Context: an optimization exercise on an open-source flow, tuned for small area. The choices shown serve that exercise and are no tape-out recipe.
Where RTL was checked, it was by simulation tests only, not by an equivalence proof against the original.
The series may have gaps, and a smaller design here may also do less where the tests do not look.
The RTL of runs 2 to 6 was laid out without a check of its function.
No driver is modelled on the clock port, so clocking that relies on it looks cheaper here than on a real chip.

===== flow/run.sh =====
#!/bin/bash
# synth_recipe.tcl (not shown) runs the flow's synth.tcl, then flattens the netlist and writes it again
# the make line also repeats each setting of config.mk as NAME=value (left out here)
make -C /OpenROAD-flow-scripts/flow DESIGN_CONFIG=/design/flow/config.mk WORK_HOME=/design/flow/orfs CLKGATE_MAP_FILE= SYNTH_SCRIPT=/design/flow/synth_recipe.tcl finish

===== flow/config.mk =====
export PLATFORM = sky130hd
export DESIGN_NAME = cordic_dds
export DESIGN_NICKNAME = cordic_dds
export VERILOG_FILES = /design/flow/design.v
export SDC_FILE = /design/flow/constraint.sdc
export NUM_CORES = 4
export LEC_CHECK = 0
export CAP_MARGIN = 20
export CORE_MARGIN = 2
export CORE_UTILIZATION = 40
export SLEW_MARGIN = 20

===== flow/constraint.sdc =====
create_clock -name core_clock -period 5.0 [get_ports {clk}]
set_input_delay 1.0000 -clock core_clock [delete_from_list [all_inputs] [get_ports {clk}]]
set_output_delay 1.0000 -clock core_clock [all_outputs]
set_load 0.01 [all_outputs]

===== flow/design.v =====
module cordic_dds # (
   parameter DW = 16,                
   parameter PIPE_DEPTH = 14,        
   parameter limP = 16'h4dba         
)
( 
   sin_o, cos_o, err_o,
   clk, phase_i
);
   input             clk;
   input [DW-1:0]    phase_i;        
   output [DW:0]     sin_o, cos_o;   
   output [DW:0]     err_o;          
   reg [DW:0] cos_r, sin_o_r;
   reg [DW:0] x[PIPE_DEPTH:0];
   reg [DW:0] y[PIPE_DEPTH:0];
   reg [DW:0] z[PIPE_DEPTH:0];
   reg [1:0] quadrant [PIPE_DEPTH:0];
   wire [DW:0] atan_rom[PIPE_DEPTH:0];
   assign atan_rom[0] = 8189;
   assign atan_rom[1] = 4834;
   assign atan_rom[2] = 2554;
   assign atan_rom[3] = 1296;
   assign atan_rom[4] = 650;
   assign atan_rom[5] = 325;
   assign atan_rom[6] = 162;
   assign atan_rom[7] = 81;
   assign atan_rom[8] = 40;
   assign atan_rom[9] = 20;
   assign atan_rom[10] = 10;
   assign atan_rom[11] = 5;
   assign atan_rom[12] = 2;
   assign atan_rom[13] = 1;
   assign atan_rom[14] = 0;
   always @ (posedge clk) begin  
      x[0] <= {1'b0, limP};
      y[0] <= 0;
      z[0] <= {3'b0, phase_i[DW-1-2:0]};  
   end
   always @ (posedge clk) begin  
      x[1] <= x[0] - y[0];
      y[1] <= x[0] + y[0];
      z[1] <= z[0] - atan_rom[0];  
   end
   generate
      genvar k;
      for(k=1; k<PIPE_DEPTH; k=k+1) begin
         always @ (posedge clk) begin
            if (z[k][DW]) begin  
               x[k+1] <= x[k] + {{k{y[k][DW]}},y[k][DW:k]};  
               y[k+1] <= y[k] - {{k{x[k][DW]}},x[k][DW:k]};  
               z[k+1] <= z[k] + atan_rom[k];
            end else begin
               x[k+1] <= x[k] - {{k{y[k][DW]}},y[k][DW:k]};
               y[k+1] <= y[k] + {{k{x[k][DW]}},x[k][DW:k]};
               z[k+1] <= z[k] - atan_rom[k];
            end
         end
      end
   endgenerate
   always @ (posedge clk) begin
      quadrant[0] <= phase_i[DW-1:DW-2];
   end
   generate
      genvar j;
      for(j=0; j<PIPE_DEPTH; j=j+1) begin
         always @ (posedge clk) begin
            quadrant[j+1] <= quadrant[j];
         end
      end
   endgenerate
   always @ (posedge clk)
      case(quadrant[PIPE_DEPTH])
         2'b00: begin
            cos_r <= x[PIPE_DEPTH];  
            sin_o_r <= y[PIPE_DEPTH];  
         end
         2'b01: begin
            cos_r <= ~(y[PIPE_DEPTH]) + 1'b1;  
            sin_o_r <= x[PIPE_DEPTH];  
         end
         2'b10: begin
            cos_r <= ~(x[PIPE_DEPTH]) + 1'b1;  
            sin_o_r <= ~(y[PIPE_DEPTH]) + 1'b1;  
         end
         2'b11: begin
            cos_r <= y[PIPE_DEPTH];  
            sin_o_r <= ~(x[PIPE_DEPTH]) + 1'b1;  
         end
      endcase
   assign cos_o = cos_r;
   assign sin_o = sin_o_r;
   assign err_o = z[PIPE_DEPTH];
endmodule

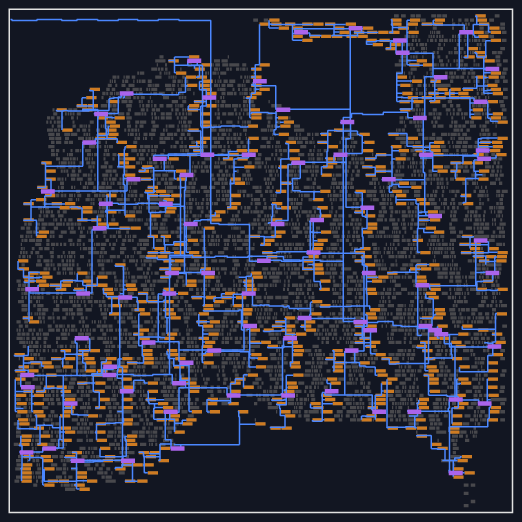
Fig. 1. Clock network drawn from the DEF (run 1).
(1.5 px per um)
Key: flip-flops = orange [count 718]; clock drivers = purple [count 85]; clock wires = blue [length 9730 um]
Position of the flops: widely spread.
clk latency of the worst-skew pair: 650 ps
Clock Skew: 28.0 ps

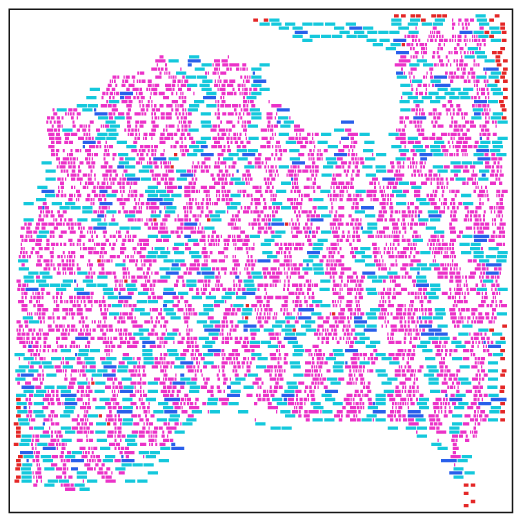
Fig. 2. Placement by cell class (run 1).
(1.5 px per um)
Key: remaining buffers and delay cells = red [cells 82]; combinational and other logic = magenta [cells 4094]; clock drivers and dummy loads = blue [cells 152]; sequential cells = cyan [cells 718]

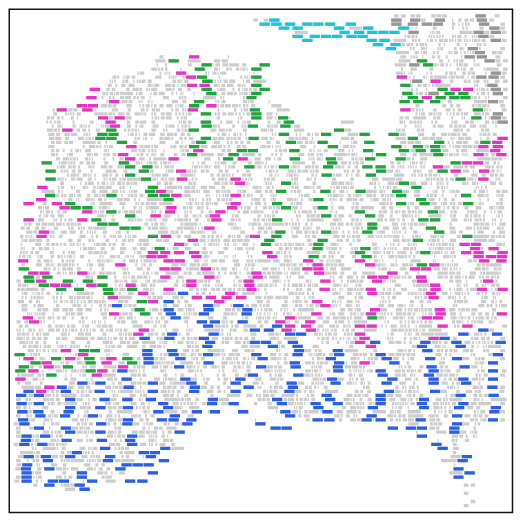
Fig. 3. Sequential cells grouped by signal name (run 1).
(1.5 px per um)
Key: `y` = green [placed flops 201]; `z` = blue [placed flops 250]; `x` = magenta [placed flops 203]; `quadrant` = cyan [placed flops 30]
Another 34 sequential cells are not colored.

==> impl_metrics.tcl, run 1 <==
set metrics [dict create \
    status "complete, no violations" \
    worst-path-max-fanout 28 \
    finalWirelength_um 95000 \
    setup.worst_path.start_class "flop" \
    finalCriticalPeriod_ps 3870 \
    grt_pass1_wl_um 158000 \
    start_util_pct 40.2 \
    r2r-start "z[11][16]" \
    crit_buf_inv 1 \
    hpwl_um 75200 \
    io_pins 68 \
    drtPass1Iterations 5 \
    synthTopCellsByArea "dfxtp_1 33%, ha_1 17%, xnor2_1 8.9%" \
    die-width_um 334 \
    hold-path-cell-count 0 \
    post_cts_buffers 0 \
    seq_area_frac_synth_pct 32.9 \
    fin_setup_tns_ps 0 \
    crit_family "simple AND/OR/NAND/NOR gates" \
    fmax_mhz 259 \
    grt_pass1_vias 32200 \
    timing.hold.ws_ps 308 \
    die_h_um 334 \
    synth_top_area_cell "dfxtp_1" \
    synthCells 4873 \
    arrival_ps 4400 \
    max_stage_delay_ps 740 \
    yosysWarnings 5 \
    synth_top_area_share_pct 32.9 \
    timing.rr.end "x[12][16]" \
    min_from "quadrant[9][1]" \
    vias_per_cell 5.16 \
    postRouteAntennaNets 0 \
    synth_nets 5522 \
    hold_class "reg -> reg" \
    cts_hold_buf 0 \
    cts-resized-gates 0 \
    critPathRequiredTime_ps 5530 \
    holdPathEnd "quadrant[10][1]" \
    path_cells "inv_1, nor2_1, a21oi_1, ha_1, or2_2, nor4_1, o21ai_0, a31oi_1, o21ai_0, a21oi_1, xnor2_1" \
    reg2reg_slack_ps 1130 \
    drive_above_1_share_pct 4.10 \
    grt_overflow 0 \
    cts_tree "done" \
    synth_cell_types 69 \
    grt_setup_unrepaired "no" \
    grt.total_usage_pct 16.9 \
    cts_root_buf "clkbuf_16" \
    fin_nets 5630 \
    cap_viol_max_count 0 \
    dieArea_um2 112000 \
    rows 121 \
    ys.flop_type "dfxtp_1" \
    synth_area_um2 43700 \
    reg2reg_depth 11 \
    critPathKind "reg -> reg" \
    port_buffers 67 \
    ctsHtreeMaxLevel 3 \
    cts_num_sinks 718 \
    antenna_found_initial 0 \
    max_slew_margin_pct 32.4 \
    finalHoldViolCount 0 \
    worst_pin_slew_ps 1010 \
    grt_max_degree 65 \
    core_area_um2 109000 \
    finalMaxSlewViolations 0 \
    cpMaxStageDelayCell "dfxtp_1" \
    cts_inserted_buffers 85 \
    clk_path_buf_depth 3 \
    synth_edf_count 0 \
    setup_violations 0 \
    ys_ff_latch 718 \
    endpoint_kind "flop" \
    avgSynthCellArea_um2 8.96 \
    wl_per_cell_um 14.7 \
    finalCritPeriodShare_pct 77.3 \
    via_count 33300 \
    routabilityCongestion 0.879 \
    clkTransAtPathRegs_ps 60 \
    async_flop_share_pct 0 \
    diodes 0 \
    drc 0 \
    drtIter0Drc 1441 \
    areaGrowthSynthToFinish_pct 12.0 \
]
[run 1: per-stage QoR]
stage                     utilization [%]  instances  worst slack, ps  cell area [um2]
after detailed placement             42.4       6308             1160            46000
final                                45.1       6460             1130            48900
after CTS                            45.1       6460             1160            48900
after global placement               42.4       6308             1230            46000
after floorplan                         -       4873             1500            43700
after global routing                 45.1       6460              760            48900
[run 1: cells in the mapped netlist, types with 5 or more instances]
library cell,number
a311oi_1,12
o41ai_1,16
o31a_1,6
a22oi_1,5
nor4_1,24
clkinv_1,7
xnor2_1,442
fa_1,35
a31o_2,5
a2111oi_0,6
and3_1,27
inv_1,284
mux2_2,18
nor3_1,116
nand2b_1,63
a21oi_1,495
o211ai_1,15
a211o_1,11
nor2b_1,48
mux2i_1,24
or2_2,16
nand4_1,24
nor2_1,406
or3_1,25
o2111ai_1,6
xor2_1,218
o21bai_1,62
a31oi_1,50
a221oi_1,11
nor3b_1,13
nand2_1,227
a21o_1,189
ha_1,597
o21a_1,72
o21ai_0,279
o31ai_1,24
o22ai_1,8
dfxtp_1,718
or4_1,14
a21boi_0,12
and2_1,13
buf_1,14
a211oi_1,40
nand3_1,73
clkbuf_1,47
[run 1: worst register-to-register path, cell delays in order (launching register included)]
cell     delay (ps)
dfxtp_1         740
inv_1           610
nor2_1          370
a21oi_1         110
ha_1            280
or2_2           310
nor4_1          450
o21ai_0         180
a31oi_1         320
o21ai_0         150
a21oi_1         180
xnor2_1          80
[run 1: layout by cell type, fill, tap and decap left out, drive strengths merged, types with 17 or more instances in the layout]
| cell type | Yosys | layout |
|---|---|---|
| o21ai | 282 | 282 |
| a31oi | 50 | 50 |
| xor2 | 218 | 218 |
| a211oi | 40 | 40 |
| clkdlybuf4s50 | 0 | 67 |
| dfxtp | 718 | 718 |
| nand2b | 63 | 63 |
| inv | 284 | 285 |
| o21a | 72 | 72 |
| o21bai | 62 | 62 |
| nor4 | 24 | 24 |
| clkbuf | 47 | 107 |
| clkinv | 7 | 35 |
| nand3 | 73 | 73 |
| ha | 597 | 597 |
| nand4 | 24 | 24 |
| nor2b | 48 | 48 |
| a21o | 189 | 189 |
| a21oi | 495 | 495 |
| nand2 | 227 | 227 |
| o41ai | 17 | 17 |
| and3 | 27 | 27 |
| xnor2 | 442 | 442 |
| o31ai | 24 | 24 |
| or3 | 25 | 25 |
| mux2i | 24 | 24 |
| nor3 | 116 | 116 |
| mux2 | 18 | 18 |
| fa | 35 | 35 |
| nor2 | 406 | 406 |
[run 1: cell type report]
type / count / area [um2]
clock inverters: 45 / 614
fillers: 10500 / 59600
multi-input cells: 3803 / 28000
flip-flops and latches: 718 / 14400
repair buffers: 82 / 783
well taps: 1414 / 1770
clock buffers: 107 / 2320
inverters: 291 / 1090
[run 1: state kept, by name, summed over array words and instances (netlist names)]
signal	cells
y	201
quadrant	30
x	203
cos_r	17
z	250
sin_o_r	17
[run 1: routing by layer]
layer	vias to the layer above	part of all wire, %	GRT usage, %
met4	0	2.8	5.44
li1	17500	-	-
met3	169	3.0	2.26
met1	15200	44	19.7
met2	467	50	31.5
met5	-	0	0
[run 1: cell families after synthesis]
family	Yosys count	share of synthesized area (%)
compound gates	1368	19.3
xor+xnor	660	13.2
fa+ha+maj	632	18.7
buf+inv	352	3.02
flops	718	32.9
mux	44	1.12
simple gates	1099	11.7
[run 1: worst max path at each step]
| stage | start | endpoint | slack, ps | depth (start not counted) |
|---|---|---|---|---|
| floorplan | z[4][16] | y[5][16] | 1500 | 12 |
| global route | z[11][16] | x[12][16] | 760 | 11 |
| finish | z[11][16] | x[12][16] | 1130 | 11 |
| CTS | z[11][16] | x[12][16] | 1160 | 11 |
| global placement | z[11][16] | x[12][16] | 1230 | 11 |
| detailed placement | z[11][16] | x[12][16] | 1160 | 11 |
Fig. 4: run 1, layout detail
Window x 152 to 182, y 219 to 249 um. Cells in gray, sequential cells in the stronger gray; small squares are vias.
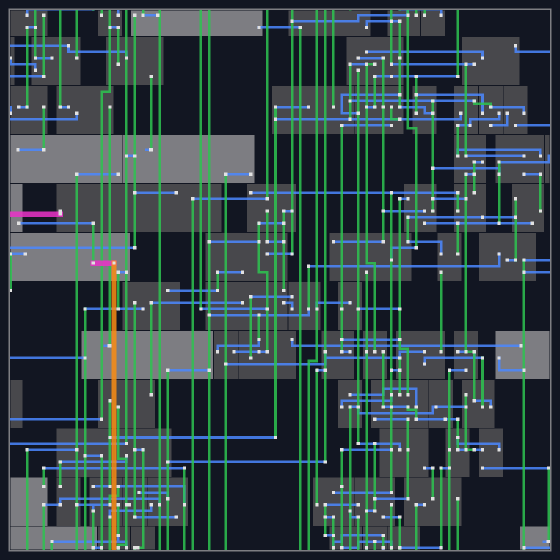

==> run 2: a larger rewrite; changed files in full <==
removed: flow/run.sh
==> flow/design.v <==
module cordic_dds (clk, phase_i, sin_o, cos_o, err_o);
   input         clk;
   input  [15:0] phase_i;
   output [16:0] sin_o, cos_o, err_o;
   reg [1:0] q [0:14];
   always @(posedge clk) q[0] <= phase_i[15:14];
   genvar g;
   generate for (g = 1; g < 15; g = g + 1) begin : qp
      always @(posedge clk) q[g] <= q[g-1];
   end endgenerate
   reg [13:0] z0;
   always @(posedge clk) z0 <= phase_i[13:0];
   reg [13:0] u1; reg sd1;
   reg [12:0] u2; reg sd2;
   reg [11:0] u3; reg sd3;
   reg [10:0] u4; reg sd4;
   reg [9:0] u5; reg sd5;
   reg [8:0] u6; reg sd6;
   reg [7:0] u7; reg sd7;
   reg [6:0] u8; reg sd8;
   reg [5:0] u9; reg sd9;
   reg [4:0] u10; reg sd10;
   reg [3:0] u11; reg sd11;
   reg [2:0] u12; reg sd12;
   reg [2:0] u13; reg sd13;
   reg [1:0] u14; reg sd14;
   wire [14:0] v0 = {1'b0, z0} - 15'd8189;
   always @(posedge clk) begin u1 <= v0[13:0] ^ {14{v0[14]}}; sd1 <= v0[14] ^ q[0][0]; end
   wire [14:0] v1 = {1'd0, u1} - 15'd4834;
   always @(posedge clk) begin u2 <= v1[12:0] ^ {13{v1[14]}}; sd2 <= sd1 ^ v1[14]; end
   wire [13:0] v2 = {1'd0, u2} - 14'd2554;
   always @(posedge clk) begin u3 <= v2[11:0] ^ {12{v2[13]}}; sd3 <= sd2 ^ v2[13]; end
   wire [12:0] v3 = {1'd0, u3} - 13'd1296;
   always @(posedge clk) begin u4 <= v3[10:0] ^ {11{v3[12]}}; sd4 <= sd3 ^ v3[12]; end
   wire [11:0] v4 = {1'd0, u4} - 12'd650;
   always @(posedge clk) begin u5 <= v4[9:0] ^ {10{v4[11]}}; sd5 <= sd4 ^ v4[11]; end
   wire [10:0] v5 = {1'd0, u5} - 11'd325;
   always @(posedge clk) begin u6 <= v5[8:0] ^ {9{v5[10]}}; sd6 <= sd5 ^ v5[10]; end
   wire [9:0] v6 = {1'd0, u6} - 10'd162;
   always @(posedge clk) begin u7 <= v6[7:0] ^ {8{v6[9]}}; sd7 <= sd6 ^ v6[9]; end
   wire [8:0] v7 = {1'd0, u7} - 9'd81;
   always @(posedge clk) begin u8 <= v7[6:0] ^ {7{v7[8]}}; sd8 <= sd7 ^ v7[8]; end
   wire [7:0] v8 = {1'd0, u8} - 8'd40;
   always @(posedge clk) begin u9 <= v8[5:0] ^ {6{v8[7]}}; sd9 <= sd8 ^ v8[7]; end
   wire [6:0] v9 = {1'd0, u9} - 7'd20;
   always @(posedge clk) begin u10 <= v9[4:0] ^ {5{v9[6]}}; sd10 <= sd9 ^ v9[6]; end
   wire [5:0] v10 = {1'd0, u10} - 6'd10;
   always @(posedge clk) begin u11 <= v10[3:0] ^ {4{v10[5]}}; sd11 <= sd10 ^ v10[5]; end
   wire [4:0] v11 = {1'd0, u11} - 5'd5;
   always @(posedge clk) begin u12 <= v11[2:0] ^ {3{v11[4]}}; sd12 <= sd11 ^ v11[4]; end
   wire [3:0] v12 = {1'd0, u12} - 4'd2;
   always @(posedge clk) begin u13 <= v12[2:0] ^ {3{v12[3]}}; sd13 <= sd12 ^ v12[3]; end
   wire [3:0] v13 = {1'd0, u13} - 4'd1;
   always @(posedge clk) begin u14 <= v13[1:0] ^ {2{v13[3]}}; sd14 <= sd13 ^ v13[3]; end
   wire zsg = sd14 ^ q[14][0];
   wire [2:0] z14 = {zsg, u14 ^ {2{zsg}}};
   assign err_o = {{14{z14[2]}}, z14};
   reg d1_2; always @(posedge clk) d1_2 <= sd1;
   reg d1_3; always @(posedge clk) d1_3 <= d1_2;
   reg d1_4; always @(posedge clk) d1_4 <= d1_3;
   reg d1_5; always @(posedge clk) d1_5 <= d1_4;
   reg d1_6; always @(posedge clk) d1_6 <= d1_5;
   reg d1_7; always @(posedge clk) d1_7 <= d1_6;
   reg d1_8; always @(posedge clk) d1_8 <= d1_7;
   reg d1_9; always @(posedge clk) d1_9 <= d1_8;
   reg d1_10; always @(posedge clk) d1_10 <= d1_9;
   reg d1_11; always @(posedge clk) d1_11 <= d1_10;
   reg d2_3; always @(posedge clk) d2_3 <= sd2;
   reg d2_4; always @(posedge clk) d2_4 <= d2_3;
   reg d2_5; always @(posedge clk) d2_5 <= d2_4;
   reg d2_6; always @(posedge clk) d2_6 <= d2_5;
   reg d2_7; always @(posedge clk) d2_7 <= d2_6;
   reg d2_8; always @(posedge clk) d2_8 <= d2_7;
   reg d2_9; always @(posedge clk) d2_9 <= d2_8;
   reg d2_10; always @(posedge clk) d2_10 <= d2_9;
   reg d2_11; always @(posedge clk) d2_11 <= d2_10;
   reg d3_4; always @(posedge clk) d3_4 <= sd3;
   reg d3_5; always @(posedge clk) d3_5 <= d3_4;
   reg d3_6; always @(posedge clk) d3_6 <= d3_5;
   reg d3_7; always @(posedge clk) d3_7 <= d3_6;
   reg d3_8; always @(posedge clk) d3_8 <= d3_7;
   reg d3_9; always @(posedge clk) d3_9 <= d3_8;
   reg d3_10; always @(posedge clk) d3_10 <= d3_9;
   reg d3_11; always @(posedge clk) d3_11 <= d3_10;
   reg d4_5; always @(posedge clk) d4_5 <= sd4;
   reg d4_6; always @(posedge clk) d4_6 <= d4_5;
   reg d4_7; always @(posedge clk) d4_7 <= d4_6;
   reg d4_8; always @(posedge clk) d4_8 <= d4_7;
   reg d4_9; always @(posedge clk) d4_9 <= d4_8;
   reg d4_10; always @(posedge clk) d4_10 <= d4_9;
   reg d4_11; always @(posedge clk) d4_11 <= d4_10;
   reg d5_6; always @(posedge clk) d5_6 <= sd5;
   reg d5_7; always @(posedge clk) d5_7 <= d5_6;
   reg d5_8; always @(posedge clk) d5_8 <= d5_7;
   reg d5_9; always @(posedge clk) d5_9 <= d5_8;
   reg d5_10; always @(posedge clk) d5_10 <= d5_9;
   reg d5_11; always @(posedge clk) d5_11 <= d5_10;
   reg d6_7; always @(posedge clk) d6_7 <= sd6;
   reg d6_8; always @(posedge clk) d6_8 <= d6_7;
   reg d6_9; always @(posedge clk) d6_9 <= d6_8;
   reg d6_10; always @(posedge clk) d6_10 <= d6_9;
   reg d6_11; always @(posedge clk) d6_11 <= d6_10;
   reg d7_8; always @(posedge clk) d7_8 <= sd7;
   reg d7_9; always @(posedge clk) d7_9 <= d7_8;
   reg d7_10; always @(posedge clk) d7_10 <= d7_9;
   reg d7_11; always @(posedge clk) d7_11 <= d7_10;
   reg d8_9; always @(posedge clk) d8_9 <= sd8;
   reg d8_10; always @(posedge clk) d8_10 <= d8_9;
   reg d8_11; always @(posedge clk) d8_11 <= d8_10;
   reg d9_10; always @(posedge clk) d9_10 <= sd9;
   reg d9_11; always @(posedge clk) d9_11 <= d9_10;
   reg d9_12; always @(posedge clk) d9_12 <= d9_11;
   reg d10_11; always @(posedge clk) d10_11 <= sd10;
   reg d10_12; always @(posedge clk) d10_12 <= d10_11;
   reg d11_12; always @(posedge clk) d11_12 <= sd11;
   reg d11_13; always @(posedge clk) d11_13 <= d11_12;
   reg d12_13; always @(posedge clk) d12_13 <= sd12;
   reg d13_14; always @(posedge clk) d13_14 <= sd13;
   wire [6:0] tsel = {d7_11, d6_11, d5_11, d4_11, d3_11, d2_11, d1_11};
   wire hf = tsel[0];
   wire [5:0] hsel = tsel[6:1] ^ {6{hf}};
   wire [15:0] hx, hy;
   wire [63:0] hx_t0 = 64'b0110000111101101101011100010110001100001111011011010111000101100;
   assign hx[0] = hx_t0[hsel];
   wire [63:0] hx_t1 = 64'b1000100010010010110110000110101011010111001010010100100000010000;
   assign hx[1] = hx_t1[hsel];
   wire [63:0] hx_t2 = 64'b0011101110111101000100101100010010010001100000101110001101000000;
   assign hx[2] = hx_t2[hsel];
   wire [63:0] hx_t3 = 64'b1110110100000010110011101111111000100001100101111101000011010011;
   assign hx[3] = hx_t3[hsel];
   wire [63:0] hx_t4 = 64'b0000010010001101110000111110010000100010110011010000110110100000;
   assign hx[4] = hx_t4[hsel];
   wire [63:0] hx_t5 = 64'b0011001101011101110111110111110011110101010101110001011100110010;
   assign hx[5] = hx_t5[hsel];
   wire [63:0] hx_t6 = 64'b0011101111011001000100011111001000011001111110011111001110010110;
   assign hx[6] = hx_t6[hsel];
   wire [63:0] hx_t7 = 64'b1011111110010111101111011001011000010101000111110011010101111110;
   assign hx[7] = hx_t7[hsel];
   wire [63:0] hx_t8 = 64'b0010001000100000100010001010100110001000101000000000000000101001;
   assign hx[8] = hx_t8[hsel];
   wire [63:0] hx_t9 = 64'b0010000010001010000000101000101011111101011101010111010111110101;
   assign hx[9] = hx_t9[hsel];
   wire [63:0] hx_t10 = 64'b1000001010100010010111010101110101011111110101110010100000101000;
   assign hx[10] = hx_t10[hsel];
   wire [63:0] hx_t11 = 64'b1101010100101010100010000111011110001000011111111010100001010111;
   assign hx[11] = hx_t11[hsel];
   wire [63:0] hx_t12 = 64'b1000111110100101100001111111000010000111111100001010011111110000;
   assign hx[12] = hx_t12[hsel];
   wire [63:0] hx_t13 = 64'b0100001101100011010000110011001101000011001100110110001100110011;
   assign hx[13] = hx_t13[hsel];
   wire [63:0] hx_t14 = 64'b1010100110001001101010011001100110101001100110011000100110011001;
   assign hx[14] = hx_t14[hsel];
   wire [63:0] hx_t15 = 64'b0000000100000001000000010001000100000001000100010000000100010001;
   assign hx[15] = hx_t15[hsel];
   wire [63:0] hy_t0 = 64'b1110110010100100010001101100110111101100101001000100011011001101;
   assign hy[0] = hy_t0[hsel];
   wire [63:0] hy_t1 = 64'b1101101101100100111000001101010001001100011110111101110110100010;
   assign hy[1] = hy_t1[hsel];
   wire [63:0] hy_t2 = 64'b1010010101001111101010010111000011000011000101000111111011110010;
   assign hy[2] = hy_t2[hsel];
   wire [63:0] hy_t3 = 64'b1010011110001011001110100010010011100111000100011110111010101100;
   assign hy[3] = hy_t3[hsel];
   wire [63:0] hy_t4 = 64'b0111011001001011000011101011010110010100011100110001011111101000;
   assign hy[4] = hy_t4[hsel];
   wire [63:0] hy_t5 = 64'b1011000000000110000110101001101001000111101101101001101011111000;
   assign hy[5] = hy_t5[hsel];
   wire [63:0] hy_t6 = 64'b1010100101000100110101000111110010010110111110110101101110011011;
   assign hy[6] = hy_t6[hsel];
   wire [63:0] hy_t7 = 64'b0101010101100100011110111101001110111111000100111011110010010100;
   assign hy[7] = hy_t7[hsel];
   wire [63:0] hy_t8 = 64'b0101110101000011100110110001010010110101101111100111000111111110;
   assign hy[8] = hy_t8[hsel];
   wire [63:0] hy_t9 = 64'b0001100111000111111101010011110101010001100101110111111100111101;
   assign hy[9] = hy_t9[hsel];
   wire [63:0] hy_t10 = 64'b0011011110000111001111110101010100111111110101111011111101010101;
   assign hy[10] = hy_t10[hsel];
   wire [63:0] hy_t11 = 64'b1111010111001101111101010101111111110101110111011111010101011111;
   assign hy[11] = hy_t11[hsel];
   wire [63:0] hy_t12 = 64'b1101011111100111110101110111011111010111111101111101011101110111;
   assign hy[12] = hy_t12[hsel];
   wire [63:0] hy_t13 = 64'b0111111101101111011111111111111101111111011111110111111111111111;
   assign hy[13] = hy_t13[hsel];
   wire [63:0] hy_t14 = 64'b1111111111101111111111111111111111111111111111111111111111111111;
   assign hy[14] = hy_t14[hsel];
   wire [63:0] hy_t15 = 64'b0000000000010000000000000000000000000000000000000000000000000000;
   assign hy[15] = hy_t15[hsel];
   wire [15:0] tx = hf ? hy : hx;
   wire [15:0] ty = hf ? hx : hy;
   wire cN = q[14][1] ^ q[14][0];
   wire sN = q[14][1];
   wire [16:0] X8 = {1'b0, tx};
   wire [16:0] Y8 = {1'b0, ty};
   wire dg8 = d8_11;
   wire [8:0] g8_wy0 = Y8[16:8], g8_wx0 = X8[16:8];
   wire [10:0] g8_xl1_c = {{2'b00, X8[7:0]}, 1'b1} + {{{1{g8_wy0[8]}}, g8_wy0} ^ {10{~dg8}}, ~dg8};
   wire [9:0] g8_xl1 = g8_xl1_c[10:1];
   wire [10:0] g8_yl1_c = {{2'b00, Y8[7:0]}, 1'b1} + {{{1{g8_wx0[8]}}, g8_wx0} ^ {10{dg8}}, dg8};
   wire [9:0] g8_yl1 = g8_yl1_c[10:1];
   wire [8:0] g8_xh1_h = X8[16:8];
   wire [1:0] g8_xh1_c = g8_xl1[9:8];
   wire g8_xh1_i = g8_xh1_c[0] & ~g8_xh1_c[1], g8_xh1_d = g8_xh1_c[1];
   wire [8:0] g8_xh1_p1, g8_xh1_p0;
   assign g8_xh1_p1[0] = 1'b1; assign g8_xh1_p0[0] = 1'b1;
   assign g8_xh1_p1[1] = g8_xh1_p1[0] & g8_xh1_h[0]; assign g8_xh1_p0[1] = g8_xh1_p0[0] & ~g8_xh1_h[0];
   assign g8_xh1_p1[2] = g8_xh1_p1[1] & g8_xh1_h[1]; assign g8_xh1_p0[2] = g8_xh1_p0[1] & ~g8_xh1_h[1];
   assign g8_xh1_p1[3] = g8_xh1_p1[2] & g8_xh1_h[2]; assign g8_xh1_p0[3] = g8_xh1_p0[2] & ~g8_xh1_h[2];
   assign g8_xh1_p1[4] = g8_xh1_p1[3] & g8_xh1_h[3]; assign g8_xh1_p0[4] = g8_xh1_p0[3] & ~g8_xh1_h[3];
   assign g8_xh1_p1[5] = g8_xh1_p1[4] & g8_xh1_h[4]; assign g8_xh1_p0[5] = g8_xh1_p0[4] & ~g8_xh1_h[4];
   assign g8_xh1_p1[6] = g8_xh1_p1[5] & g8_xh1_h[5]; assign g8_xh1_p0[6] = g8_xh1_p0[5] & ~g8_xh1_h[5];
   assign g8_xh1_p1[7] = g8_xh1_p1[6] & g8_xh1_h[6]; assign g8_xh1_p0[7] = g8_xh1_p0[6] & ~g8_xh1_h[6];
   assign g8_xh1_p1[8] = g8_xh1_p1[7] & g8_xh1_h[7]; assign g8_xh1_p0[8] = g8_xh1_p0[7] & ~g8_xh1_h[7];
   wire [8:0] g8_xh1 = g8_xh1_h ^ (({9{g8_xh1_i}} & g8_xh1_p1) | ({9{g8_xh1_d}} & g8_xh1_p0));
   wire [8:0] g8_yh1_h = Y8[16:8];
   wire [1:0] g8_yh1_c = g8_yl1[9:8];
   wire g8_yh1_i = g8_yh1_c[0] & ~g8_yh1_c[1], g8_yh1_d = g8_yh1_c[1];
   wire [8:0] g8_yh1_p1, g8_yh1_p0;
   assign g8_yh1_p1[0] = 1'b1; assign g8_yh1_p0[0] = 1'b1;
   assign g8_yh1_p1[1] = g8_yh1_p1[0] & g8_yh1_h[0]; assign g8_yh1_p0[1] = g8_yh1_p0[0] & ~g8_yh1_h[0];
   assign g8_yh1_p1[2] = g8_yh1_p1[1] & g8_yh1_h[1]; assign g8_yh1_p0[2] = g8_yh1_p0[1] & ~g8_yh1_h[1];
   assign g8_yh1_p1[3] = g8_yh1_p1[2] & g8_yh1_h[2]; assign g8_yh1_p0[3] = g8_yh1_p0[2] & ~g8_yh1_h[2];
   assign g8_yh1_p1[4] = g8_yh1_p1[3] & g8_yh1_h[3]; assign g8_yh1_p0[4] = g8_yh1_p0[3] & ~g8_yh1_h[3];
   assign g8_yh1_p1[5] = g8_yh1_p1[4] & g8_yh1_h[4]; assign g8_yh1_p0[5] = g8_yh1_p0[4] & ~g8_yh1_h[4];
   assign g8_yh1_p1[6] = g8_yh1_p1[5] & g8_yh1_h[5]; assign g8_yh1_p0[6] = g8_yh1_p0[5] & ~g8_yh1_h[5];
   assign g8_yh1_p1[7] = g8_yh1_p1[6] & g8_yh1_h[6]; assign g8_yh1_p0[7] = g8_yh1_p0[6] & ~g8_yh1_h[6];
   assign g8_yh1_p1[8] = g8_yh1_p1[7] & g8_yh1_h[7]; assign g8_yh1_p0[8] = g8_yh1_p0[7] & ~g8_yh1_h[7];
   wire [8:0] g8_yh1 = g8_yh1_h ^ (({9{g8_yh1_i}} & g8_yh1_p1) | ({9{g8_yh1_d}} & g8_yh1_p0));
   wire [16:0] g8_x1 = {g8_xh1, g8_xl1[7:0]}, g8_y1 = {g8_yh1, g8_yl1[7:0]};
   reg [15:0] xr12, yr12;
   always @(posedge clk) begin xr12 <= g8_x1[15:0]; yr12 <= g8_y1[15:0]; end
   wire [16:0] X9 = {1'b0, xr12};
   wire [16:0] Y9 = {1'b0, yr12};
   wire dg9 = d9_12;
   wire [7:0] g9_wy0 = Y9[16:9], g9_wx0 = X9[16:9];
   wire [9:0] g9_xl1_c = {{2'b00, X9[6:0]}, 1'b1} + {{{1{g9_wy0[7]}}, g9_wy0} ^ {9{~dg9}}, ~dg9};
   wire [8:0] g9_xl1 = g9_xl1_c[9:1];
   wire [9:0] g9_yl1_c = {{2'b00, Y9[6:0]}, 1'b1} + {{{1{g9_wx0[7]}}, g9_wx0} ^ {9{dg9}}, dg9};
   wire [8:0] g9_yl1 = g9_yl1_c[9:1];
   wire [9:0] g9_xh1_h = X9[16:7];
   wire [1:0] g9_xh1_c = g9_xl1[8:7];
   wire g9_xh1_i = g9_xh1_c[0] & ~g9_xh1_c[1], g9_xh1_d = g9_xh1_c[1];
   wire [9:0] g9_xh1_p1, g9_xh1_p0;
   assign g9_xh1_p1[0] = 1'b1; assign g9_xh1_p0[0] = 1'b1;
   assign g9_xh1_p1[1] = g9_xh1_p1[0] & g9_xh1_h[0]; assign g9_xh1_p0[1] = g9_xh1_p0[0] & ~g9_xh1_h[0];
   assign g9_xh1_p1[2] = g9_xh1_p1[1] & g9_xh1_h[1]; assign g9_xh1_p0[2] = g9_xh1_p0[1] & ~g9_xh1_h[1];
   assign g9_xh1_p1[3] = g9_xh1_p1[2] & g9_xh1_h[2]; assign g9_xh1_p0[3] = g9_xh1_p0[2] & ~g9_xh1_h[2];
   assign g9_xh1_p1[4] = g9_xh1_p1[3] & g9_xh1_h[3]; assign g9_xh1_p0[4] = g9_xh1_p0[3] & ~g9_xh1_h[3];
   assign g9_xh1_p1[5] = g9_xh1_p1[4] & g9_xh1_h[4]; assign g9_xh1_p0[5] = g9_xh1_p0[4] & ~g9_xh1_h[4];
   assign g9_xh1_p1[6] = g9_xh1_p1[5] & g9_xh1_h[5]; assign g9_xh1_p0[6] = g9_xh1_p0[5] & ~g9_xh1_h[5];
   assign g9_xh1_p1[7] = g9_xh1_p1[6] & g9_xh1_h[6]; assign g9_xh1_p0[7] = g9_xh1_p0[6] & ~g9_xh1_h[6];
   assign g9_xh1_p1[8] = g9_xh1_p1[7] & g9_xh1_h[7]; assign g9_xh1_p0[8] = g9_xh1_p0[7] & ~g9_xh1_h[7];
   assign g9_xh1_p1[9] = g9_xh1_p1[8] & g9_xh1_h[8]; assign g9_xh1_p0[9] = g9_xh1_p0[8] & ~g9_xh1_h[8];
   wire [9:0] g9_xh1 = g9_xh1_h ^ (({10{g9_xh1_i}} & g9_xh1_p1) | ({10{g9_xh1_d}} & g9_xh1_p0));
   wire [9:0] g9_yh1_h = Y9[16:7];
   wire [1:0] g9_yh1_c = g9_yl1[8:7];
   wire g9_yh1_i = g9_yh1_c[0] & ~g9_yh1_c[1], g9_yh1_d = g9_yh1_c[1];
   wire [9:0] g9_yh1_p1, g9_yh1_p0;
   assign g9_yh1_p1[0] = 1'b1; assign g9_yh1_p0[0] = 1'b1;
   assign g9_yh1_p1[1] = g9_yh1_p1[0] & g9_yh1_h[0]; assign g9_yh1_p0[1] = g9_yh1_p0[0] & ~g9_yh1_h[0];
   assign g9_yh1_p1[2] = g9_yh1_p1[1] & g9_yh1_h[1]; assign g9_yh1_p0[2] = g9_yh1_p0[1] & ~g9_yh1_h[1];
   assign g9_yh1_p1[3] = g9_yh1_p1[2] & g9_yh1_h[2]; assign g9_yh1_p0[3] = g9_yh1_p0[2] & ~g9_yh1_h[2];
   assign g9_yh1_p1[4] = g9_yh1_p1[3] & g9_yh1_h[3]; assign g9_yh1_p0[4] = g9_yh1_p0[3] & ~g9_yh1_h[3];
   assign g9_yh1_p1[5] = g9_yh1_p1[4] & g9_yh1_h[4]; assign g9_yh1_p0[5] = g9_yh1_p0[4] & ~g9_yh1_h[4];
   assign g9_yh1_p1[6] = g9_yh1_p1[5] & g9_yh1_h[5]; assign g9_yh1_p0[6] = g9_yh1_p0[5] & ~g9_yh1_h[5];
   assign g9_yh1_p1[7] = g9_yh1_p1[6] & g9_yh1_h[6]; assign g9_yh1_p0[7] = g9_yh1_p0[6] & ~g9_yh1_h[6];
   assign g9_yh1_p1[8] = g9_yh1_p1[7] & g9_yh1_h[7]; assign g9_yh1_p0[8] = g9_yh1_p0[7] & ~g9_yh1_h[7];
   assign g9_yh1_p1[9] = g9_yh1_p1[8] & g9_yh1_h[8]; assign g9_yh1_p0[9] = g9_yh1_p0[8] & ~g9_yh1_h[8];
   wire [9:0] g9_yh1 = g9_yh1_h ^ (({10{g9_yh1_i}} & g9_yh1_p1) | ({10{g9_yh1_d}} & g9_yh1_p0));
   wire [16:0] g9_x1 = {g9_xh1, g9_xl1[6:0]}, g9_y1 = {g9_yh1, g9_yl1[6:0]};
   wire dg10 = d10_12;
   wire [6:0] g9_wy1 = g9_y1[16:10], g9_wx1 = g9_x1[16:10];
   wire [9:0] g9_xl2_c = {g9_xl1, 1'b1} + {{{2{g9_wy1[6]}}, g9_wy1} ^ {9{~dg10}}, ~dg10};
   wire [8:0] g9_xl2 = g9_xl2_c[9:1];
   wire [9:0] g9_yl2_c = {g9_yl1, 1'b1} + {{{2{g9_wx1[6]}}, g9_wx1} ^ {9{dg10}}, dg10};
   wire [8:0] g9_yl2 = g9_yl2_c[9:1];
   wire [9:0] g9_xh2_h = X9[16:7];
   wire [1:0] g9_xh2_c = g9_xl2[8:7];
   wire g9_xh2_i = g9_xh2_c[0] & ~g9_xh2_c[1], g9_xh2_d = g9_xh2_c[1];
   wire [9:0] g9_xh2_p1, g9_xh2_p0;
   assign g9_xh2_p1[0] = 1'b1; assign g9_xh2_p0[0] = 1'b1;
   assign g9_xh2_p1[1] = g9_xh2_p1[0] & g9_xh2_h[0]; assign g9_xh2_p0[1] = g9_xh2_p0[0] & ~g9_xh2_h[0];
   assign g9_xh2_p1[2] = g9_xh2_p1[1] & g9_xh2_h[1]; assign g9_xh2_p0[2] = g9_xh2_p0[1] & ~g9_xh2_h[1];
   assign g9_xh2_p1[3] = g9_xh2_p1[2] & g9_xh2_h[2]; assign g9_xh2_p0[3] = g9_xh2_p0[2] & ~g9_xh2_h[2];
   assign g9_xh2_p1[4] = g9_xh2_p1[3] & g9_xh2_h[3]; assign g9_xh2_p0[4] = g9_xh2_p0[3] & ~g9_xh2_h[3];
   assign g9_xh2_p1[5] = g9_xh2_p1[4] & g9_xh2_h[4]; assign g9_xh2_p0[5] = g9_xh2_p0[4] & ~g9_xh2_h[4];
   assign g9_xh2_p1[6] = g9_xh2_p1[5] & g9_xh2_h[5]; assign g9_xh2_p0[6] = g9_xh2_p0[5] & ~g9_xh2_h[5];
   assign g9_xh2_p1[7] = g9_xh2_p1[6] & g9_xh2_h[6]; assign g9_xh2_p0[7] = g9_xh2_p0[6] & ~g9_xh2_h[6];
   assign g9_xh2_p1[8] = g9_xh2_p1[7] & g9_xh2_h[7]; assign g9_xh2_p0[8] = g9_xh2_p0[7] & ~g9_xh2_h[7];
   assign g9_xh2_p1[9] = g9_xh2_p1[8] & g9_xh2_h[8]; assign g9_xh2_p0[9] = g9_xh2_p0[8] & ~g9_xh2_h[8];
   wire [9:0] g9_xh2 = g9_xh2_h ^ (({10{g9_xh2_i}} & g9_xh2_p1) | ({10{g9_xh2_d}} & g9_xh2_p0));
   wire [9:0] g9_yh2_h = Y9[16:7];
   wire [1:0] g9_yh2_c = g9_yl2[8:7];
   wire g9_yh2_i = g9_yh2_c[0] & ~g9_yh2_c[1], g9_yh2_d = g9_yh2_c[1];
   wire [9:0] g9_yh2_p1, g9_yh2_p0;
   assign g9_yh2_p1[0] = 1'b1; assign g9_yh2_p0[0] = 1'b1;
   assign g9_yh2_p1[1] = g9_yh2_p1[0] & g9_yh2_h[0]; assign g9_yh2_p0[1] = g9_yh2_p0[0] & ~g9_yh2_h[0];
   assign g9_yh2_p1[2] = g9_yh2_p1[1] & g9_yh2_h[1]; assign g9_yh2_p0[2] = g9_yh2_p0[1] & ~g9_yh2_h[1];
   assign g9_yh2_p1[3] = g9_yh2_p1[2] & g9_yh2_h[2]; assign g9_yh2_p0[3] = g9_yh2_p0[2] & ~g9_yh2_h[2];
   assign g9_yh2_p1[4] = g9_yh2_p1[3] & g9_yh2_h[3]; assign g9_yh2_p0[4] = g9_yh2_p0[3] & ~g9_yh2_h[3];
   assign g9_yh2_p1[5] = g9_yh2_p1[4] & g9_yh2_h[4]; assign g9_yh2_p0[5] = g9_yh2_p0[4] & ~g9_yh2_h[4];
   assign g9_yh2_p1[6] = g9_yh2_p1[5] & g9_yh2_h[5]; assign g9_yh2_p0[6] = g9_yh2_p0[5] & ~g9_yh2_h[5];
   assign g9_yh2_p1[7] = g9_yh2_p1[6] & g9_yh2_h[6]; assign g9_yh2_p0[7] = g9_yh2_p0[6] & ~g9_yh2_h[6];
   assign g9_yh2_p1[8] = g9_yh2_p1[7] & g9_yh2_h[7]; assign g9_yh2_p0[8] = g9_yh2_p0[7] & ~g9_yh2_h[7];
   assign g9_yh2_p1[9] = g9_yh2_p1[8] & g9_yh2_h[8]; assign g9_yh2_p0[9] = g9_yh2_p0[8] & ~g9_yh2_h[8];
   wire [9:0] g9_yh2 = g9_yh2_h ^ (({10{g9_yh2_i}} & g9_yh2_p1) | ({10{g9_yh2_d}} & g9_yh2_p0));
   wire [16:0] g9_x2 = {g9_xh2, g9_xl2[6:0]}, g9_y2 = {g9_yh2, g9_yl2[6:0]};
   reg [15:0] xr13, yr13;
   always @(posedge clk) begin xr13 <= g9_x2[15:0]; yr13 <= g9_y2[15:0]; end
   wire [16:0] X11 = {1'b0, xr13};
   wire [16:0] Y11 = {1'b0, yr13};
   wire dg11 = d11_13;
   wire [5:0] g11_wy0 = Y11[16:11], g11_wx0 = X11[16:11];
   wire [7:0] g11_xl1_c = {{2'b00, X11[4:0]}, 1'b1} + {{{1{g11_wy0[5]}}, g11_wy0} ^ {7{~dg11}}, ~dg11};
   wire [6:0] g11_xl1 = g11_xl1_c[7:1];
   wire [7:0] g11_yl1_c = {{2'b00, Y11[4:0]}, 1'b1} + {{{1{g11_wx0[5]}}, g11_wx0} ^ {7{dg11}}, dg11};
   wire [6:0] g11_yl1 = g11_yl1_c[7:1];
   wire [11:0] g11_xh1_h = X11[16:5];
   wire [1:0] g11_xh1_c = g11_xl1[6:5];
   wire g11_xh1_i = g11_xh1_c[0] & ~g11_xh1_c[1], g11_xh1_d = g11_xh1_c[1];
   wire [11:0] g11_xh1_p1, g11_xh1_p0;
   assign g11_xh1_p1[0] = 1'b1; assign g11_xh1_p0[0] = 1'b1;
   assign g11_xh1_p1[1] = g11_xh1_p1[0] & g11_xh1_h[0]; assign g11_xh1_p0[1] = g11_xh1_p0[0] & ~g11_xh1_h[0];
   assign g11_xh1_p1[2] = g11_xh1_p1[1] & g11_xh1_h[1]; assign g11_xh1_p0[2] = g11_xh1_p0[1] & ~g11_xh1_h[1];
   assign g11_xh1_p1[3] = g11_xh1_p1[2] & g11_xh1_h[2]; assign g11_xh1_p0[3] = g11_xh1_p0[2] & ~g11_xh1_h[2];
   assign g11_xh1_p1[4] = g11_xh1_p1[3] & g11_xh1_h[3]; assign g11_xh1_p0[4] = g11_xh1_p0[3] & ~g11_xh1_h[3];
   assign g11_xh1_p1[5] = g11_xh1_p1[4] & g11_xh1_h[4]; assign g11_xh1_p0[5] = g11_xh1_p0[4] & ~g11_xh1_h[4];
   assign g11_xh1_p1[6] = g11_xh1_p1[5] & g11_xh1_h[5]; assign g11_xh1_p0[6] = g11_xh1_p0[5] & ~g11_xh1_h[5];
   assign g11_xh1_p1[7] = g11_xh1_p1[6] & g11_xh1_h[6]; assign g11_xh1_p0[7] = g11_xh1_p0[6] & ~g11_xh1_h[6];
   assign g11_xh1_p1[8] = g11_xh1_p1[7] & g11_xh1_h[7]; assign g11_xh1_p0[8] = g11_xh1_p0[7] & ~g11_xh1_h[7];
   assign g11_xh1_p1[9] = g11_xh1_p1[8] & g11_xh1_h[8]; assign g11_xh1_p0[9] = g11_xh1_p0[8] & ~g11_xh1_h[8];
   assign g11_xh1_p1[10] = g11_xh1_p1[9] & g11_xh1_h[9]; assign g11_xh1_p0[10] = g11_xh1_p0[9] & ~g11_xh1_h[9];
   assign g11_xh1_p1[11] = g11_xh1_p1[10] & g11_xh1_h[10]; assign g11_xh1_p0[11] = g11_xh1_p0[10] & ~g11_xh1_h[10];
   wire [11:0] g11_xh1 = g11_xh1_h ^ (({12{g11_xh1_i}} & g11_xh1_p1) | ({12{g11_xh1_d}} & g11_xh1_p0));
   wire [11:0] g11_yh1_h = Y11[16:5];
   wire [1:0] g11_yh1_c = g11_yl1[6:5];
   wire g11_yh1_i = g11_yh1_c[0] & ~g11_yh1_c[1], g11_yh1_d = g11_yh1_c[1];
   wire [11:0] g11_yh1_p1, g11_yh1_p0;
   assign g11_yh1_p1[0] = 1'b1; assign g11_yh1_p0[0] = 1'b1;
   assign g11_yh1_p1[1] = g11_yh1_p1[0] & g11_yh1_h[0]; assign g11_yh1_p0[1] = g11_yh1_p0[0] & ~g11_yh1_h[0];
   assign g11_yh1_p1[2] = g11_yh1_p1[1] & g11_yh1_h[1]; assign g11_yh1_p0[2] = g11_yh1_p0[1] & ~g11_yh1_h[1];
   assign g11_yh1_p1[3] = g11_yh1_p1[2] & g11_yh1_h[2]; assign g11_yh1_p0[3] = g11_yh1_p0[2] & ~g11_yh1_h[2];
   assign g11_yh1_p1[4] = g11_yh1_p1[3] & g11_yh1_h[3]; assign g11_yh1_p0[4] = g11_yh1_p0[3] & ~g11_yh1_h[3];
   assign g11_yh1_p1[5] = g11_yh1_p1[4] & g11_yh1_h[4]; assign g11_yh1_p0[5] = g11_yh1_p0[4] & ~g11_yh1_h[4];
   assign g11_yh1_p1[6] = g11_yh1_p1[5] & g11_yh1_h[5]; assign g11_yh1_p0[6] = g11_yh1_p0[5] & ~g11_yh1_h[5];
   assign g11_yh1_p1[7] = g11_yh1_p1[6] & g11_yh1_h[6]; assign g11_yh1_p0[7] = g11_yh1_p0[6] & ~g11_yh1_h[6];
   assign g11_yh1_p1[8] = g11_yh1_p1[7] & g11_yh1_h[7]; assign g11_yh1_p0[8] = g11_yh1_p0[7] & ~g11_yh1_h[7];
   assign g11_yh1_p1[9] = g11_yh1_p1[8] & g11_yh1_h[8]; assign g11_yh1_p0[9] = g11_yh1_p0[8] & ~g11_yh1_h[8];
   assign g11_yh1_p1[10] = g11_yh1_p1[9] & g11_yh1_h[9]; assign g11_yh1_p0[10] = g11_yh1_p0[9] & ~g11_yh1_h[9];
   assign g11_yh1_p1[11] = g11_yh1_p1[10] & g11_yh1_h[10]; assign g11_yh1_p0[11] = g11_yh1_p0[10] & ~g11_yh1_h[10];
   wire [11:0] g11_yh1 = g11_yh1_h ^ (({12{g11_yh1_i}} & g11_yh1_p1) | ({12{g11_yh1_d}} & g11_yh1_p0));
   wire [16:0] g11_x1 = {g11_xh1, g11_xl1[4:0]}, g11_y1 = {g11_yh1, g11_yl1[4:0]};
   wire dg12 = d12_13;
   wire [4:0] g11_wy1 = g11_y1[16:12], g11_wx1 = g11_x1[16:12];
   wire [7:0] g11_xl2_c = {g11_xl1, 1'b1} + {{{2{g11_wy1[4]}}, g11_wy1} ^ {7{~dg12}}, ~dg12};
   wire [6:0] g11_xl2 = g11_xl2_c[7:1];
   wire [7:0] g11_yl2_c = {g11_yl1, 1'b1} + {{{2{g11_wx1[4]}}, g11_wx1} ^ {7{dg12}}, dg12};
   wire [6:0] g11_yl2 = g11_yl2_c[7:1];
   wire [11:0] g11_xh2_h = X11[16:5];
   wire [1:0] g11_xh2_c = g11_xl2[6:5];
   wire g11_xh2_i = g11_xh2_c[0] & ~g11_xh2_c[1], g11_xh2_d = g11_xh2_c[1];
   wire [11:0] g11_xh2_p1, g11_xh2_p0;
   assign g11_xh2_p1[0] = 1'b1; assign g11_xh2_p0[0] = 1'b1;
   assign g11_xh2_p1[1] = g11_xh2_p1[0] & g11_xh2_h[0]; assign g11_xh2_p0[1] = g11_xh2_p0[0] & ~g11_xh2_h[0];
   assign g11_xh2_p1[2] = g11_xh2_p1[1] & g11_xh2_h[1]; assign g11_xh2_p0[2] = g11_xh2_p0[1] & ~g11_xh2_h[1];
   assign g11_xh2_p1[3] = g11_xh2_p1[2] & g11_xh2_h[2]; assign g11_xh2_p0[3] = g11_xh2_p0[2] & ~g11_xh2_h[2];
   assign g11_xh2_p1[4] = g11_xh2_p1[3] & g11_xh2_h[3]; assign g11_xh2_p0[4] = g11_xh2_p0[3] & ~g11_xh2_h[3];
   assign g11_xh2_p1[5] = g11_xh2_p1[4] & g11_xh2_h[4]; assign g11_xh2_p0[5] = g11_xh2_p0[4] & ~g11_xh2_h[4];
   assign g11_xh2_p1[6] = g11_xh2_p1[5] & g11_xh2_h[5]; assign g11_xh2_p0[6] = g11_xh2_p0[5] & ~g11_xh2_h[5];
   assign g11_xh2_p1[7] = g11_xh2_p1[6] & g11_xh2_h[6]; assign g11_xh2_p0[7] = g11_xh2_p0[6] & ~g11_xh2_h[6];
   assign g11_xh2_p1[8] = g11_xh2_p1[7] & g11_xh2_h[7]; assign g11_xh2_p0[8] = g11_xh2_p0[7] & ~g11_xh2_h[7];
   assign g11_xh2_p1[9] = g11_xh2_p1[8] & g11_xh2_h[8]; assign g11_xh2_p0[9] = g11_xh2_p0[8] & ~g11_xh2_h[8];
   assign g11_xh2_p1[10] = g11_xh2_p1[9] & g11_xh2_h[9]; assign g11_xh2_p0[10] = g11_xh2_p0[9] & ~g11_xh2_h[9];
   assign g11_xh2_p1[11] = g11_xh2_p1[10] & g11_xh2_h[10]; assign g11_xh2_p0[11] = g11_xh2_p0[10] & ~g11_xh2_h[10];
   wire [11:0] g11_xh2 = g11_xh2_h ^ (({12{g11_xh2_i}} & g11_xh2_p1) | ({12{g11_xh2_d}} & g11_xh2_p0));
   wire [11:0] g11_yh2_h = Y11[16:5];
   wire [1:0] g11_yh2_c = g11_yl2[6:5];
   wire g11_yh2_i = g11_yh2_c[0] & ~g11_yh2_c[1], g11_yh2_d = g11_yh2_c[1];
   wire [11:0] g11_yh2_p1, g11_yh2_p0;
   assign g11_yh2_p1[0] = 1'b1; assign g11_yh2_p0[0] = 1'b1;
   assign g11_yh2_p1[1] = g11_yh2_p1[0] & g11_yh2_h[0]; assign g11_yh2_p0[1] = g11_yh2_p0[0] & ~g11_yh2_h[0];
   assign g11_yh2_p1[2] = g11_yh2_p1[1] & g11_yh2_h[1]; assign g11_yh2_p0[2] = g11_yh2_p0[1] & ~g11_yh2_h[1];
   assign g11_yh2_p1[3] = g11_yh2_p1[2] & g11_yh2_h[2]; assign g11_yh2_p0[3] = g11_yh2_p0[2] & ~g11_yh2_h[2];
   assign g11_yh2_p1[4] = g11_yh2_p1[3] & g11_yh2_h[3]; assign g11_yh2_p0[4] = g11_yh2_p0[3] & ~g11_yh2_h[3];
   assign g11_yh2_p1[5] = g11_yh2_p1[4] & g11_yh2_h[4]; assign g11_yh2_p0[5] = g11_yh2_p0[4] & ~g11_yh2_h[4];
   assign g11_yh2_p1[6] = g11_yh2_p1[5] & g11_yh2_h[5]; assign g11_yh2_p0[6] = g11_yh2_p0[5] & ~g11_yh2_h[5];
   assign g11_yh2_p1[7] = g11_yh2_p1[6] & g11_yh2_h[6]; assign g11_yh2_p0[7] = g11_yh2_p0[6] & ~g11_yh2_h[6];
   assign g11_yh2_p1[8] = g11_yh2_p1[7] & g11_yh2_h[7]; assign g11_yh2_p0[8] = g11_yh2_p0[7] & ~g11_yh2_h[7];
   assign g11_yh2_p1[9] = g11_yh2_p1[8] & g11_yh2_h[8]; assign g11_yh2_p0[9] = g11_yh2_p0[8] & ~g11_yh2_h[8];
   assign g11_yh2_p1[10] = g11_yh2_p1[9] & g11_yh2_h[9]; assign g11_yh2_p0[10] = g11_yh2_p0[9] & ~g11_yh2_h[9];
   assign g11_yh2_p1[11] = g11_yh2_p1[10] & g11_yh2_h[10]; assign g11_yh2_p0[11] = g11_yh2_p0[10] & ~g11_yh2_h[10];
   wire [11:0] g11_yh2 = g11_yh2_h ^ (({12{g11_yh2_i}} & g11_yh2_p1) | ({12{g11_yh2_d}} & g11_yh2_p0));
   wire [16:0] g11_x2 = {g11_xh2, g11_xl2[4:0]}, g11_y2 = {g11_yh2, g11_yl2[4:0]};
   reg [15:0] xr14, yr14;
   always @(posedge clk) begin xr14 <= g11_x2[15:0]; yr14 <= g11_y2[15:0]; end
   wire [16:0] X13 = {(xr14[15] & xr14[14]), xr14};
   wire [16:0] Y13 = {(yr14[15] & yr14[14]), yr14};
   wire dg13 = d13_14;
   wire [3:0] g13_wy0 = Y13[16:13], g13_wx0 = X13[16:13];
   wire [5:0] g13_xm = {2'b00, X13[3:0]} - {5'd0, cN};
   wire [5:0] g13_ym = {2'b00, Y13[3:0]} - {5'd0, sN};
   wire [6:0] g13_xl1_c = {g13_xm, 1'b1} + {{{2{g13_wy0[3]}}, g13_wy0} ^ {6{~dg13}}, ~dg13};
   wire [5:0] g13_xl1 = g13_xl1_c[6:1];
   wire [6:0] g13_yl1_c = {g13_ym, 1'b1} + {{{2{g13_wx0[3]}}, g13_wx0} ^ {6{dg13}}, dg13};
   wire [5:0] g13_yl1 = g13_yl1_c[6:1];
   wire [12:0] g13_xh1_h = X13[16:4];
   wire [1:0] g13_xh1_c = g13_xl1[5:4];
   wire g13_xh1_i = g13_xh1_c[0] & ~g13_xh1_c[1], g13_xh1_d = g13_xh1_c[1];
   wire [12:0] g13_xh1_p1, g13_xh1_p0;
   assign g13_xh1_p1[0] = 1'b1; assign g13_xh1_p0[0] = 1'b1;
   assign g13_xh1_p1[1] = g13_xh1_p1[0] & g13_xh1_h[0]; assign g13_xh1_p0[1] = g13_xh1_p0[0] & ~g13_xh1_h[0];
   assign g13_xh1_p1[2] = g13_xh1_p1[1] & g13_xh1_h[1]; assign g13_xh1_p0[2] = g13_xh1_p0[1] & ~g13_xh1_h[1];
   assign g13_xh1_p1[3] = g13_xh1_p1[2] & g13_xh1_h[2]; assign g13_xh1_p0[3] = g13_xh1_p0[2] & ~g13_xh1_h[2];
   assign g13_xh1_p1[4] = g13_xh1_p1[3] & g13_xh1_h[3]; assign g13_xh1_p0[4] = g13_xh1_p0[3] & ~g13_xh1_h[3];
   assign g13_xh1_p1[5] = g13_xh1_p1[4] & g13_xh1_h[4]; assign g13_xh1_p0[5] = g13_xh1_p0[4] & ~g13_xh1_h[4];
   assign g13_xh1_p1[6] = g13_xh1_p1[5] & g13_xh1_h[5]; assign g13_xh1_p0[6] = g13_xh1_p0[5] & ~g13_xh1_h[5];
   assign g13_xh1_p1[7] = g13_xh1_p1[6] & g13_xh1_h[6]; assign g13_xh1_p0[7] = g13_xh1_p0[6] & ~g13_xh1_h[6];
   assign g13_xh1_p1[8] = g13_xh1_p1[7] & g13_xh1_h[7]; assign g13_xh1_p0[8] = g13_xh1_p0[7] & ~g13_xh1_h[7];
   assign g13_xh1_p1[9] = g13_xh1_p1[8] & g13_xh1_h[8]; assign g13_xh1_p0[9] = g13_xh1_p0[8] & ~g13_xh1_h[8];
   assign g13_xh1_p1[10] = g13_xh1_p1[9] & g13_xh1_h[9]; assign g13_xh1_p0[10] = g13_xh1_p0[9] & ~g13_xh1_h[9];
   assign g13_xh1_p1[11] = g13_xh1_p1[10] & g13_xh1_h[10]; assign g13_xh1_p0[11] = g13_xh1_p0[10] & ~g13_xh1_h[10];
   assign g13_xh1_p1[12] = g13_xh1_p1[11] & g13_xh1_h[11]; assign g13_xh1_p0[12] = g13_xh1_p0[11] & ~g13_xh1_h[11];
   wire [12:0] g13_xh1 = g13_xh1_h ^ (({13{g13_xh1_i}} & g13_xh1_p1) | ({13{g13_xh1_d}} & g13_xh1_p0));
   wire [12:0] g13_yh1_h = Y13[16:4];
   wire [1:0] g13_yh1_c = g13_yl1[5:4];
   wire g13_yh1_i = g13_yh1_c[0] & ~g13_yh1_c[1], g13_yh1_d = g13_yh1_c[1];
   wire [12:0] g13_yh1_p1, g13_yh1_p0;
   assign g13_yh1_p1[0] = 1'b1; assign g13_yh1_p0[0] = 1'b1;
   assign g13_yh1_p1[1] = g13_yh1_p1[0] & g13_yh1_h[0]; assign g13_yh1_p0[1] = g13_yh1_p0[0] & ~g13_yh1_h[0];
   assign g13_yh1_p1[2] = g13_yh1_p1[1] & g13_yh1_h[1]; assign g13_yh1_p0[2] = g13_yh1_p0[1] & ~g13_yh1_h[1];
   assign g13_yh1_p1[3] = g13_yh1_p1[2] & g13_yh1_h[2]; assign g13_yh1_p0[3] = g13_yh1_p0[2] & ~g13_yh1_h[2];
   assign g13_yh1_p1[4] = g13_yh1_p1[3] & g13_yh1_h[3]; assign g13_yh1_p0[4] = g13_yh1_p0[3] & ~g13_yh1_h[3];
   assign g13_yh1_p1[5] = g13_yh1_p1[4] & g13_yh1_h[4]; assign g13_yh1_p0[5] = g13_yh1_p0[4] & ~g13_yh1_h[4];
   assign g13_yh1_p1[6] = g13_yh1_p1[5] & g13_yh1_h[5]; assign g13_yh1_p0[6] = g13_yh1_p0[5] & ~g13_yh1_h[5];
   assign g13_yh1_p1[7] = g13_yh1_p1[6] & g13_yh1_h[6]; assign g13_yh1_p0[7] = g13_yh1_p0[6] & ~g13_yh1_h[6];
   assign g13_yh1_p1[8] = g13_yh1_p1[7] & g13_yh1_h[7]; assign g13_yh1_p0[8] = g13_yh1_p0[7] & ~g13_yh1_h[7];
   assign g13_yh1_p1[9] = g13_yh1_p1[8] & g13_yh1_h[8]; assign g13_yh1_p0[9] = g13_yh1_p0[8] & ~g13_yh1_h[8];
   assign g13_yh1_p1[10] = g13_yh1_p1[9] & g13_yh1_h[9]; assign g13_yh1_p0[10] = g13_yh1_p0[9] & ~g13_yh1_h[9];
   assign g13_yh1_p1[11] = g13_yh1_p1[10] & g13_yh1_h[10]; assign g13_yh1_p0[11] = g13_yh1_p0[10] & ~g13_yh1_h[10];
   assign g13_yh1_p1[12] = g13_yh1_p1[11] & g13_yh1_h[11]; assign g13_yh1_p0[12] = g13_yh1_p0[11] & ~g13_yh1_h[11];
   wire [12:0] g13_yh1 = g13_yh1_h ^ (({13{g13_yh1_i}} & g13_yh1_p1) | ({13{g13_yh1_d}} & g13_yh1_p0));
   wire [16:0] g13_x1 = {g13_xh1, g13_xl1[3:0]}, g13_y1 = {g13_yh1, g13_yl1[3:0]};
   reg [16:0] cos_r, sin_r;
   always @(posedge clk) begin
      cos_r <= {17{cN}} ^ g13_x1;
      sin_r <= {17{sN}} ^ g13_y1;
   end
   assign cos_o = cos_r;
   assign sin_o = sin_r;
endmodule
==> flow/flow/run.sh <==
#!/bin/bash
# Own layout flow: the standard flow (standard synthesis unchanged), with
#  - the port buffers made from sky130_fd_sc_hd__buf_1 cells,
#  - clock tree options passed to clock_tree_synthesis,
#  - power recovery (cell down-sizing on paths with slack) after global routing.
# Each make run writes its full output to a log of its own in the work folder;
# ORFS's per-step logs are under orfs/logs/.
set -euo pipefail
cd "$(dirname "$0")/.."
source flow/knobs.sh
bash standard.sh finish \
  "BUFFER_PORTS_ARGS=$PORT_BUF_ARGS" \
  "CTS_ARGS=$CTS_ARGS" \
  "RECOVER_POWER=$RECOVER" > flow_standard.log 2>&1
==> flow/flow/knobs.sh <==
PORT_BUF_ARGS="-buffer_cell sky130_fd_sc_hd__buf_1"
CTS_ARGS="-sink_clustering_enable -repair_clock_nets -dont_use_dummy_load -buf_list sky130_fd_sc_hd__clkbuf_16 -sink_clustering_size 25 -sink_clustering_max_diameter 120"
RECOVER=0
==> flow/standard.sh <==
#!/bin/bash
# synth_recipe.tcl (not shown) runs the flow's synth.tcl, then flattens the netlist and writes it again
# the make line also repeats each setting of config.mk as NAME=value (left out here)
make -C /OpenROAD-flow-scripts/flow DESIGN_CONFIG=/design/flow/config.mk WORK_HOME=/design/flow/orfs CLKGATE_MAP_FILE= SYNTH_SCRIPT=/design/flow/synth_recipe.tcl "${@:-finish}"
==> flow/config.mk <==
export PLATFORM = sky130hd
export DESIGN_NAME = cordic_dds
export DESIGN_NICKNAME = cordic_dds
export VERILOG_FILES = /design/flow/design.v
export SDC_FILE = /design/flow/constraint.sdc
export NUM_CORES = 4
export LEC_CHECK = 0
export ABC_AREA = 1
export ABC_CLOCK_PERIOD_IN_PS = 5000
export CAP_MARGIN = 20
export CORE_MARGIN = 2
export CORE_UTILIZATION = 40
export SLEW_MARGIN = 20
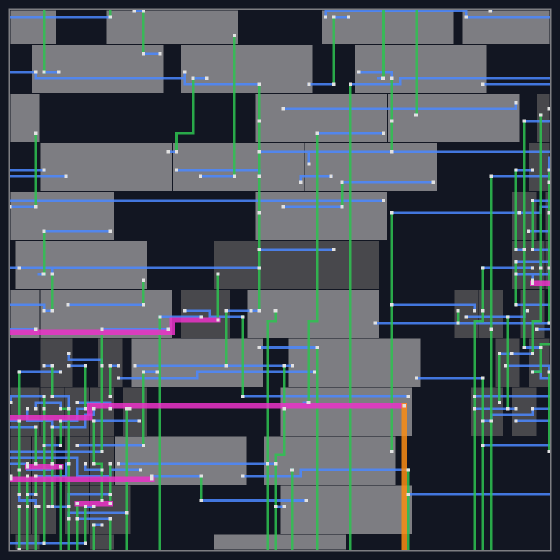
Fig. 5. Layout detail (run 2).
Window x 100 to 130, y 146 to 176 um. Cells in gray, sequential cells in the stronger gray; small squares are vias.
Key: metal 4 = orange; metal 3 = magenta; metal 1 = blue; metal 2 = green
Most frequent: dfxtp_1 (22), nand2_1 (11), nand3_1 (6). Sequential cells in the window: 22. 50 logic cells have their middle in the window. Netlist names of flops here include `xr12` (6), `q` (4).

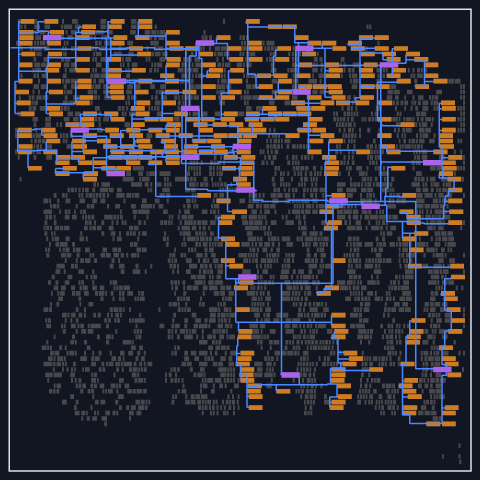
Fig. 6. Clock network drawn from the DEF (run 2).
(2 px per um)
Key: clock wires = blue [length 3710 um]; flip-flops = orange [count 356]; clock drivers = purple [count 18]
Position of the flops: widely spread. There are 19 routed clock nets.
Clock Skew: 42.4 ps

==> run 2 against run 1 <==
Against the previous run:
- wire length decreased by 46%
- largest cell class unchanged
- count of clock-buffer cells in the layout decreased by 89
- via count decreased by 47%
- critical path type unchanged
- first-iteration DRC count decreased by 24%
==> impl_metrics.tcl, run 2 <==
set metrics [dict create \
    top_register "q" \
    synth_cell_types 52 \
    drive_above_1_share_pct 7.68 \
    hpwl_um 41100 \
    grt_pass1_wl_um 82000 \
    start_util_pct 40.7 \
    synth_edf_count 0 \
    fin_nets 3012 \
    cts_inserted_buffers 18 \
    grt_overflow 0 \
    seq_area_frac_synth_pct 34.9 \
    port_buffers 67 \
    finalWirelength_um 50800 \
    finalCriticalPeriod_ps 4610 \
    cpMaxStageDelayCell "dfxtp_2" \
    status "complete, no violations" \
    routabilityCongestion 0.969 \
    drtPass1Iterations 6 \
    critPathRequiredTime_ps 5390 \
    largest_registers "q (30), cos_r (17), sin_r (17)" \
    largest_reg_flops 30 \
    setup_violations 0 \
    io_pins 68 \
    ys_ff_latch 356 \
    hold_class "reg -> reg" \
    multi_input_area_um2 11700 \
    ys.flop_type "dfxtp_1" \
    synth_area_um2 20400 \
    grt_max_degree 37 \
    clkTransAtPathRegs_ps 90 \
    cap_viol_max_count 0 \
    dieArea_um2 52900 \
    fmax_mhz 217 \
    diodes 0 \
    grt_pass1_vias 16700 \
    synthCells 2752 \
]
==> run 2: cell count changes after synthesis, moves of 159 or more <==
cell     previous run  this run
a21oi_1           495       111
nor2_1            406       145
o21ai_0           279       120
a21o_1            189         9
dfxtp_1           718       356
nand2_1           227       660
xnor2_1           442       132
ha_1              597       104
==> run 2: timing repair <==
action | in CTS | in global routing
endpoints found under the hold margin | 0 | 0
setup buffers | 0 | 1
resized for setup | 0 | 18
setup endpoints to repair | 0 | 42
==> run 2: kinds of logic (layout without fill, tap and decap cells) <==
family / count (synthesis) / count (layout) / share of synthesized area, %
xor gates and xnor gates: 379 / 379 / 16.5
and+or+nand+nor: 1156 / 1156 / 24.4
buffers and inverters: 415 / 552 / 8.31
AOI/OAI and AO/OA: 342 / 342 / 9.62
adders and majority gates: 104 / 104 / 6.37
DFF: 356 / 356 / 34.9
==> run 2: critical path, delay by kind of cell (launching register included) <==
kind	cells	cell delay, ps
AND/OR/NAND/NOR	12	990
flip-flops	1	380
adder cells (fa/ha/maj)	2	640
AO/OA/AOI/OAI	9	1420
XOR/XNOR	1	260
buffers and inverters	6	780
==> run 2: worst paths after layout <==
check                              from        to  slack, ps  cells after the start
worst max-delay path              d1_11  xr12[11]        390                     30
worst min-delay path            q[7][0]   q[8][0]        310                      0
worst max register to register    d1_11  xr12[11]        390                     30
worst min register to register  q[7][0]   q[8][0]        310                      0
==> run 2: through the flow <==
step / TNS, ps / worst slack [ps] / area (um2) / utilization, %
after floorplan: 0 / 486 / 20400 / -
after global placement: 0 / 255 / 22100 / 43.9
after detailed placement: 0 / 146 / 22100 / 43.9
final: 0 / 393 / 22600 / 44.9
after global routing: -2.53 / -1.36 / 22600 / 44.9
after CTS: 0 / 120 / 22500 / 44.8
==> run 2: layout make-up <==
cell class / instances / share of cell area (%)
clock buffer: 18 / 2.00
inverter: 344 / 5.73
timing repair buffer: 190 / 5.35
tap: 672 / 3.72
sequential: 356 / 31.6
multi-input combinational: 1981 / 51.6
==> run 2: metal layers <==
| metal | GRT usage (%) | vias to the layer above | wire length, um |
|---|---|---|---|
| met5 | 0 | - | 0 |
| met4 | 7.68 | 0 | 2290 |
| met3 | 1.98 | 121 | 1760 |
| met2 | 36.5 | 419 | 26200 |
| met1 | 20.7 | 7986 | 20600 |
| li1 | - | 9093 | - |
Fig. 7: run 2, cells by drive strength
(2 px per um)
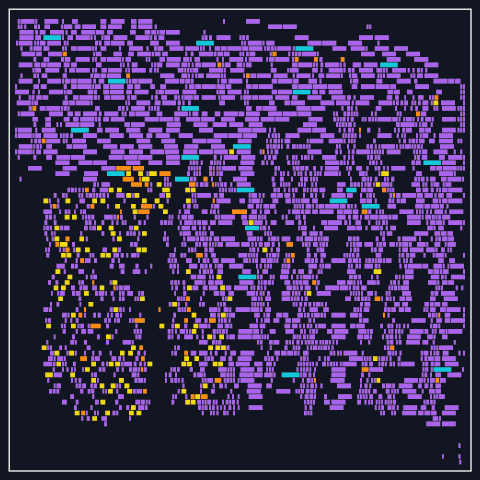

==> inputs of run 3 (changes only) <==
--- a/flow/config.mk
+++ b/flow/config.mk
@@ -10,4 +10,5 @@
 export CAP_MARGIN = 20
 export CORE_MARGIN = 2
 export CORE_UTILIZATION = 40
+export GPL_TIMING_DRIVEN = 0
 export SLEW_MARGIN = 20
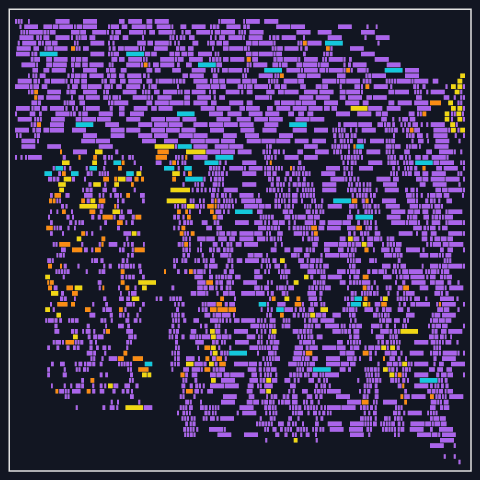
Fig. 8. Cells by drive strength (run 3).
(2 px per um)
Key: _6 and larger = cyan [cells 34, share 1.2%, most used clkbuf_16]; _3 and _4 cells = yellow [cells 77, share 2.7%, most used buf_4]; _2 cells = orange [cells 132, share 4.6%, most used nand2_2]; _0 and _1 cells = purple [cells 2628, share 92%, most used nand2_1]

==> run 3 against run 2 <==
Against the previous run:
- still clean
- die area did not move
- register-to-register slack got worse by 98 ps
- global-route usage rose by 1.2 points
- fmax fell by 2.1%
- worst setup slack got worse by 98 ps
- clock skew fell by 12 ps
- cell count fell by 0.51%
- via count rose by 0.87%
- worst hold slack improved by 16 ps
==> impl_metrics.tcl, run 3 <==
set metrics [dict create \
    synthTopCellsByArea "dfxtp_1 35%, nand2_1 12%, xor2_1 10%" \
    antenna_found_initial 0 \
    avgSynthCellArea_um2 7.43 \
    crit_family "simple AND/OR/NAND/NOR gates" \
    finalWirelength_um 54200 \
    max_slew_margin_pct 25.3 \
    hold_class "reg -> reg" \
    setup.worst_path.start_class "flop" \
    fin_skew_ps 30.9 \
    port_buffers 67 \
    async_flop_share_pct 0 \
    yosysWarnings 2 \
    cts_tree "done" \
    critPathRequiredTime_ps 5410 \
    grt.total_usage_pct 20.1 \
    cpMaxStageDelayCell "dfxtp_1" \
    synth.most_common_cell "nand2_1" \
    vias_per_cell 5.02 \
    drtPass1Iterations 6 \
    filler_cell_count 5101 \
    layout_setup_ws_ps 295 \
    finalHoldViolCount 0 \
    via_count 17800 \
    synth_top_area_share_pct 34.9 \
    top_register "q" \
    worst_pin_slew_ps 1120 \
    synth_nets 2873 \
    grt_pass1_wl_um 85700 \
    cts_hold_buf 0 \
    areaGrowthSynthToFinish_pct 11.1 \
    postRouteAntennaNets 0 \
    drive_above_1_share_pct 8.46 \
    dieArea_um2 52900 \
    dp_slack_ps -897 \
    crit_top_cell "nand2_1" \
    fmax_mhz 213 \
    finalCritPeriodShare_pct 94.1 \
    io_pins 68 \
    mostFrequentLayoutCell "nand2_1" \
    gr-usage-met3_pct 2.13 \
    synthCells 2752 \
    synth_area_um2 20400 \
    finalCriticalPeriod_ps 4710 \
    finalMaxSlewViolations 0 \
    drtIter0Drc 1134 \
    grtUsageMet1_pct 22.1 \
    crit_buf_inv 7 \
    start_util_pct 40.7 \
    seq_area_frac_synth_pct 34.9 \
    max_stage_delay_ps 390 \
    clk_latency_ps 530 \
    gr-usage-met2_pct 37.7 \
    synthTopCellsByCount "660 x nand2_1, 356 x dfxtp_1, 328 x inv_1, 241 x xor2_1, 205 x nand3_1" \
    wl_per_cell_um 15.3 \
    ys_ff_latch 356 \
    hpwl_um 42600 \
    cts_inserted_buffers 18 \
    fin_setup_tns_ps 0 \
    setup_violations 0 \
    synth_top_area_cell "dfxtp_1" \
    synth_cell_types 52 \
    ys.flop_type "dfxtp_1" \
    cts_num_sinks 356 \
    core_area_um2 50300 \
    arrival_ps 5110 \
    drc 0 \
    worst-path-max-fanout 10 \
    critPathKind "reg -> reg" \
    layout_common_cells "638 x nand2_1, 355 x dfxtp_1, 324 x inv_1, 240 x xor2_1, 202 x nand3_1" \
    endpoint_kind "flop" \
    grt_pass1_vias 16900 \
    grt_max_degree 26 \
    grt_overflow 0 \
    largest_reg_flops 30 \
    diodes 0 \
    cap_viol_max_count 0 \
    status "complete, no violations" \
    gr-max-usage-layer "met2" \
    clkTransAtPathRegs_ps 100 \
    largest_registers "q (30), cos_r (17), sin_r (17)" \
    fin_nets 2994 \
    synth_edf_count 0 \
    routabilityCongestion 0.999 \
]
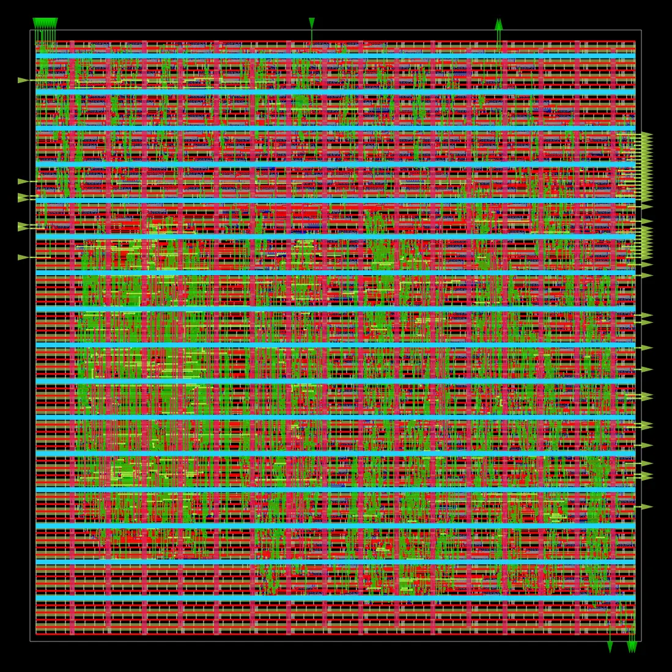
Fig. 9. The whole layout, all layers (run 3).
die width: 230 um
# rows: 82
design area: 22700 um2
Layout Utilization: 45.2%
fin cells: 3543

==> run 3: final timing paths <==
kind,from,to,slack [ps],cells past startpoint
worst max-delay path,d9_12,yr13[9],290,31
worst min-delay path,d6_7,d6_8,320,0
worst max register to register,d9_12,yr13[9],290,31
worst min register to register,d6_7,d6_8,320,0
==> run 3: kinds of logic after synthesis <==
kind of cell	after synthesis	synth area share (%)
buffers and inverters	415	8.31
XOR/XNOR	379	16.5
flip-flops	356	34.9
AO/OA/AOI/OAI	342	9.62
adder cells (fa/ha/maj)	104	6.37
AND/OR/NAND/NOR	1156	24.4
==> run 3: routing by layer <==
layer,wire [um],up-vias
met5,0,-
met4,3350,0
met3,2230,163
met2,27200,482
met1,21400,8069
li1,-,9058
==> run 3: per-stage QoR <==
step	std cells	hold WS [ps]	cell area, um2
2_1_floorplan	2752	310	20400
3_3_place_gp	3491	310	21500
3_5_place_dp	3491	312	21500
4_1_cts	3523	328	22200
5_1_grt	3543	335	22700
6_report	3543	325	22700
==> run 3: what timing repair did <==
action                     in CTS  in global routing
resized for setup              37                105
buffers inserted               14                 20
setup endpoints to repair      61                 57
pin swaps                       5                 18
==> run 3: area by class of cell <==
cell class,instances,area (um2),area share [%]
timing repair buffer,101,523,2.30
sequential,356,7130,31.4
clock buffer,18,450,1.98
multi-input combinational,1981,12000,52.8
tap,672,841,3.70
inverter,344,1300,5.71
buffer,71,479,2.11
Fig. 10: run 3, clock network drawn from the DEF
(2 px per um)
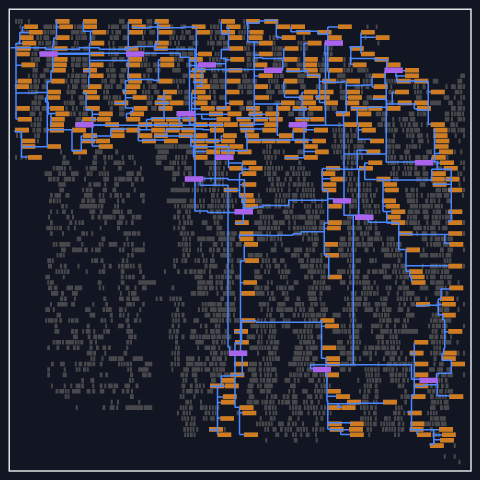

--- run 4: outline of the changes from run 3 ---
flow/design.v: 448 -> 695 lines; modules unchanged: 0
  cordic_dds: edited, 448 -> 695 lines
==> flow/run.sh (new file) <==
#!/bin/bash
# synth_recipe.tcl (not shown) runs the flow's synth.tcl, then flattens the netlist and writes it again
# the make line also repeats each setting of config.mk as NAME=value (left out here)
make -C /OpenROAD-flow-scripts/flow DESIGN_CONFIG=/design/flow/config.mk WORK_HOME=/design/flow/orfs CLKGATE_MAP_FILE= SYNTH_SCRIPT=/design/flow/synth_recipe.tcl finish
--- a/flow/config.mk
+++ b/flow/config.mk
@@ -6,9 +6,6 @@
 export NUM_CORES = 4
 export LEC_CHECK = 0
-export ABC_AREA = 1
-export ABC_CLOCK_PERIOD_IN_PS = 5000
 export CAP_MARGIN = 20
 export CORE_MARGIN = 2
 export CORE_UTILIZATION = 40
-export GPL_TIMING_DRIVEN = 0
 export SLEW_MARGIN = 20
removed: flow/flow/run.sh
removed: flow/flow/knobs.sh
removed: flow/standard.sh
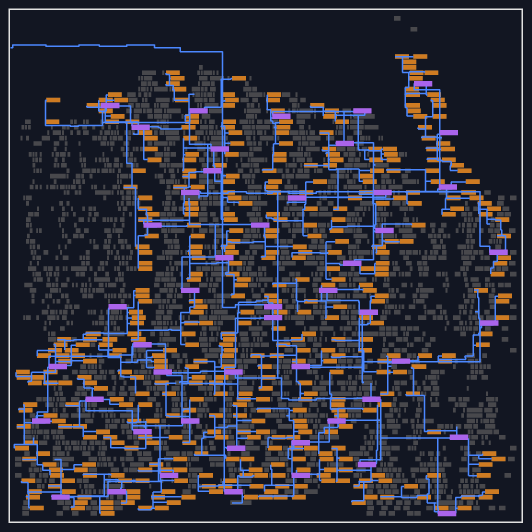
Fig. 11. Clock network drawn from the DEF (run 4).
(2 px per um)
Key: clock wires = blue [length 5950 um]; clock drivers = purple [count 49]; flip-flops = orange [count 451]
Position of the flops: widely spread. There are 50 routed clock nets.
clk latency of the worst-skew pair: 610 ps
Clock Skew: 38.8 ps

==> run 4 against run 3 <==
Against the previous run:
- design area rose by 26%
- clock skew grew 7.9 ps
- sequential share of layout area rose by 0.15 points
- still clean
- worst hold slack got worse by 2.7 ps
==> impl_metrics.tcl, run 4 <==
set metrics [dict create \
    grt_overflow 0 \
    dieArea_um2 65400 \
    timing.hold.ws_ps 322 \
    core_area_um2 62900 \
    final_area_um2 28600 \
    ys_ff_latch 451 \
    synth_area_um2 25400 \
    fin_nets 3069 \
    synth.most_common_cell "dfxtp_1" \
    ctsHtreeMaxLevel 2 \
    via_count 18000 \
    synth_top_area_cell "dfxtp_1" \
    drtIter0Drc 932 \
    fin_setup_tns_ps 0 \
    finalCritPeriodShare_pct 84.2 \
    fmax_mhz 238 \
    status "complete, no violations" \
    max_slew_margin_pct 44.9 \
    worst_pin_slew_ps 827 \
    arrival_ps 4680 \
    cts_num_sinks 451 \
    grt_max_degree 87 \
    synthTopCellsByArea "dfxtp_1 36%, ha_1 13%, fa_1 8.8%" \
    die-width_um 256 \
    worst-path-max-fanout 11 \
    drtPass1Iterations 7 \
    finalWirelength_um 54700 \
    wl_per_cell_um 15.4 \
    synth_cell_types 82 \
    clk_path_buf_depth 3 \
    post_cts_buffers 0 \
    largest_registers "q (30), cos_r (17), sin_r (17)" \
    cap_viol_max_count 0 \
    grt.total_usage_pct 16.8 \
    yosysWarnings 2 \
    drive_above_1_share_pct 5.50 \
    die_h_um 256 \
    clkTransAtPathRegs_ps 60 \
    top_register "q" \
    layout_setup_ws_ps 791 \
    cts-resized-gates 0 \
    finalMaxSlewViolations 0 \
    setup_violations 0 \
    ys.flop_type "dfxtp_1" \
    grt_pass1_vias 18400 \
    dp_slack_ps 791 \
    postRouteAntennaNets 0 \
    avgSynthCellArea_um2 9.66 \
    mostFrequentLayoutCell "dfxtp_1" \
    layout_common_cells "446 x dfxtp_1, 281 x inv_1, 270 x ha_1, 221 x xnor2_1, 196 x a21oi_1" \
    path_cells "or3_1, ha_1, mux4_2, nand2_1, o21ai_0, xnor2_1, ha_1, and2_1, a221o_1, o32ai_1, o21ai_2, a21oi_1, nor3_1, nand3b_1" \
    synth_nets 3024 \
    crit_top_cell "ha_1" \
    max_stage_delay_ps 540 \
    io_pins 68 \
    finalHoldViolCount 0 \
    drc 0 \
    endpoint_kind "flop" \
    cts_inserted_buffers 49 \
    hold_class "reg -> reg" \
    antenna_found_initial 0 \
    seq_area_frac_synth_pct 35.6 \
    grt_setup_unrepaired "no" \
    cts_tree "done" \
    routabilityCongestion 0.897 \
    areaGrowthSynthToFinish_pct 12.9 \
]
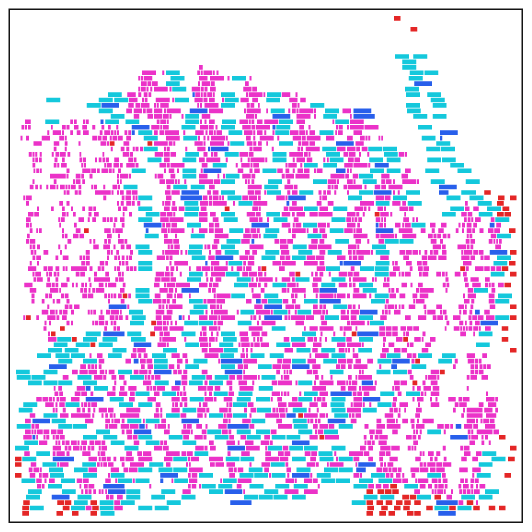
Fig. 12. Placement by cell class (run 4).
(2 px per um)
Key: clock drivers and dummy loads = blue [cells 91]; remaining buffers and delay cells = red [cells 90]; sequential cells = cyan [cells 451]; combinational and other logic = magenta [cells 2079]

-- run 4: stage by stage --
stage	std cells	util (%)
6_report	3557	45.6
3_5_place_dp	3466	42.7
2_1_floorplan	2626	-
3_3_place_gp	3466	42.7
4_1_cts	3557	45.6
5_1_grt	3557	45.6
-- run 4: cell type report --
class | count | area (um2)
sequential | 451 | 9030
timing repair buffer | 90 | 843
fill | 5979 | 34200
tap | 846 | 1060
multi-input combinational | 1796 | 14800
clock buffer | 57 | 1300
inverter | 283 | 1060
clock inverter | 34 | 524
-- run 4: cell families (layout without fill, tap and decap cells) --
kind of cell / after synthesis / count (layout) / share of synthesized area (%)
compound gates: 597 / 597 / 15.0
simple gates: 477 / 477 / 8.95
flops: 451 / 451 / 35.6
fa+ha+maj: 381 / 381 / 22.1
buf+inv: 379 / 464 / 5.97
xor+xnor: 300 / 300 / 10.4
mux: 41 / 41 / 2.00
-- run 4: routing by layer --
layer / vias to the layer above / routed length [um] / global-route usage [%]
met2: 353 / 28800 / 32.0
li1: 9000 / - / -
met3: 154 / 1970 / 2.71
met5: - / 0 / 0
met1: 8539 / 21300 / 17.9
met4: 0 / 2610 / 8.07
-- run 4: worst max-delay path: cells and delay by family, from the launching register on --
kind	cells	cell delay (ps)
DFF	1	420
muxes	1	540
and+or+nand+nor	5	990
xor gates and xnor gates	1	190
AOI/OAI and AO/OA	5	1270
adders and majority gates	2	650
-- run 4: worst paths after layout --
| path | startpoint | endpoint | slack [ps] | cells after the start |
|---|---|---|---|---|
| max reg2reg | xr14[15] | sin_r[15] | 790 | 14 |
| min reg2reg | z12[0] | z13[0] | 320 | 0 |
| min | z12[0] | z13[0] | 320 | 0 |
| max | xr14[15] | sin_r[15] | 790 | 14 |
Fig. 13: run 4, cells by drive strength
(2 px per um)
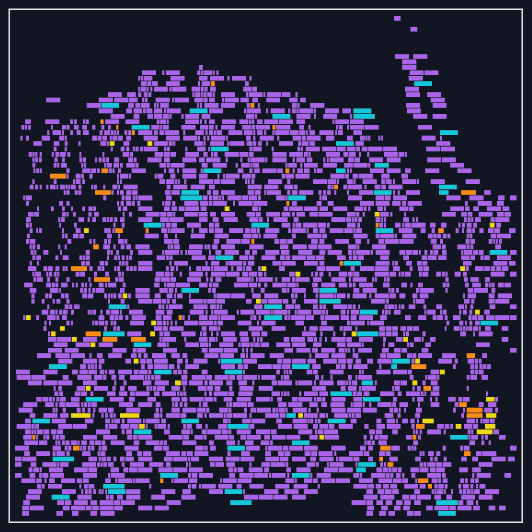

==> inputs of run 5 (changes only) <==
--- a/flow/config.mk
+++ b/flow/config.mk
@@ -8,4 +8,5 @@
 export CAP_MARGIN = 20
 export CORE_MARGIN = 2
 export CORE_UTILIZATION = 40
+export CTS_BUF_LIST = sky130_fd_sc_hd__clkbuf_4
 export SLEW_MARGIN = 20
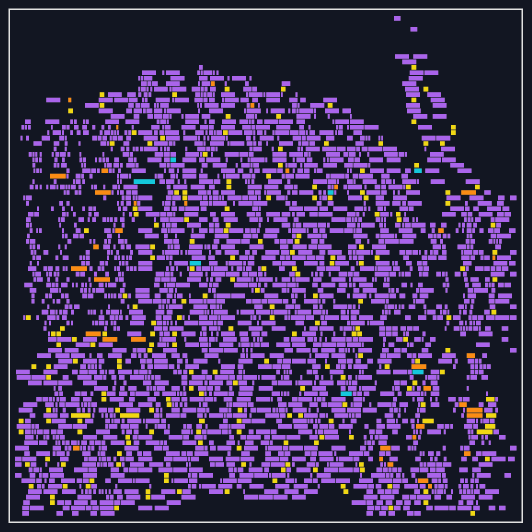
Fig. 14. Cells by drive strength (run 5).
(2 px per um)
Key: _0 and _1 cells = purple [cells 2578, share 91%, most used dfxtp_1]; _3 and _4 cells = yellow [cells 204, share 7.2%, most used clkbuf_4]; _6 and larger = cyan [cells 7, share 0.25%]; _2 cells = orange [cells 36, share 1.3%, most used or2_2]

==> run 5 against run 4 <==
Against the previous run:
- fmax is 0.39% lower
- still clean
- flip-flop and latch count stayed put
- core utilization is 0.49 points lower
- count of clock-buffer cells in the layout is 116 higher
- wire length is 0.91% higher
==> impl_metrics.tcl, run 5 <==
set metrics [dict create \
    status "complete, no violations" \
    drc 0 \
    finalCritPeriodShare_pct 84.5 \
    yosysWarnings 2 \
    core_area_um2 62900 \
    die_h_um 256 \
    synth_edf_count 0 \
    grt_pass1_wl_um 91800 \
    synth_top_area_cell "dfxtp_1" \
    start_util_pct 40.4 \
    synth_cell_types 82 \
    finalHoldViolCount 0 \
    mostFrequentLayoutCell "dfxtp_1" \
    drtPass1Iterations 5 \
    cts_tree "done" \
    worst_pin_slew_ps 842 \
    dieArea_um2 65400 \
    critPathKind "reg -> reg" \
    cts_root_buf "clkbuf_4" \
    async_flop_share_pct 0 \
    grt_pass1_vias 19000 \
    critPathRequiredTime_ps 5700 \
    cts_inserted_buffers 120 \
    max_slew_margin_pct 43.9 \
    top_register "q" \
    seq_area_um2 9030 \
    hpwl_um 42100 \
    fmax_mhz 237 \
    layout_setup_ws_ps 775 \
    ys_ff_latch 451 \
    clkTransAtPathRegs_ps 70 \
    worst-path-max-fanout 9 \
    post_cts_buffers 0 \
    seq_area_frac_synth_pct 35.6 \
    endpoint_kind "flop" \
    cts_num_sinks 451 \
    setup_violations 0 \
    synth.most_common_cell "dfxtp_1" \
    grt.total_usage_pct 17.0 \
    die-width_um 256 \
    hold_class "reg -> reg" \
    finalMaxSlewViolations 0 \
    fin_nets 3140 \
    finalWirelength_um 55200 \
    via_count 18400 \
    place_inst 3466 \
    avgSynthCellArea_um2 9.66 \
    synthTopCellsByArea "dfxtp_1 36%, ha_1 13%, fa_1 8.8%" \
    ys.flop_type "dfxtp_1" \
    ctsHtreeMaxLevel 3 \
    largest_reg_flops 30 \
    port_buffers 67 \
    synth_nets 3024 \
    rows 92 \
    cts-resized-gates 0 \
    largest_registers "q (30), cos_r (17), sin_r (17)" \
    antenna_found_initial 1 \
    synth_area_um2 25400 \
    cts_hold_buf 0 \
    fin_setup_tns_ps 0 \
    synth_top_area_share_pct 35.6 \
    synthTopCellsByCount "451 x dfxtp_1, 281 x inv_1, 270 x ha_1, 221 x xnor2_1, 196 x a21oi_1" \
    synthCells 2626 \
    filler_cell_count 6087 \
    vias_per_cell 5.01 \
    dp_slack_ps 791 \
    grt_max_degree 87 \
    drtIter0Drc 886 \
]
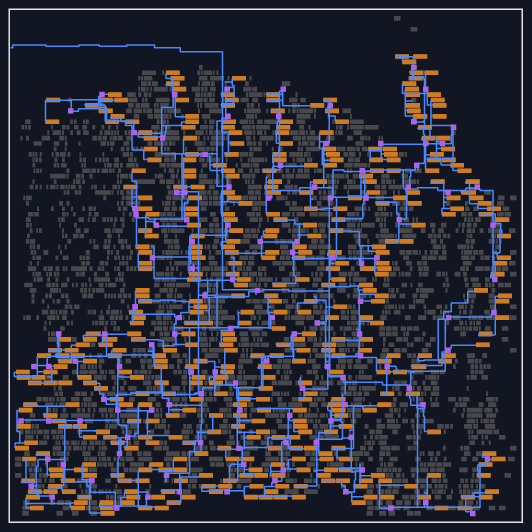
Fig. 15. Clock network drawn from the DEF (run 5).
(2 px per um)
clk latency of the worst-skew pair: 870 ps
Clock Skew: 58.1 ps

==> run 5: worst paths after layout <==
| kind | from | end | slack (ps) | cells after the start |
|---|---|---|---|---|
| max | xr14[14] | sin_r[15] | 770 | 18 |
| min | q[7][1] | q[8][1] | 310 | 0 |
| max reg2reg | xr14[14] | sin_r[15] | 770 | 18 |
| min reg2reg | q[7][1] | q[8][1] | 310 | 0 |
==> run 5: metal layers <==
layer / global-route usage (%) / vias to the layer above / wire length (um)
met2: 32.0 / 399 / 29100
met5: 0 / - / 0
met4: 10.1 / 0 / 2780
met3: 2.95 / 162 / 2110
met1: 17.6 / 8623 / 21200
li1: - / 9211 / -
==> run 5: stage by stage <==
| step | cell area, um2 | hold WS [ps] | utilization, % |
|---|---|---|---|
| global placement | 26800 | 310 | 42.7 |
| CTS | 28300 | 314 | 45.1 |
| detailed placement | 26800 | 312 | 42.7 |
| global route | 28300 | 330 | 45.1 |
| finish | 28300 | 315 | 45.1 |
| floorplan | 25400 | 310 | - |
==> run 5: cell families (layout without fill, tap and decap cells) <==
logic type	Yosys count	in the layout	share of synthesized area [%]
multiplexers	41	41	2.00
buffers and inverters	379	578	5.97
AND/OR/NAND/NOR	477	477	8.95
flip-flops	451	451	35.6
other	0	1	0
XOR/XNOR	300	300	10.4
adder cells (fa/ha/maj)	381	381	22.1
AO/OA/AOI/OAI	597	597	15.0
==> run 5: final cells by class <==
type / count / share of cell area, %
multi-input combinational: 1796 / 52.3
sequential: 451 / 31.9
clock buffer: 173 / 4.58
inverter: 283 / 3.75
tap: 846 / 3.74
timing repair buffer: 90 / 2.98
clock inverter: 32 / 0.746
antenna: 1 / 0.00883
==> run 5: worst max-delay path, stage by stage, from the launching register on <==
cell	delay [ps]
dfxtp_1	490
inv_1	110
ha_1	280
mux2i_1	70
and2_1	180
a21oi_1	270
inv_1	110
ha_1	220
nand2_1	120
o21ai_0	140
xnor2_1	190
ha_1	350
and2_1	190
a221o_1	370
o32ai_1	360
o21ai_2	140
a21oi_1	250
nor3_1	90
nand3b_1	150
Fig. 16: run 5, placement by cell class
(2 px per um)
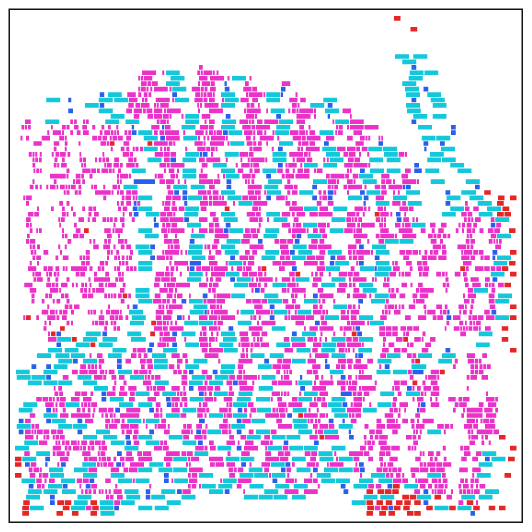

## Run 6: large edit since run 5, in outline
flow/design.v: 695 -> 694 lines; modules unchanged: 0
  cordic_dds: edited, 695 -> 694 lines
--- a/flow/config.mk
+++ b/flow/config.mk
@@ -9,4 +9,6 @@
 export CORE_MARGIN = 2
 export CORE_UTILIZATION = 40
-export CTS_BUF_LIST = sky130_fd_sc_hd__clkbuf_4
+export CTS_BUF_LIST = sky130_fd_sc_hd__clkbuf_16
+export CTS_CLUSTER_DIAMETER = 120
+export CTS_CLUSTER_SIZE = 25
 export SLEW_MARGIN = 20
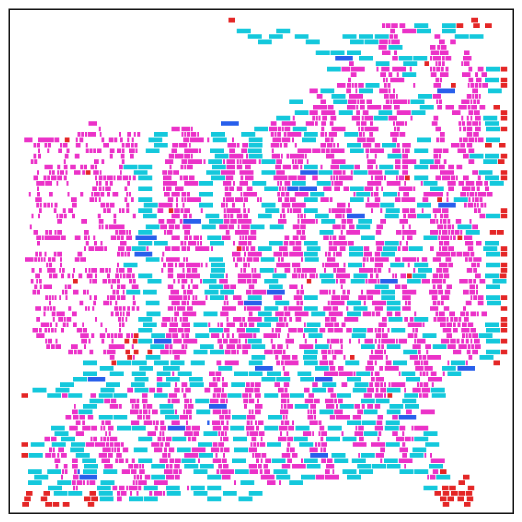
Fig. 17. Placement by cell class (run 6).
(2 px per um)
# rows: 90
core box area: 60400 um2
Seq area share: 34.1%
Layout Utilization: 43.9%

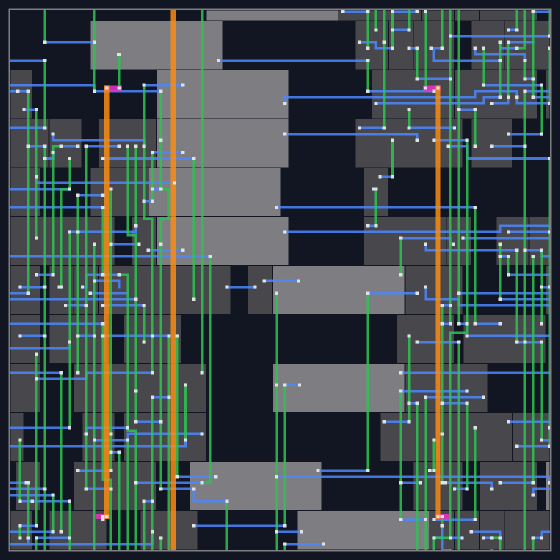
Fig. 18. Layout detail (run 6).
Window x 111 to 141, y 161 to 191 um. Cells in gray, sequential cells in the stronger gray; small squares are vias.

==> run 6 against run 5 <==
Against the previous run:
- fmax rose by 4.9%
- core utilization fell by 1.2 points
- still clean
- register-to-register slack improved by 200 ps
- worst setup slack improved by 200 ps
==> impl_metrics.tcl, run 6 <==
set metrics [dict create \
    status "complete, no violations" \
    max_slew_margin_pct 35.1 \
    ys_ff_latch 451 \
    wl_per_cell_um 14.8 \
    synth_edf_count 0 \
    layout_common_cells "447 x dfxtp_1, 270 x ha_1, 236 x inv_1, 196 x xnor2_1, 170 x a21oi_1" \
    grt_pass1_wl_um 82100 \
    mostFrequentLayoutCell "dfxtp_1" \
    critPathRequiredTime_ps 5450 \
    hold_class "reg -> reg" \
    cts_inserted_buffers 22 \
    finalHoldViolCount 0 \
    fmax_mhz 248 \
    drtPass1Iterations 5 \
    synth.most_common_cell "dfxtp_1" \
    arrival_ps 4470 \
    drtIter0Drc 839 \
    timing.hold.ws_ps 329 \
    drive_above_1_share_pct 2.67 \
    synth_top_area_cell "dfxtp_1" \
    die-width_um 251 \
    synth_area_um2 24500 \
    grt_max_degree 94 \
    via_count 16800 \
    grt_setup_unrepaired "no" \
    critPathKind "reg -> reg" \
    clk_latency_ps 570 \
    grt.total_usage_pct 15.6 \
    cap_viol_max_count 0 \
    ctsHtreeMaxLevel 1 \
    largest_registers "q (30), cos_r (17), sin_r (17)" \
    cts_num_sinks 451 \
    synthCells 2480 \
    place_inst 3266 \
    largest_reg_flops 30 \
    cts_root_buf "clkbuf_16" \
    fin_nets 2906 \
    top_register "q" \
    io_pins 68 \
    cts_hold_buf 0 \
    start_util_pct 40.5 \
    placed_area_um2 25900 \
    seq_area_frac_synth_pct 36.9 \
    port_buffers 67 \
    synthTopCellsByCount "451 x dfxtp_1, 270 x ha_1, 234 x inv_1, 196 x xnor2_1, 170 x a21oi_1" \
    hpwl_um 37300 \
    cts_tree "done" \
    endpoint_kind "flop" \
]
-- run 6: cell types whose count changed in the layout (fill, tap and decap cells not counted), moves of 15 or more --
cell,delta
mux2i_1,-17
clkinv_1,-19
clkbuf_4,-173
nand2_1,+20
xor2_1,+36
o21a_1,-32
a21oi_1,-26
xnor2_1,-25
nor3_1,-15
clkbuf_16,+22
inv_1,-45
-- run 6: worst paths after layout --
kind	depth (start not counted)	start	slack, ps	end
worst min register to register	0	d1_3	330	d1_4
worst max register to register	14	xr14[14]	970	sin_r[16]
worst min-delay path	0	d1_3	330	d1_4
worst max-delay path	14	xr14[14]	970	sin_r[16]
-- run 6: final cells by class --
cell class              instances  area, um2
clock buffers                  22        551
clock inverters                 4       53.8
fillers                      5676      33900
inverters                     236        886
multi-input cells            1708      14100
flip-flops and latches        451       9040
well taps                     782        978
repair buffers                 89        836
-- run 6: per-layer routing --
metal	wire length (um)	vias up	GRT usage, %
met2	25900	325	30.6
met1	19800	7896	17.3
met5	0	-	0
met4	1460	0	5.31
met3	1700	99	1.69
li1	-	8444	-
-- run 6: critical path, cell delays in order, from the launching register on --
cell and delay [ps]:
dfxtp_1 510, inv_1 110, ha_1 290, mux2i_1 230, ha_1 250, a22oi_1 80
o221ai_1 540, buf_4 300, ha_1 230, nor2_1 60, o21ai_0 170, o21ai_1 160
nor4_1 530, o221ai_1 270, xnor2_1 180
-- run 6: logic make-up after synthesis --
logic type | count (synthesis) | synth area share (%)
AO/OA/AOI/OAI | 531 | 13.8
XOR/XNOR | 312 | 11.3
adder cells (fa/ha/maj) | 381 | 22.9
buffers and inverters | 321 | 5.22
flip-flops | 451 | 36.9
multiplexers | 17 | 0.901
AND/OR/NAND/NOR | 467 | 8.96
-- run 6: stage by stage --
stage	setup WS, ps
CTS	1030
global route	628
finish	974
global placement	1190
detailed placement	1050
floorplan	987
Fig. 19: run 6, the whole layout, all layers
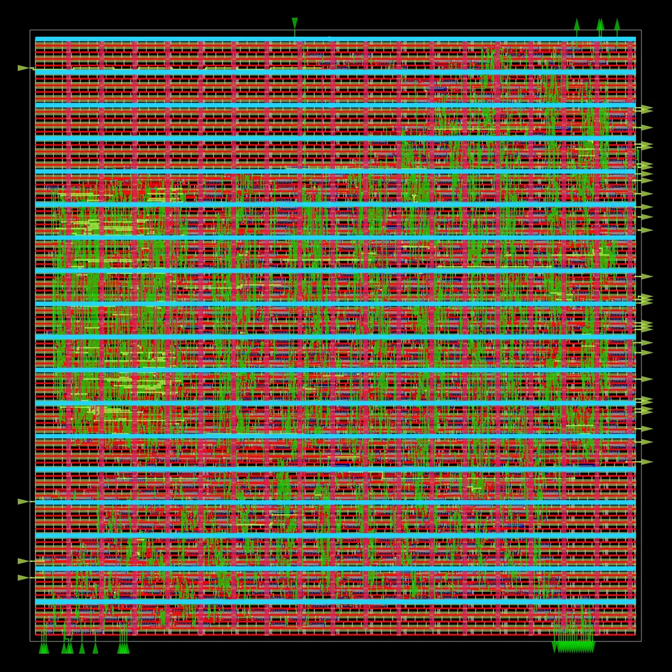

==> inputs of run 7 (changes only) <==
--- a/flow/design.v
+++ b/flow/design.v
@@ -137,8 +137,8 @@
    always @(posedge clk) begin xr8 <= tx; yr8 <= ty; end
    wire [16:0] wy7 = {(yr8[15] & yr8[14]), yr8};
    wire [16:0] wx7 = {(xr8[15] & xr8[14]), xr8};
-   wire [15:0] sy7 = $signed(wy7) >>> 7;
-   wire [15:0] sx7 = $signed(wx7) >>> 7;
+   wire [15:0] sy7 = {{6{wy7[16]}}, wy7[16:7]};   
+   wire [15:0] sx7 = {{6{wx7[16]}}, wx7[16:7]};   
    wire dd7 = d7_8;
    wire nd7 = ~dd7;
    wire [15:0] nx8;
@@ -227,8 +227,8 @@
    always @(posedge clk) begin xr9 <= nx8; yr9 <= ny8; end
    wire [16:0] wy8 = {1'b0, yr9};
    wire [16:0] wx8 = {1'b0, xr9};
-   wire [15:0] sy8 = $signed(wy8) >>> 8;
-   wire [15:0] sx8 = $signed(wx8) >>> 8;
+   wire [15:0] sy8 = {{7{wy8[16]}}, wy8[16:8]};   
+   wire [15:0] sx8 = {{7{wx8[16]}}, wx8[16:8]};   
    wire dd8 = d8_9;
    wire nd8 = ~dd8;
    wire [15:0] nx9;
@@ -317,8 +317,8 @@
    always @(posedge clk) begin xr10 <= nx9; yr10 <= ny9; end
    wire [16:0] wy9 = {1'b0, yr10};
    wire [16:0] wx9 = {1'b0, xr10};
-   wire [15:0] sy9 = $signed(wy9) >>> 9;
-   wire [15:0] sx9 = $signed(wx9) >>> 9;
+   wire [15:0] sy9 = {{8{wy9[16]}}, wy9[16:9]};   
+   wire [15:0] sx9 = {{8{wx9[16]}}, wx9[16:9]};   
    wire dd9 = d9_10;
    wire nd9 = ~dd9;
    wire [15:0] nx10;
@@ -407,8 +407,8 @@
    always @(posedge clk) begin xr11 <= nx10; yr11 <= ny10; end
    wire [16:0] wy10 = {1'b0, yr11};
    wire [16:0] wx10 = {1'b0, xr11};
-   wire [15:0] sy10 = $signed(wy10) >>> 10;
-   wire [15:0] sx10 = $signed(wx10) >>> 10;
+   wire [15:0] sy10 = {{9{wy10[16]}}, wy10[16:10]};   
+   wire [15:0] sx10 = {{9{wx10[16]}}, wx10[16:10]};   
    wire dd10 = d10_11;
    wire nd10 = ~dd10;
    wire [15:0] nx11;
@@ -497,8 +497,8 @@
    always @(posedge clk) begin xr12 <= nx11; yr12 <= ny11; end
    wire [16:0] wy11 = {1'b0, yr12};
    wire [16:0] wx11 = {1'b0, xr12};
-   wire [15:0] sy11 = $signed(wy11) >>> 11;
-   wire [15:0] sx11 = $signed(wx11) >>> 11;
+   wire [15:0] sy11 = {{10{wy11[16]}}, wy11[16:11]};   
+   wire [15:0] sx11 = {{10{wx11[16]}}, wx11[16:11]};   
    wire dd11 = d11_12;
    wire nd11 = ~dd11;
    wire [15:0] nx12;
@@ -587,8 +587,8 @@
    always @(posedge clk) begin xr13 <= nx12; yr13 <= ny12; end
    wire [16:0] wy12 = {(yr13[15] & yr13[14]), yr13};
    wire [16:0] wx12 = {(xr13[15] & xr13[14]), xr13};
-   wire [15:0] sy12 = $signed(wy12) >>> 12;
-   wire [15:0] sx12 = $signed(wx12) >>> 12;
+   wire [15:0] sy12 = {{11{wy12[16]}}, wy12[16:12]};   
+   wire [15:0] sx12 = {{11{wx12[16]}}, wx12[16:12]};   
    wire dd12 = d12_13;
    wire nd12 = ~dd12;
    wire [15:0] nx13;
@@ -684,10 +684,95 @@
    wire sN = q[14][1];
    wire [4:0] ta = (d13 ? {a13[3], a13} : -{a13[3], a13}) - {4'd0, cN};
    wire [4:0] tb = (d13 ? -{b13[3], b13} : {b13[3], b13}) - {4'd0, sN};
+   wire [16:0] tax = {{12{ta[4]}}, ta}, tbx = {{12{tb[4]}}, tb};
+   wire [16:0] cs;
+   wire [16:0] u13_b = tax ^ {17{1'b0}};
+   wire [16:0] u13_p = X13 ^ u13_b, u13_g = X13 & u13_b;
+   wire u13_0_G = u13_g[1] | (u13_p[1] & (u13_g[0] | (u13_p[0] & 1'b0)));
+   wire u13_1_G = u13_g[3] | (u13_p[3] & u13_g[2]);
+   wire u13_1_P = u13_p[3] & u13_p[2];
+   wire u13_2_G = u13_g[5] | (u13_p[5] & u13_g[4]);
+   wire u13_2_P = u13_p[5] & u13_p[4];
+   wire u13_3_G = u13_g[7] | (u13_p[7] & u13_g[6]);
+   wire u13_3_P = u13_p[7] & u13_p[6];
+   wire u13_4_G = u13_g[9] | (u13_p[9] & u13_g[8]);
+   wire u13_4_P = u13_p[9] & u13_p[8];
+   wire u13_5_G = u13_g[11] | (u13_p[11] & u13_g[10]);
+   wire u13_5_P = u13_p[11] & u13_p[10];
+   wire u13_6_G = u13_g[13] | (u13_p[13] & u13_g[12]);
+   wire u13_6_P = u13_p[13] & u13_p[12];
+   wire u13_7_G = u13_g[15] | (u13_p[15] & u13_g[14]);
+   wire u13_7_P = u13_p[15] & u13_p[14];
+   wire u13_8_G = u13_1_G | (u13_1_P & u13_0_G);
+   wire u13_9_G = u13_3_G | (u13_3_P & u13_2_G);
+   wire u13_9_P = u13_3_P & u13_2_P;
+   wire u13_10_G = u13_5_G | (u13_5_P & u13_4_G);
+   wire u13_10_P = u13_5_P & u13_4_P;
+   wire u13_11_G = u13_7_G | (u13_7_P & u13_6_G);
+   wire u13_11_P = u13_7_P & u13_6_P;
+   wire u13_12_G = u13_9_G | (u13_9_P & u13_8_G);
+   wire u13_13_G = u13_11_G | (u13_11_P & u13_10_G);
+   wire u13_13_P = u13_11_P & u13_10_P;
+   wire u13_14_G = u13_13_G | (u13_13_P & u13_12_G);
+   wire u13_15_G = u13_10_G | (u13_10_P & u13_12_G);
+   wire u13_16_G = u13_2_G | (u13_2_P & u13_8_G);
+   wire u13_17_G = u13_4_G | (u13_4_P & u13_12_G);
+   wire u13_18_G = u13_6_G | (u13_6_P & u13_15_G);
+   wire u13_19_G = u13_g[2] | (u13_p[2] & u13_0_G);
+   wire u13_20_G = u13_g[4] | (u13_p[4] & u13_8_G);
+   wire u13_21_G = u13_g[6] | (u13_p[6] & u13_16_G);
+   wire u13_22_G = u13_g[8] | (u13_p[8] & u13_12_G);
+   wire u13_23_G = u13_g[10] | (u13_p[10] & u13_17_G);
+   wire u13_24_G = u13_g[12] | (u13_p[12] & u13_15_G);
+   wire u13_25_G = u13_g[14] | (u13_p[14] & u13_18_G);
+   wire u13_26_G = u13_g[16] | (u13_p[16] & u13_14_G);
+   assign cs = u13_p ^ {u13_14_G, u13_25_G, u13_18_G, u13_24_G, u13_15_G, u13_23_G, u13_17_G, u13_22_G, u13_12_G, u13_21_G, u13_16_G, u13_20_G, u13_8_G, u13_19_G, u13_0_G, (u13_g[0] | (u13_p[0] & 1'b0)), 1'b0};
+   wire [16:0] ss;
+   wire [16:0] u14_b = tbx ^ {17{1'b0}};
+   wire [16:0] u14_p = Y13 ^ u14_b, u14_g = Y13 & u14_b;
+   wire u14_0_G = u14_g[1] | (u14_p[1] & (u14_g[0] | (u14_p[0] & 1'b0)));
+   wire u14_1_G = u14_g[3] | (u14_p[3] & u14_g[2]);
+   wire u14_1_P = u14_p[3] & u14_p[2];
+   wire u14_2_G = u14_g[5] | (u14_p[5] & u14_g[4]);
+   wire u14_2_P = u14_p[5] & u14_p[4];
+   wire u14_3_G = u14_g[7] | (u14_p[7] & u14_g[6]);
+   wire u14_3_P = u14_p[7] & u14_p[6];
+   wire u14_4_G = u14_g[9] | (u14_p[9] & u14_g[8]);
+   wire u14_4_P = u14_p[9] & u14_p[8];
+   wire u14_5_G = u14_g[11] | (u14_p[11] & u14_g[10]);
+   wire u14_5_P = u14_p[11] & u14_p[10];
+   wire u14_6_G = u14_g[13] | (u14_p[13] & u14_g[12]);
+   wire u14_6_P = u14_p[13] & u14_p[12];
+   wire u14_7_G = u14_g[15] | (u14_p[15] & u14_g[14]);
+   wire u14_7_P = u14_p[15] & u14_p[14];
+   wire u14_8_G = u14_1_G | (u14_1_P & u14_0_G);
+   wire u14_9_G = u14_3_G | (u14_3_P & u14_2_G);
+   wire u14_9_P = u14_3_P & u14_2_P;
+   wire u14_10_G = u14_5_G | (u14_5_P & u14_4_G);
+   wire u14_10_P = u14_5_P & u14_4_P;
+   wire u14_11_G = u14_7_G | (u14_7_P & u14_6_G);
+   wire u14_11_P = u14_7_P & u14_6_P;
+   wire u14_12_G = u14_9_G | (u14_9_P & u14_8_G);
+   wire u14_13_G = u14_11_G | (u14_11_P & u14_10_G);
+   wire u14_13_P = u14_11_P & u14_10_P;
+   wire u14_14_G = u14_13_G | (u14_13_P & u14_12_G);
+   wire u14_15_G = u14_10_G | (u14_10_P & u14_12_G);
+   wire u14_16_G = u14_2_G | (u14_2_P & u14_8_G);
+   wire u14_17_G = u14_4_G | (u14_4_P & u14_12_G);
+   wire u14_18_G = u14_6_G | (u14_6_P & u14_15_G);
+   wire u14_19_G = u14_g[2] | (u14_p[2] & u14_0_G);
+   wire u14_20_G = u14_g[4] | (u14_p[4] & u14_8_G);
+   wire u14_21_G = u14_g[6] | (u14_p[6] & u14_16_G);
+   wire u14_22_G = u14_g[8] | (u14_p[8] & u14_12_G);
+   wire u14_23_G = u14_g[10] | (u14_p[10] & u14_17_G);
+   wire u14_24_G = u14_g[12] | (u14_p[12] & u14_15_G);
+   wire u14_25_G = u14_g[14] | (u14_p[14] & u14_18_G);
+   wire u14_26_G = u14_g[16] | (u14_p[16] & u14_14_G);
+   assign ss = u14_p ^ {u14_14_G, u14_25_G, u14_18_G, u14_24_G, u14_15_G, u14_23_G, u14_17_G, u14_22_G, u14_12_G, u14_21_G, u14_16_G, u14_20_G, u14_8_G, u14_19_G, u14_0_G, (u14_g[0] | (u14_p[0] & 1'b0)), 1'b0};
    reg [16:0] cos_r, sin_r;
    always @(posedge clk) begin
-      cos_r <= {17{cN}} ^ (X13 + {{12{ta[4]}}, ta});
-      sin_r <= {17{sN}} ^ (Y13 + {{12{tb[4]}}, tb});
+      cos_r <= {17{cN}} ^ cs;
+      sin_r <= {17{sN}} ^ ss;
    end
    assign cos_o = cos_r;
    assign sin_o = sin_r;
--- a/flow/config.mk
+++ b/flow/config.mk
@@ -9,6 +9,6 @@
 export CORE_MARGIN = 2
 export CORE_UTILIZATION = 40
 export CTS_BUF_LIST = sky130_fd_sc_hd__clkbuf_16
-export CTS_CLUSTER_DIAMETER = 120
-export CTS_CLUSTER_SIZE = 25
+export CTS_CLUSTER_DIAMETER = 80
+export CTS_CLUSTER_SIZE = 35
 export SLEW_MARGIN = 20
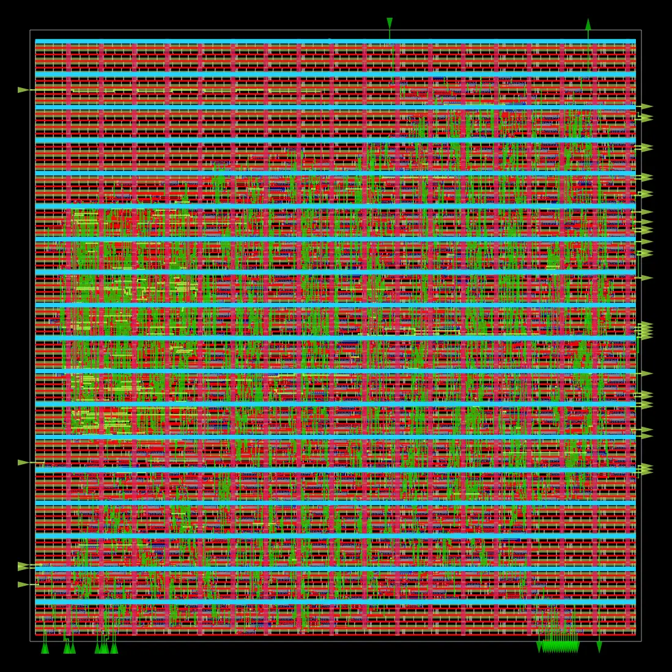
Fig. 20. The whole layout, all layers (run 7).
design area: 27000 um2
Layout Utilization: 44.6%
die area: 63600 um2
final WL: 47800 um
fin cells: 3343

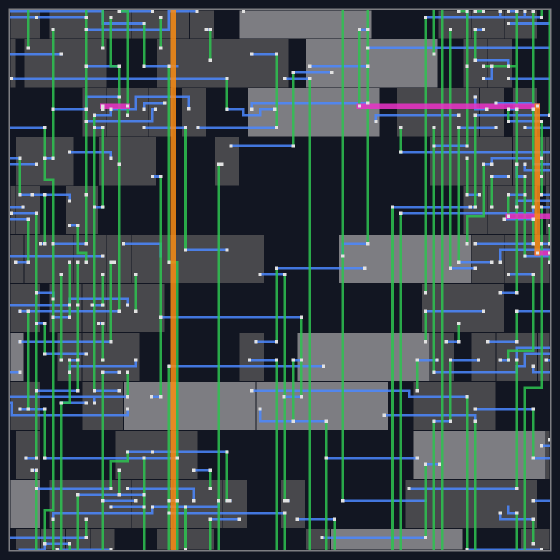
Fig. 21. Layout detail (run 7).
Window x 111 to 141, y 162 to 192 um. Cells in gray, sequential cells in the stronger gray; small squares are vias.

==> run 7 against run 6 <==
Against the previous run:
- still clean
- design area rose by 2.0%
- via count shrank 0.58%
- critical path type unchanged
==> impl_metrics.tcl, run 7 <==
set metrics [dict create \
    clk_latency_ps 600 \
    grt_setup_unrepaired "no" \
    filler_cell_count 5685 \
    core_area_um2 60600 \
    cts_root_buf "clkbuf_16" \
    reg2reg_depth 19 \
    top_register "q" \
    seq_area_um2 9030 \
    avgSynthCellArea_um2 9.84 \
    grt_pass1_vias 16900 \
    grt_pass1_wl_um 80300 \
    setup.worst_path.start_class "flop" \
    setup_violations 0 \
    routabilityCongestion 0.869 \
    finalHoldViolCount 0 \
    die-width_um 252 \
    cts_hold_buf 0 \
    ys.flop_type "dfxtp_1" \
    synth_xor_area_share_pct 10.6 \
    hpwl_um 36900 \
    synth_area_um2 24600 \
    cts_tree "done" \
    critPathRequiredTime_ps 5490 \
    finalCriticalPeriod_ps 4580 \
    drive_above_1_share_pct 4.10 \
    cts_inserted_buffers 27 \
    finalMaxSlewViolations 0 \
    ctsHtreeMaxLevel 1 \
    synth_top_area_share_pct 36.6 \
    postRouteAntennaNets 0 \
    synth_nets 2910 \
    diodes 0 \
    yosysWarnings 2 \
    layout_common_cells "448 x dfxtp_1, 319 x inv_1, 265 x ha_1, 203 x xnor2_1, 161 x nand2_1" \
    drc 0 \
    endpoint_kind "flop" \
    grt_max_degree 63 \
    synth_fa_ha_area_share_pct 23.6 \
    io_pins 68 \
    reg2reg_slack_ps 420 \
    seq_area_frac_synth_pct 36.6 \
    fin_nets 2947 \
    hold_class "reg -> reg" \
    synth_edf_count 0 \
    grt_overflow 0 \
    status "complete, no violations" \
    max_slew_margin_pct 48.6 \
    rows 90 \
    die_h_um 252 \
    largest_reg_flops 30 \
    synth_compound_area_share_pct 13.5 \
    worst_pin_slew_ps 771 \
    clkTransAtPathRegs_ps 100 \
    worst-path-max-fanout 12 \
    synth_cell_types 73 \
    r2r-start "yr14[14]" \
    synthTopCellsByCount "451 x dfxtp_1, 319 x inv_1, 265 x ha_1, 203 x xnor2_1, 161 x nand2_1" \
    via_count 16700 \
    grt.total_usage_pct 15.2 \
    clk_path_buf_depth 3 \
    multi_input_area_um2 13900 \
    largest_registers "q (30), cos_r (17), sin_r (17)" \
    synth.most_common_cell "dfxtp_1" \
    mostFrequentLayoutCell "dfxtp_1" \
    timing.rr.end "cos_r[15]" \
    synth_top_area_cell "dfxtp_1" \
    holdPathEnd "z7[0]" \
    cap_viol_max_count 0 \
    synthCells 2503 \
    synth_top_family_by_area "adder cells" \
    yosys.area_share.simple_pct 7.89 \
    areaGrowthSynthToFinish_pct 9.63 \
    critPathKind "reg -> reg" \
    synthMuxAreaShare_pct 0.858 \
    min_from "z6[0]" \
    wl_per_cell_um 14.3 \
    arrival_ps 5070 \
    antenna_found_initial 0 \
    fmax_mhz 218 \
    drtPass1Iterations 5 \
    drtIter0Drc 883 \
]
[run 7: cell types whose count changed after synthesis, moves of 12 or more]
cell,change
nand2b_1,+14
xor2_1,-22
fa_1,+14
buf_2,+31
inv_1,+85
buf_1,-12
clkbuf_1,-28
nand2_1,+23
nor2_1,-58
[run 7: cell type report]
type | instances | area share [%]
multi-input cells | 1645 | 51.6
clock inverters | 23 | 1.18
well taps | 782 | 3.62
clock buffers | 27 | 2.50
repair buffers | 94 | 3.23
flip-flops and latches | 451 | 33.4
inverters | 321 | 4.47
[run 7: per-stage QoR]
stage                     worst slack [ps]  cell area, um2  hold slack (ps)  util, %  cells
final                                  421           27000              316     44.6   3343
after global routing                  87.3           27000              340     44.6   3343
after CTS                              330           27000              319     44.5   3337
after detailed placement               340           26000              312     42.9   3287
after global placement                 522           26000              310     42.9   3287
after floorplan                        841           24600              310        -   2503
[run 7: worst max path at each step]
stage,from,cells past startpoint,slack [ps],endpoint
after global routing,xr14[14],17,90,sin_r[14]
after floorplan,q[14][1],19,840,cos_r[15]
after CTS,yr14[14],18,330,cos_r[15]
after detailed placement,yr14[14],18,340,cos_r[15]
final,yr14[14],19,420,cos_r[15]
after global placement,yr14[14],18,520,cos_r[15]
[run 7: timing repair]
| action | in CTS | in global routing |
|---|---|---|
| gates resized for setup | 0 | 1 |
| setup buffers | 0 | 6 |
| endpoints found under the setup margin | 0 | 1 |
[run 7: kinds of logic (layout without fill, tap and decap cells)]
family / after synthesis / after routing
muxes: 16 / 16
and+or+nand+nor: 419 / 419
adders and majority gates: 390 / 390
AOI/OAI and AO/OA: 523 / 523
DFF: 451 / 451
buffers and inverters: 407 / 465
xor gates and xnor gates: 297 / 297
[run 7: routing by layer]
metal,track usage [%],up-vias,wire length [um]
li1,-,8396,-
met1,16.6,7842,19200
met2,29.7,329,25000
met3,1.60,99,1580
met4,5.66,0,1920
met5,0,-,0
[run 7: critical path, stage by stage (launching register included)]
cell	delay, ps
dfxtp_1	500
inv_1	150
ha_1	300
mux2i_1	90
ha_1	270
nor2b_1	170
o22ai_1	110
o21ai_1	510
clkinvlp_4	190
buf_4	210
ha_1	340
o211ai_1	100
a21oi_1	160
o21ai_0	160
o21a_1	240
o21bai_1	170
a21oi_1	110
fa_1	380
xor2_1	180
xnor2_1	120

==> gallery <==
Placement by cell class.
(2 px per um)
panel A
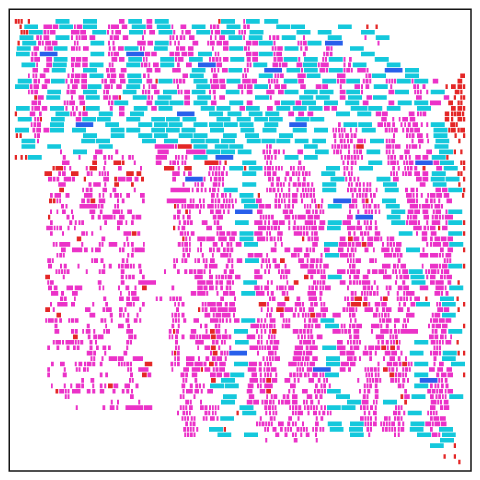
panel B
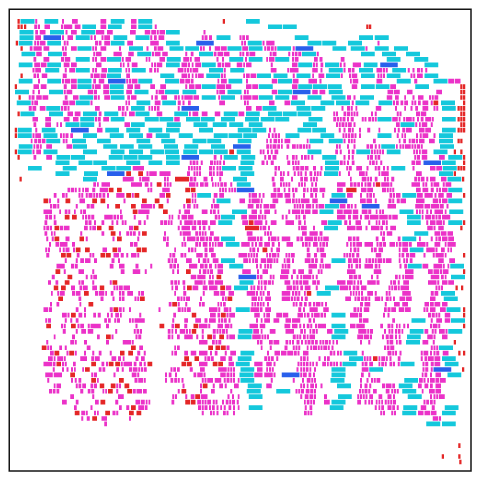
panel C
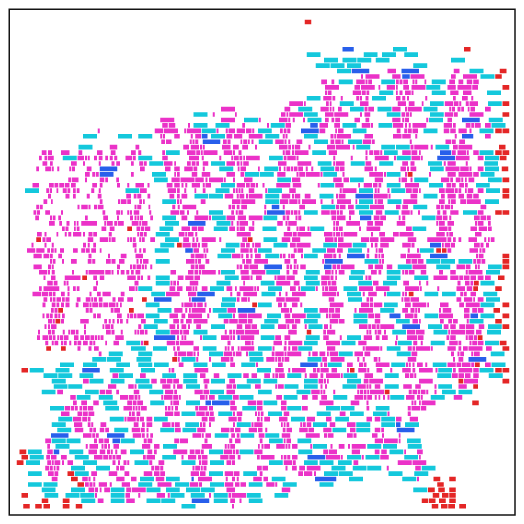
panel A: run 3
panel B: run 2
panel C: run 7
The one with the most sequential cells is panel C.


==> screenshots <==
The whole layout, all layers.
picture 1
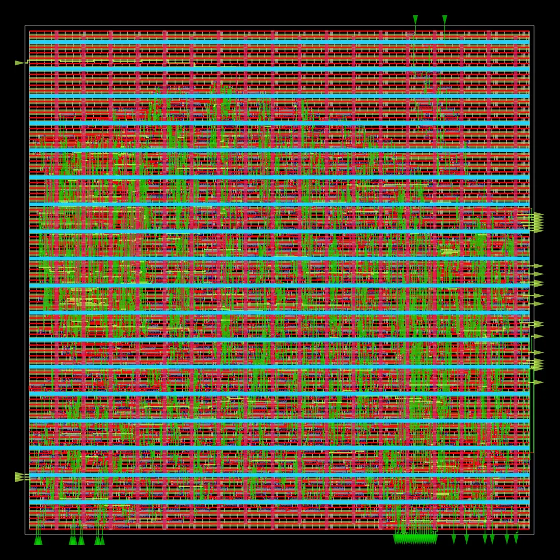
picture 2
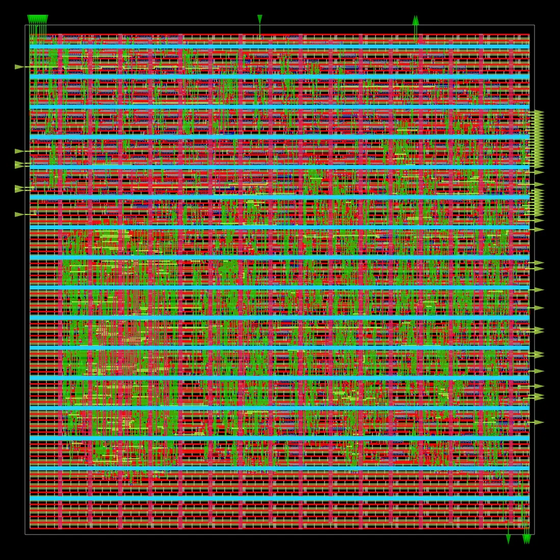
picture 3
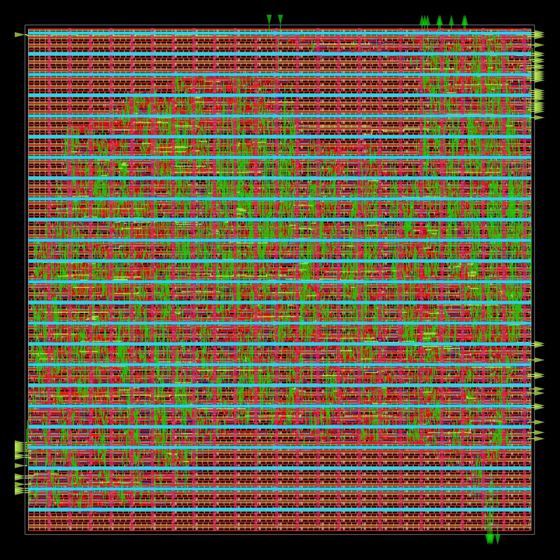
For run 2, see picture 2.
For run 1, see picture 3.
For run 5, see picture 1.
Of these, most cells: picture 3
Of these, largest die: picture 3

## what the ideal ports hide
The flow's constraints put no driver on any port. The routed layouts listed below were extracted and timed again, unchanged, in two steps.
Step 1 sets driving cells, clkbuf_16 on the clock port and buf_2 on the other inputs (assumed; they add their load-dependent delay and slew).
Step 2 moves the port delays by t, midway between the first and last clock arrival at a register: inputs arrive t later, outputs are due t later. That takes back most of the time a late clock gives input paths.
Three values: ideal ports, drivers, drivers and shift; two values: the first two.
run | shift t [ns] | setup WS [ns] | hold WS [ns] | worst data-port slew with drivers (ns)
run 1 | 0.710 | 1.134 / 1.134 / 1.134 | 0.308 / 0.308 / 0.308 | 0.04
run 2 | 0.566 | 0.393 / 0.393 / 0.393 | 0.309 / 0.309 / 0.309 | 0.05
run 3 | 0.564 | 0.295 / 0.295 / 0.295 | 0.325 / 0.325 / 0.325 | 0.04
run 4 | 0.651 | 0.791 / 0.791 / 0.791 | 0.322 / 0.322 / 0.322 | 0.03
run 5 | 0.890 | 0.775 / 0.775 / 0.775 | 0.315 / 0.315 / 0.315 | 0.03
run 6 | 0.610 | 0.974 / 0.974 / 0.974 | 0.329 / 0.329 / 0.329 | 0.03
run 7 | 0.644 | 0.421 / 0.421 / 0.421 | 0.316 / 0.316 / 0.316 | 0.04
After both steps every run listed still meets setup and hold.
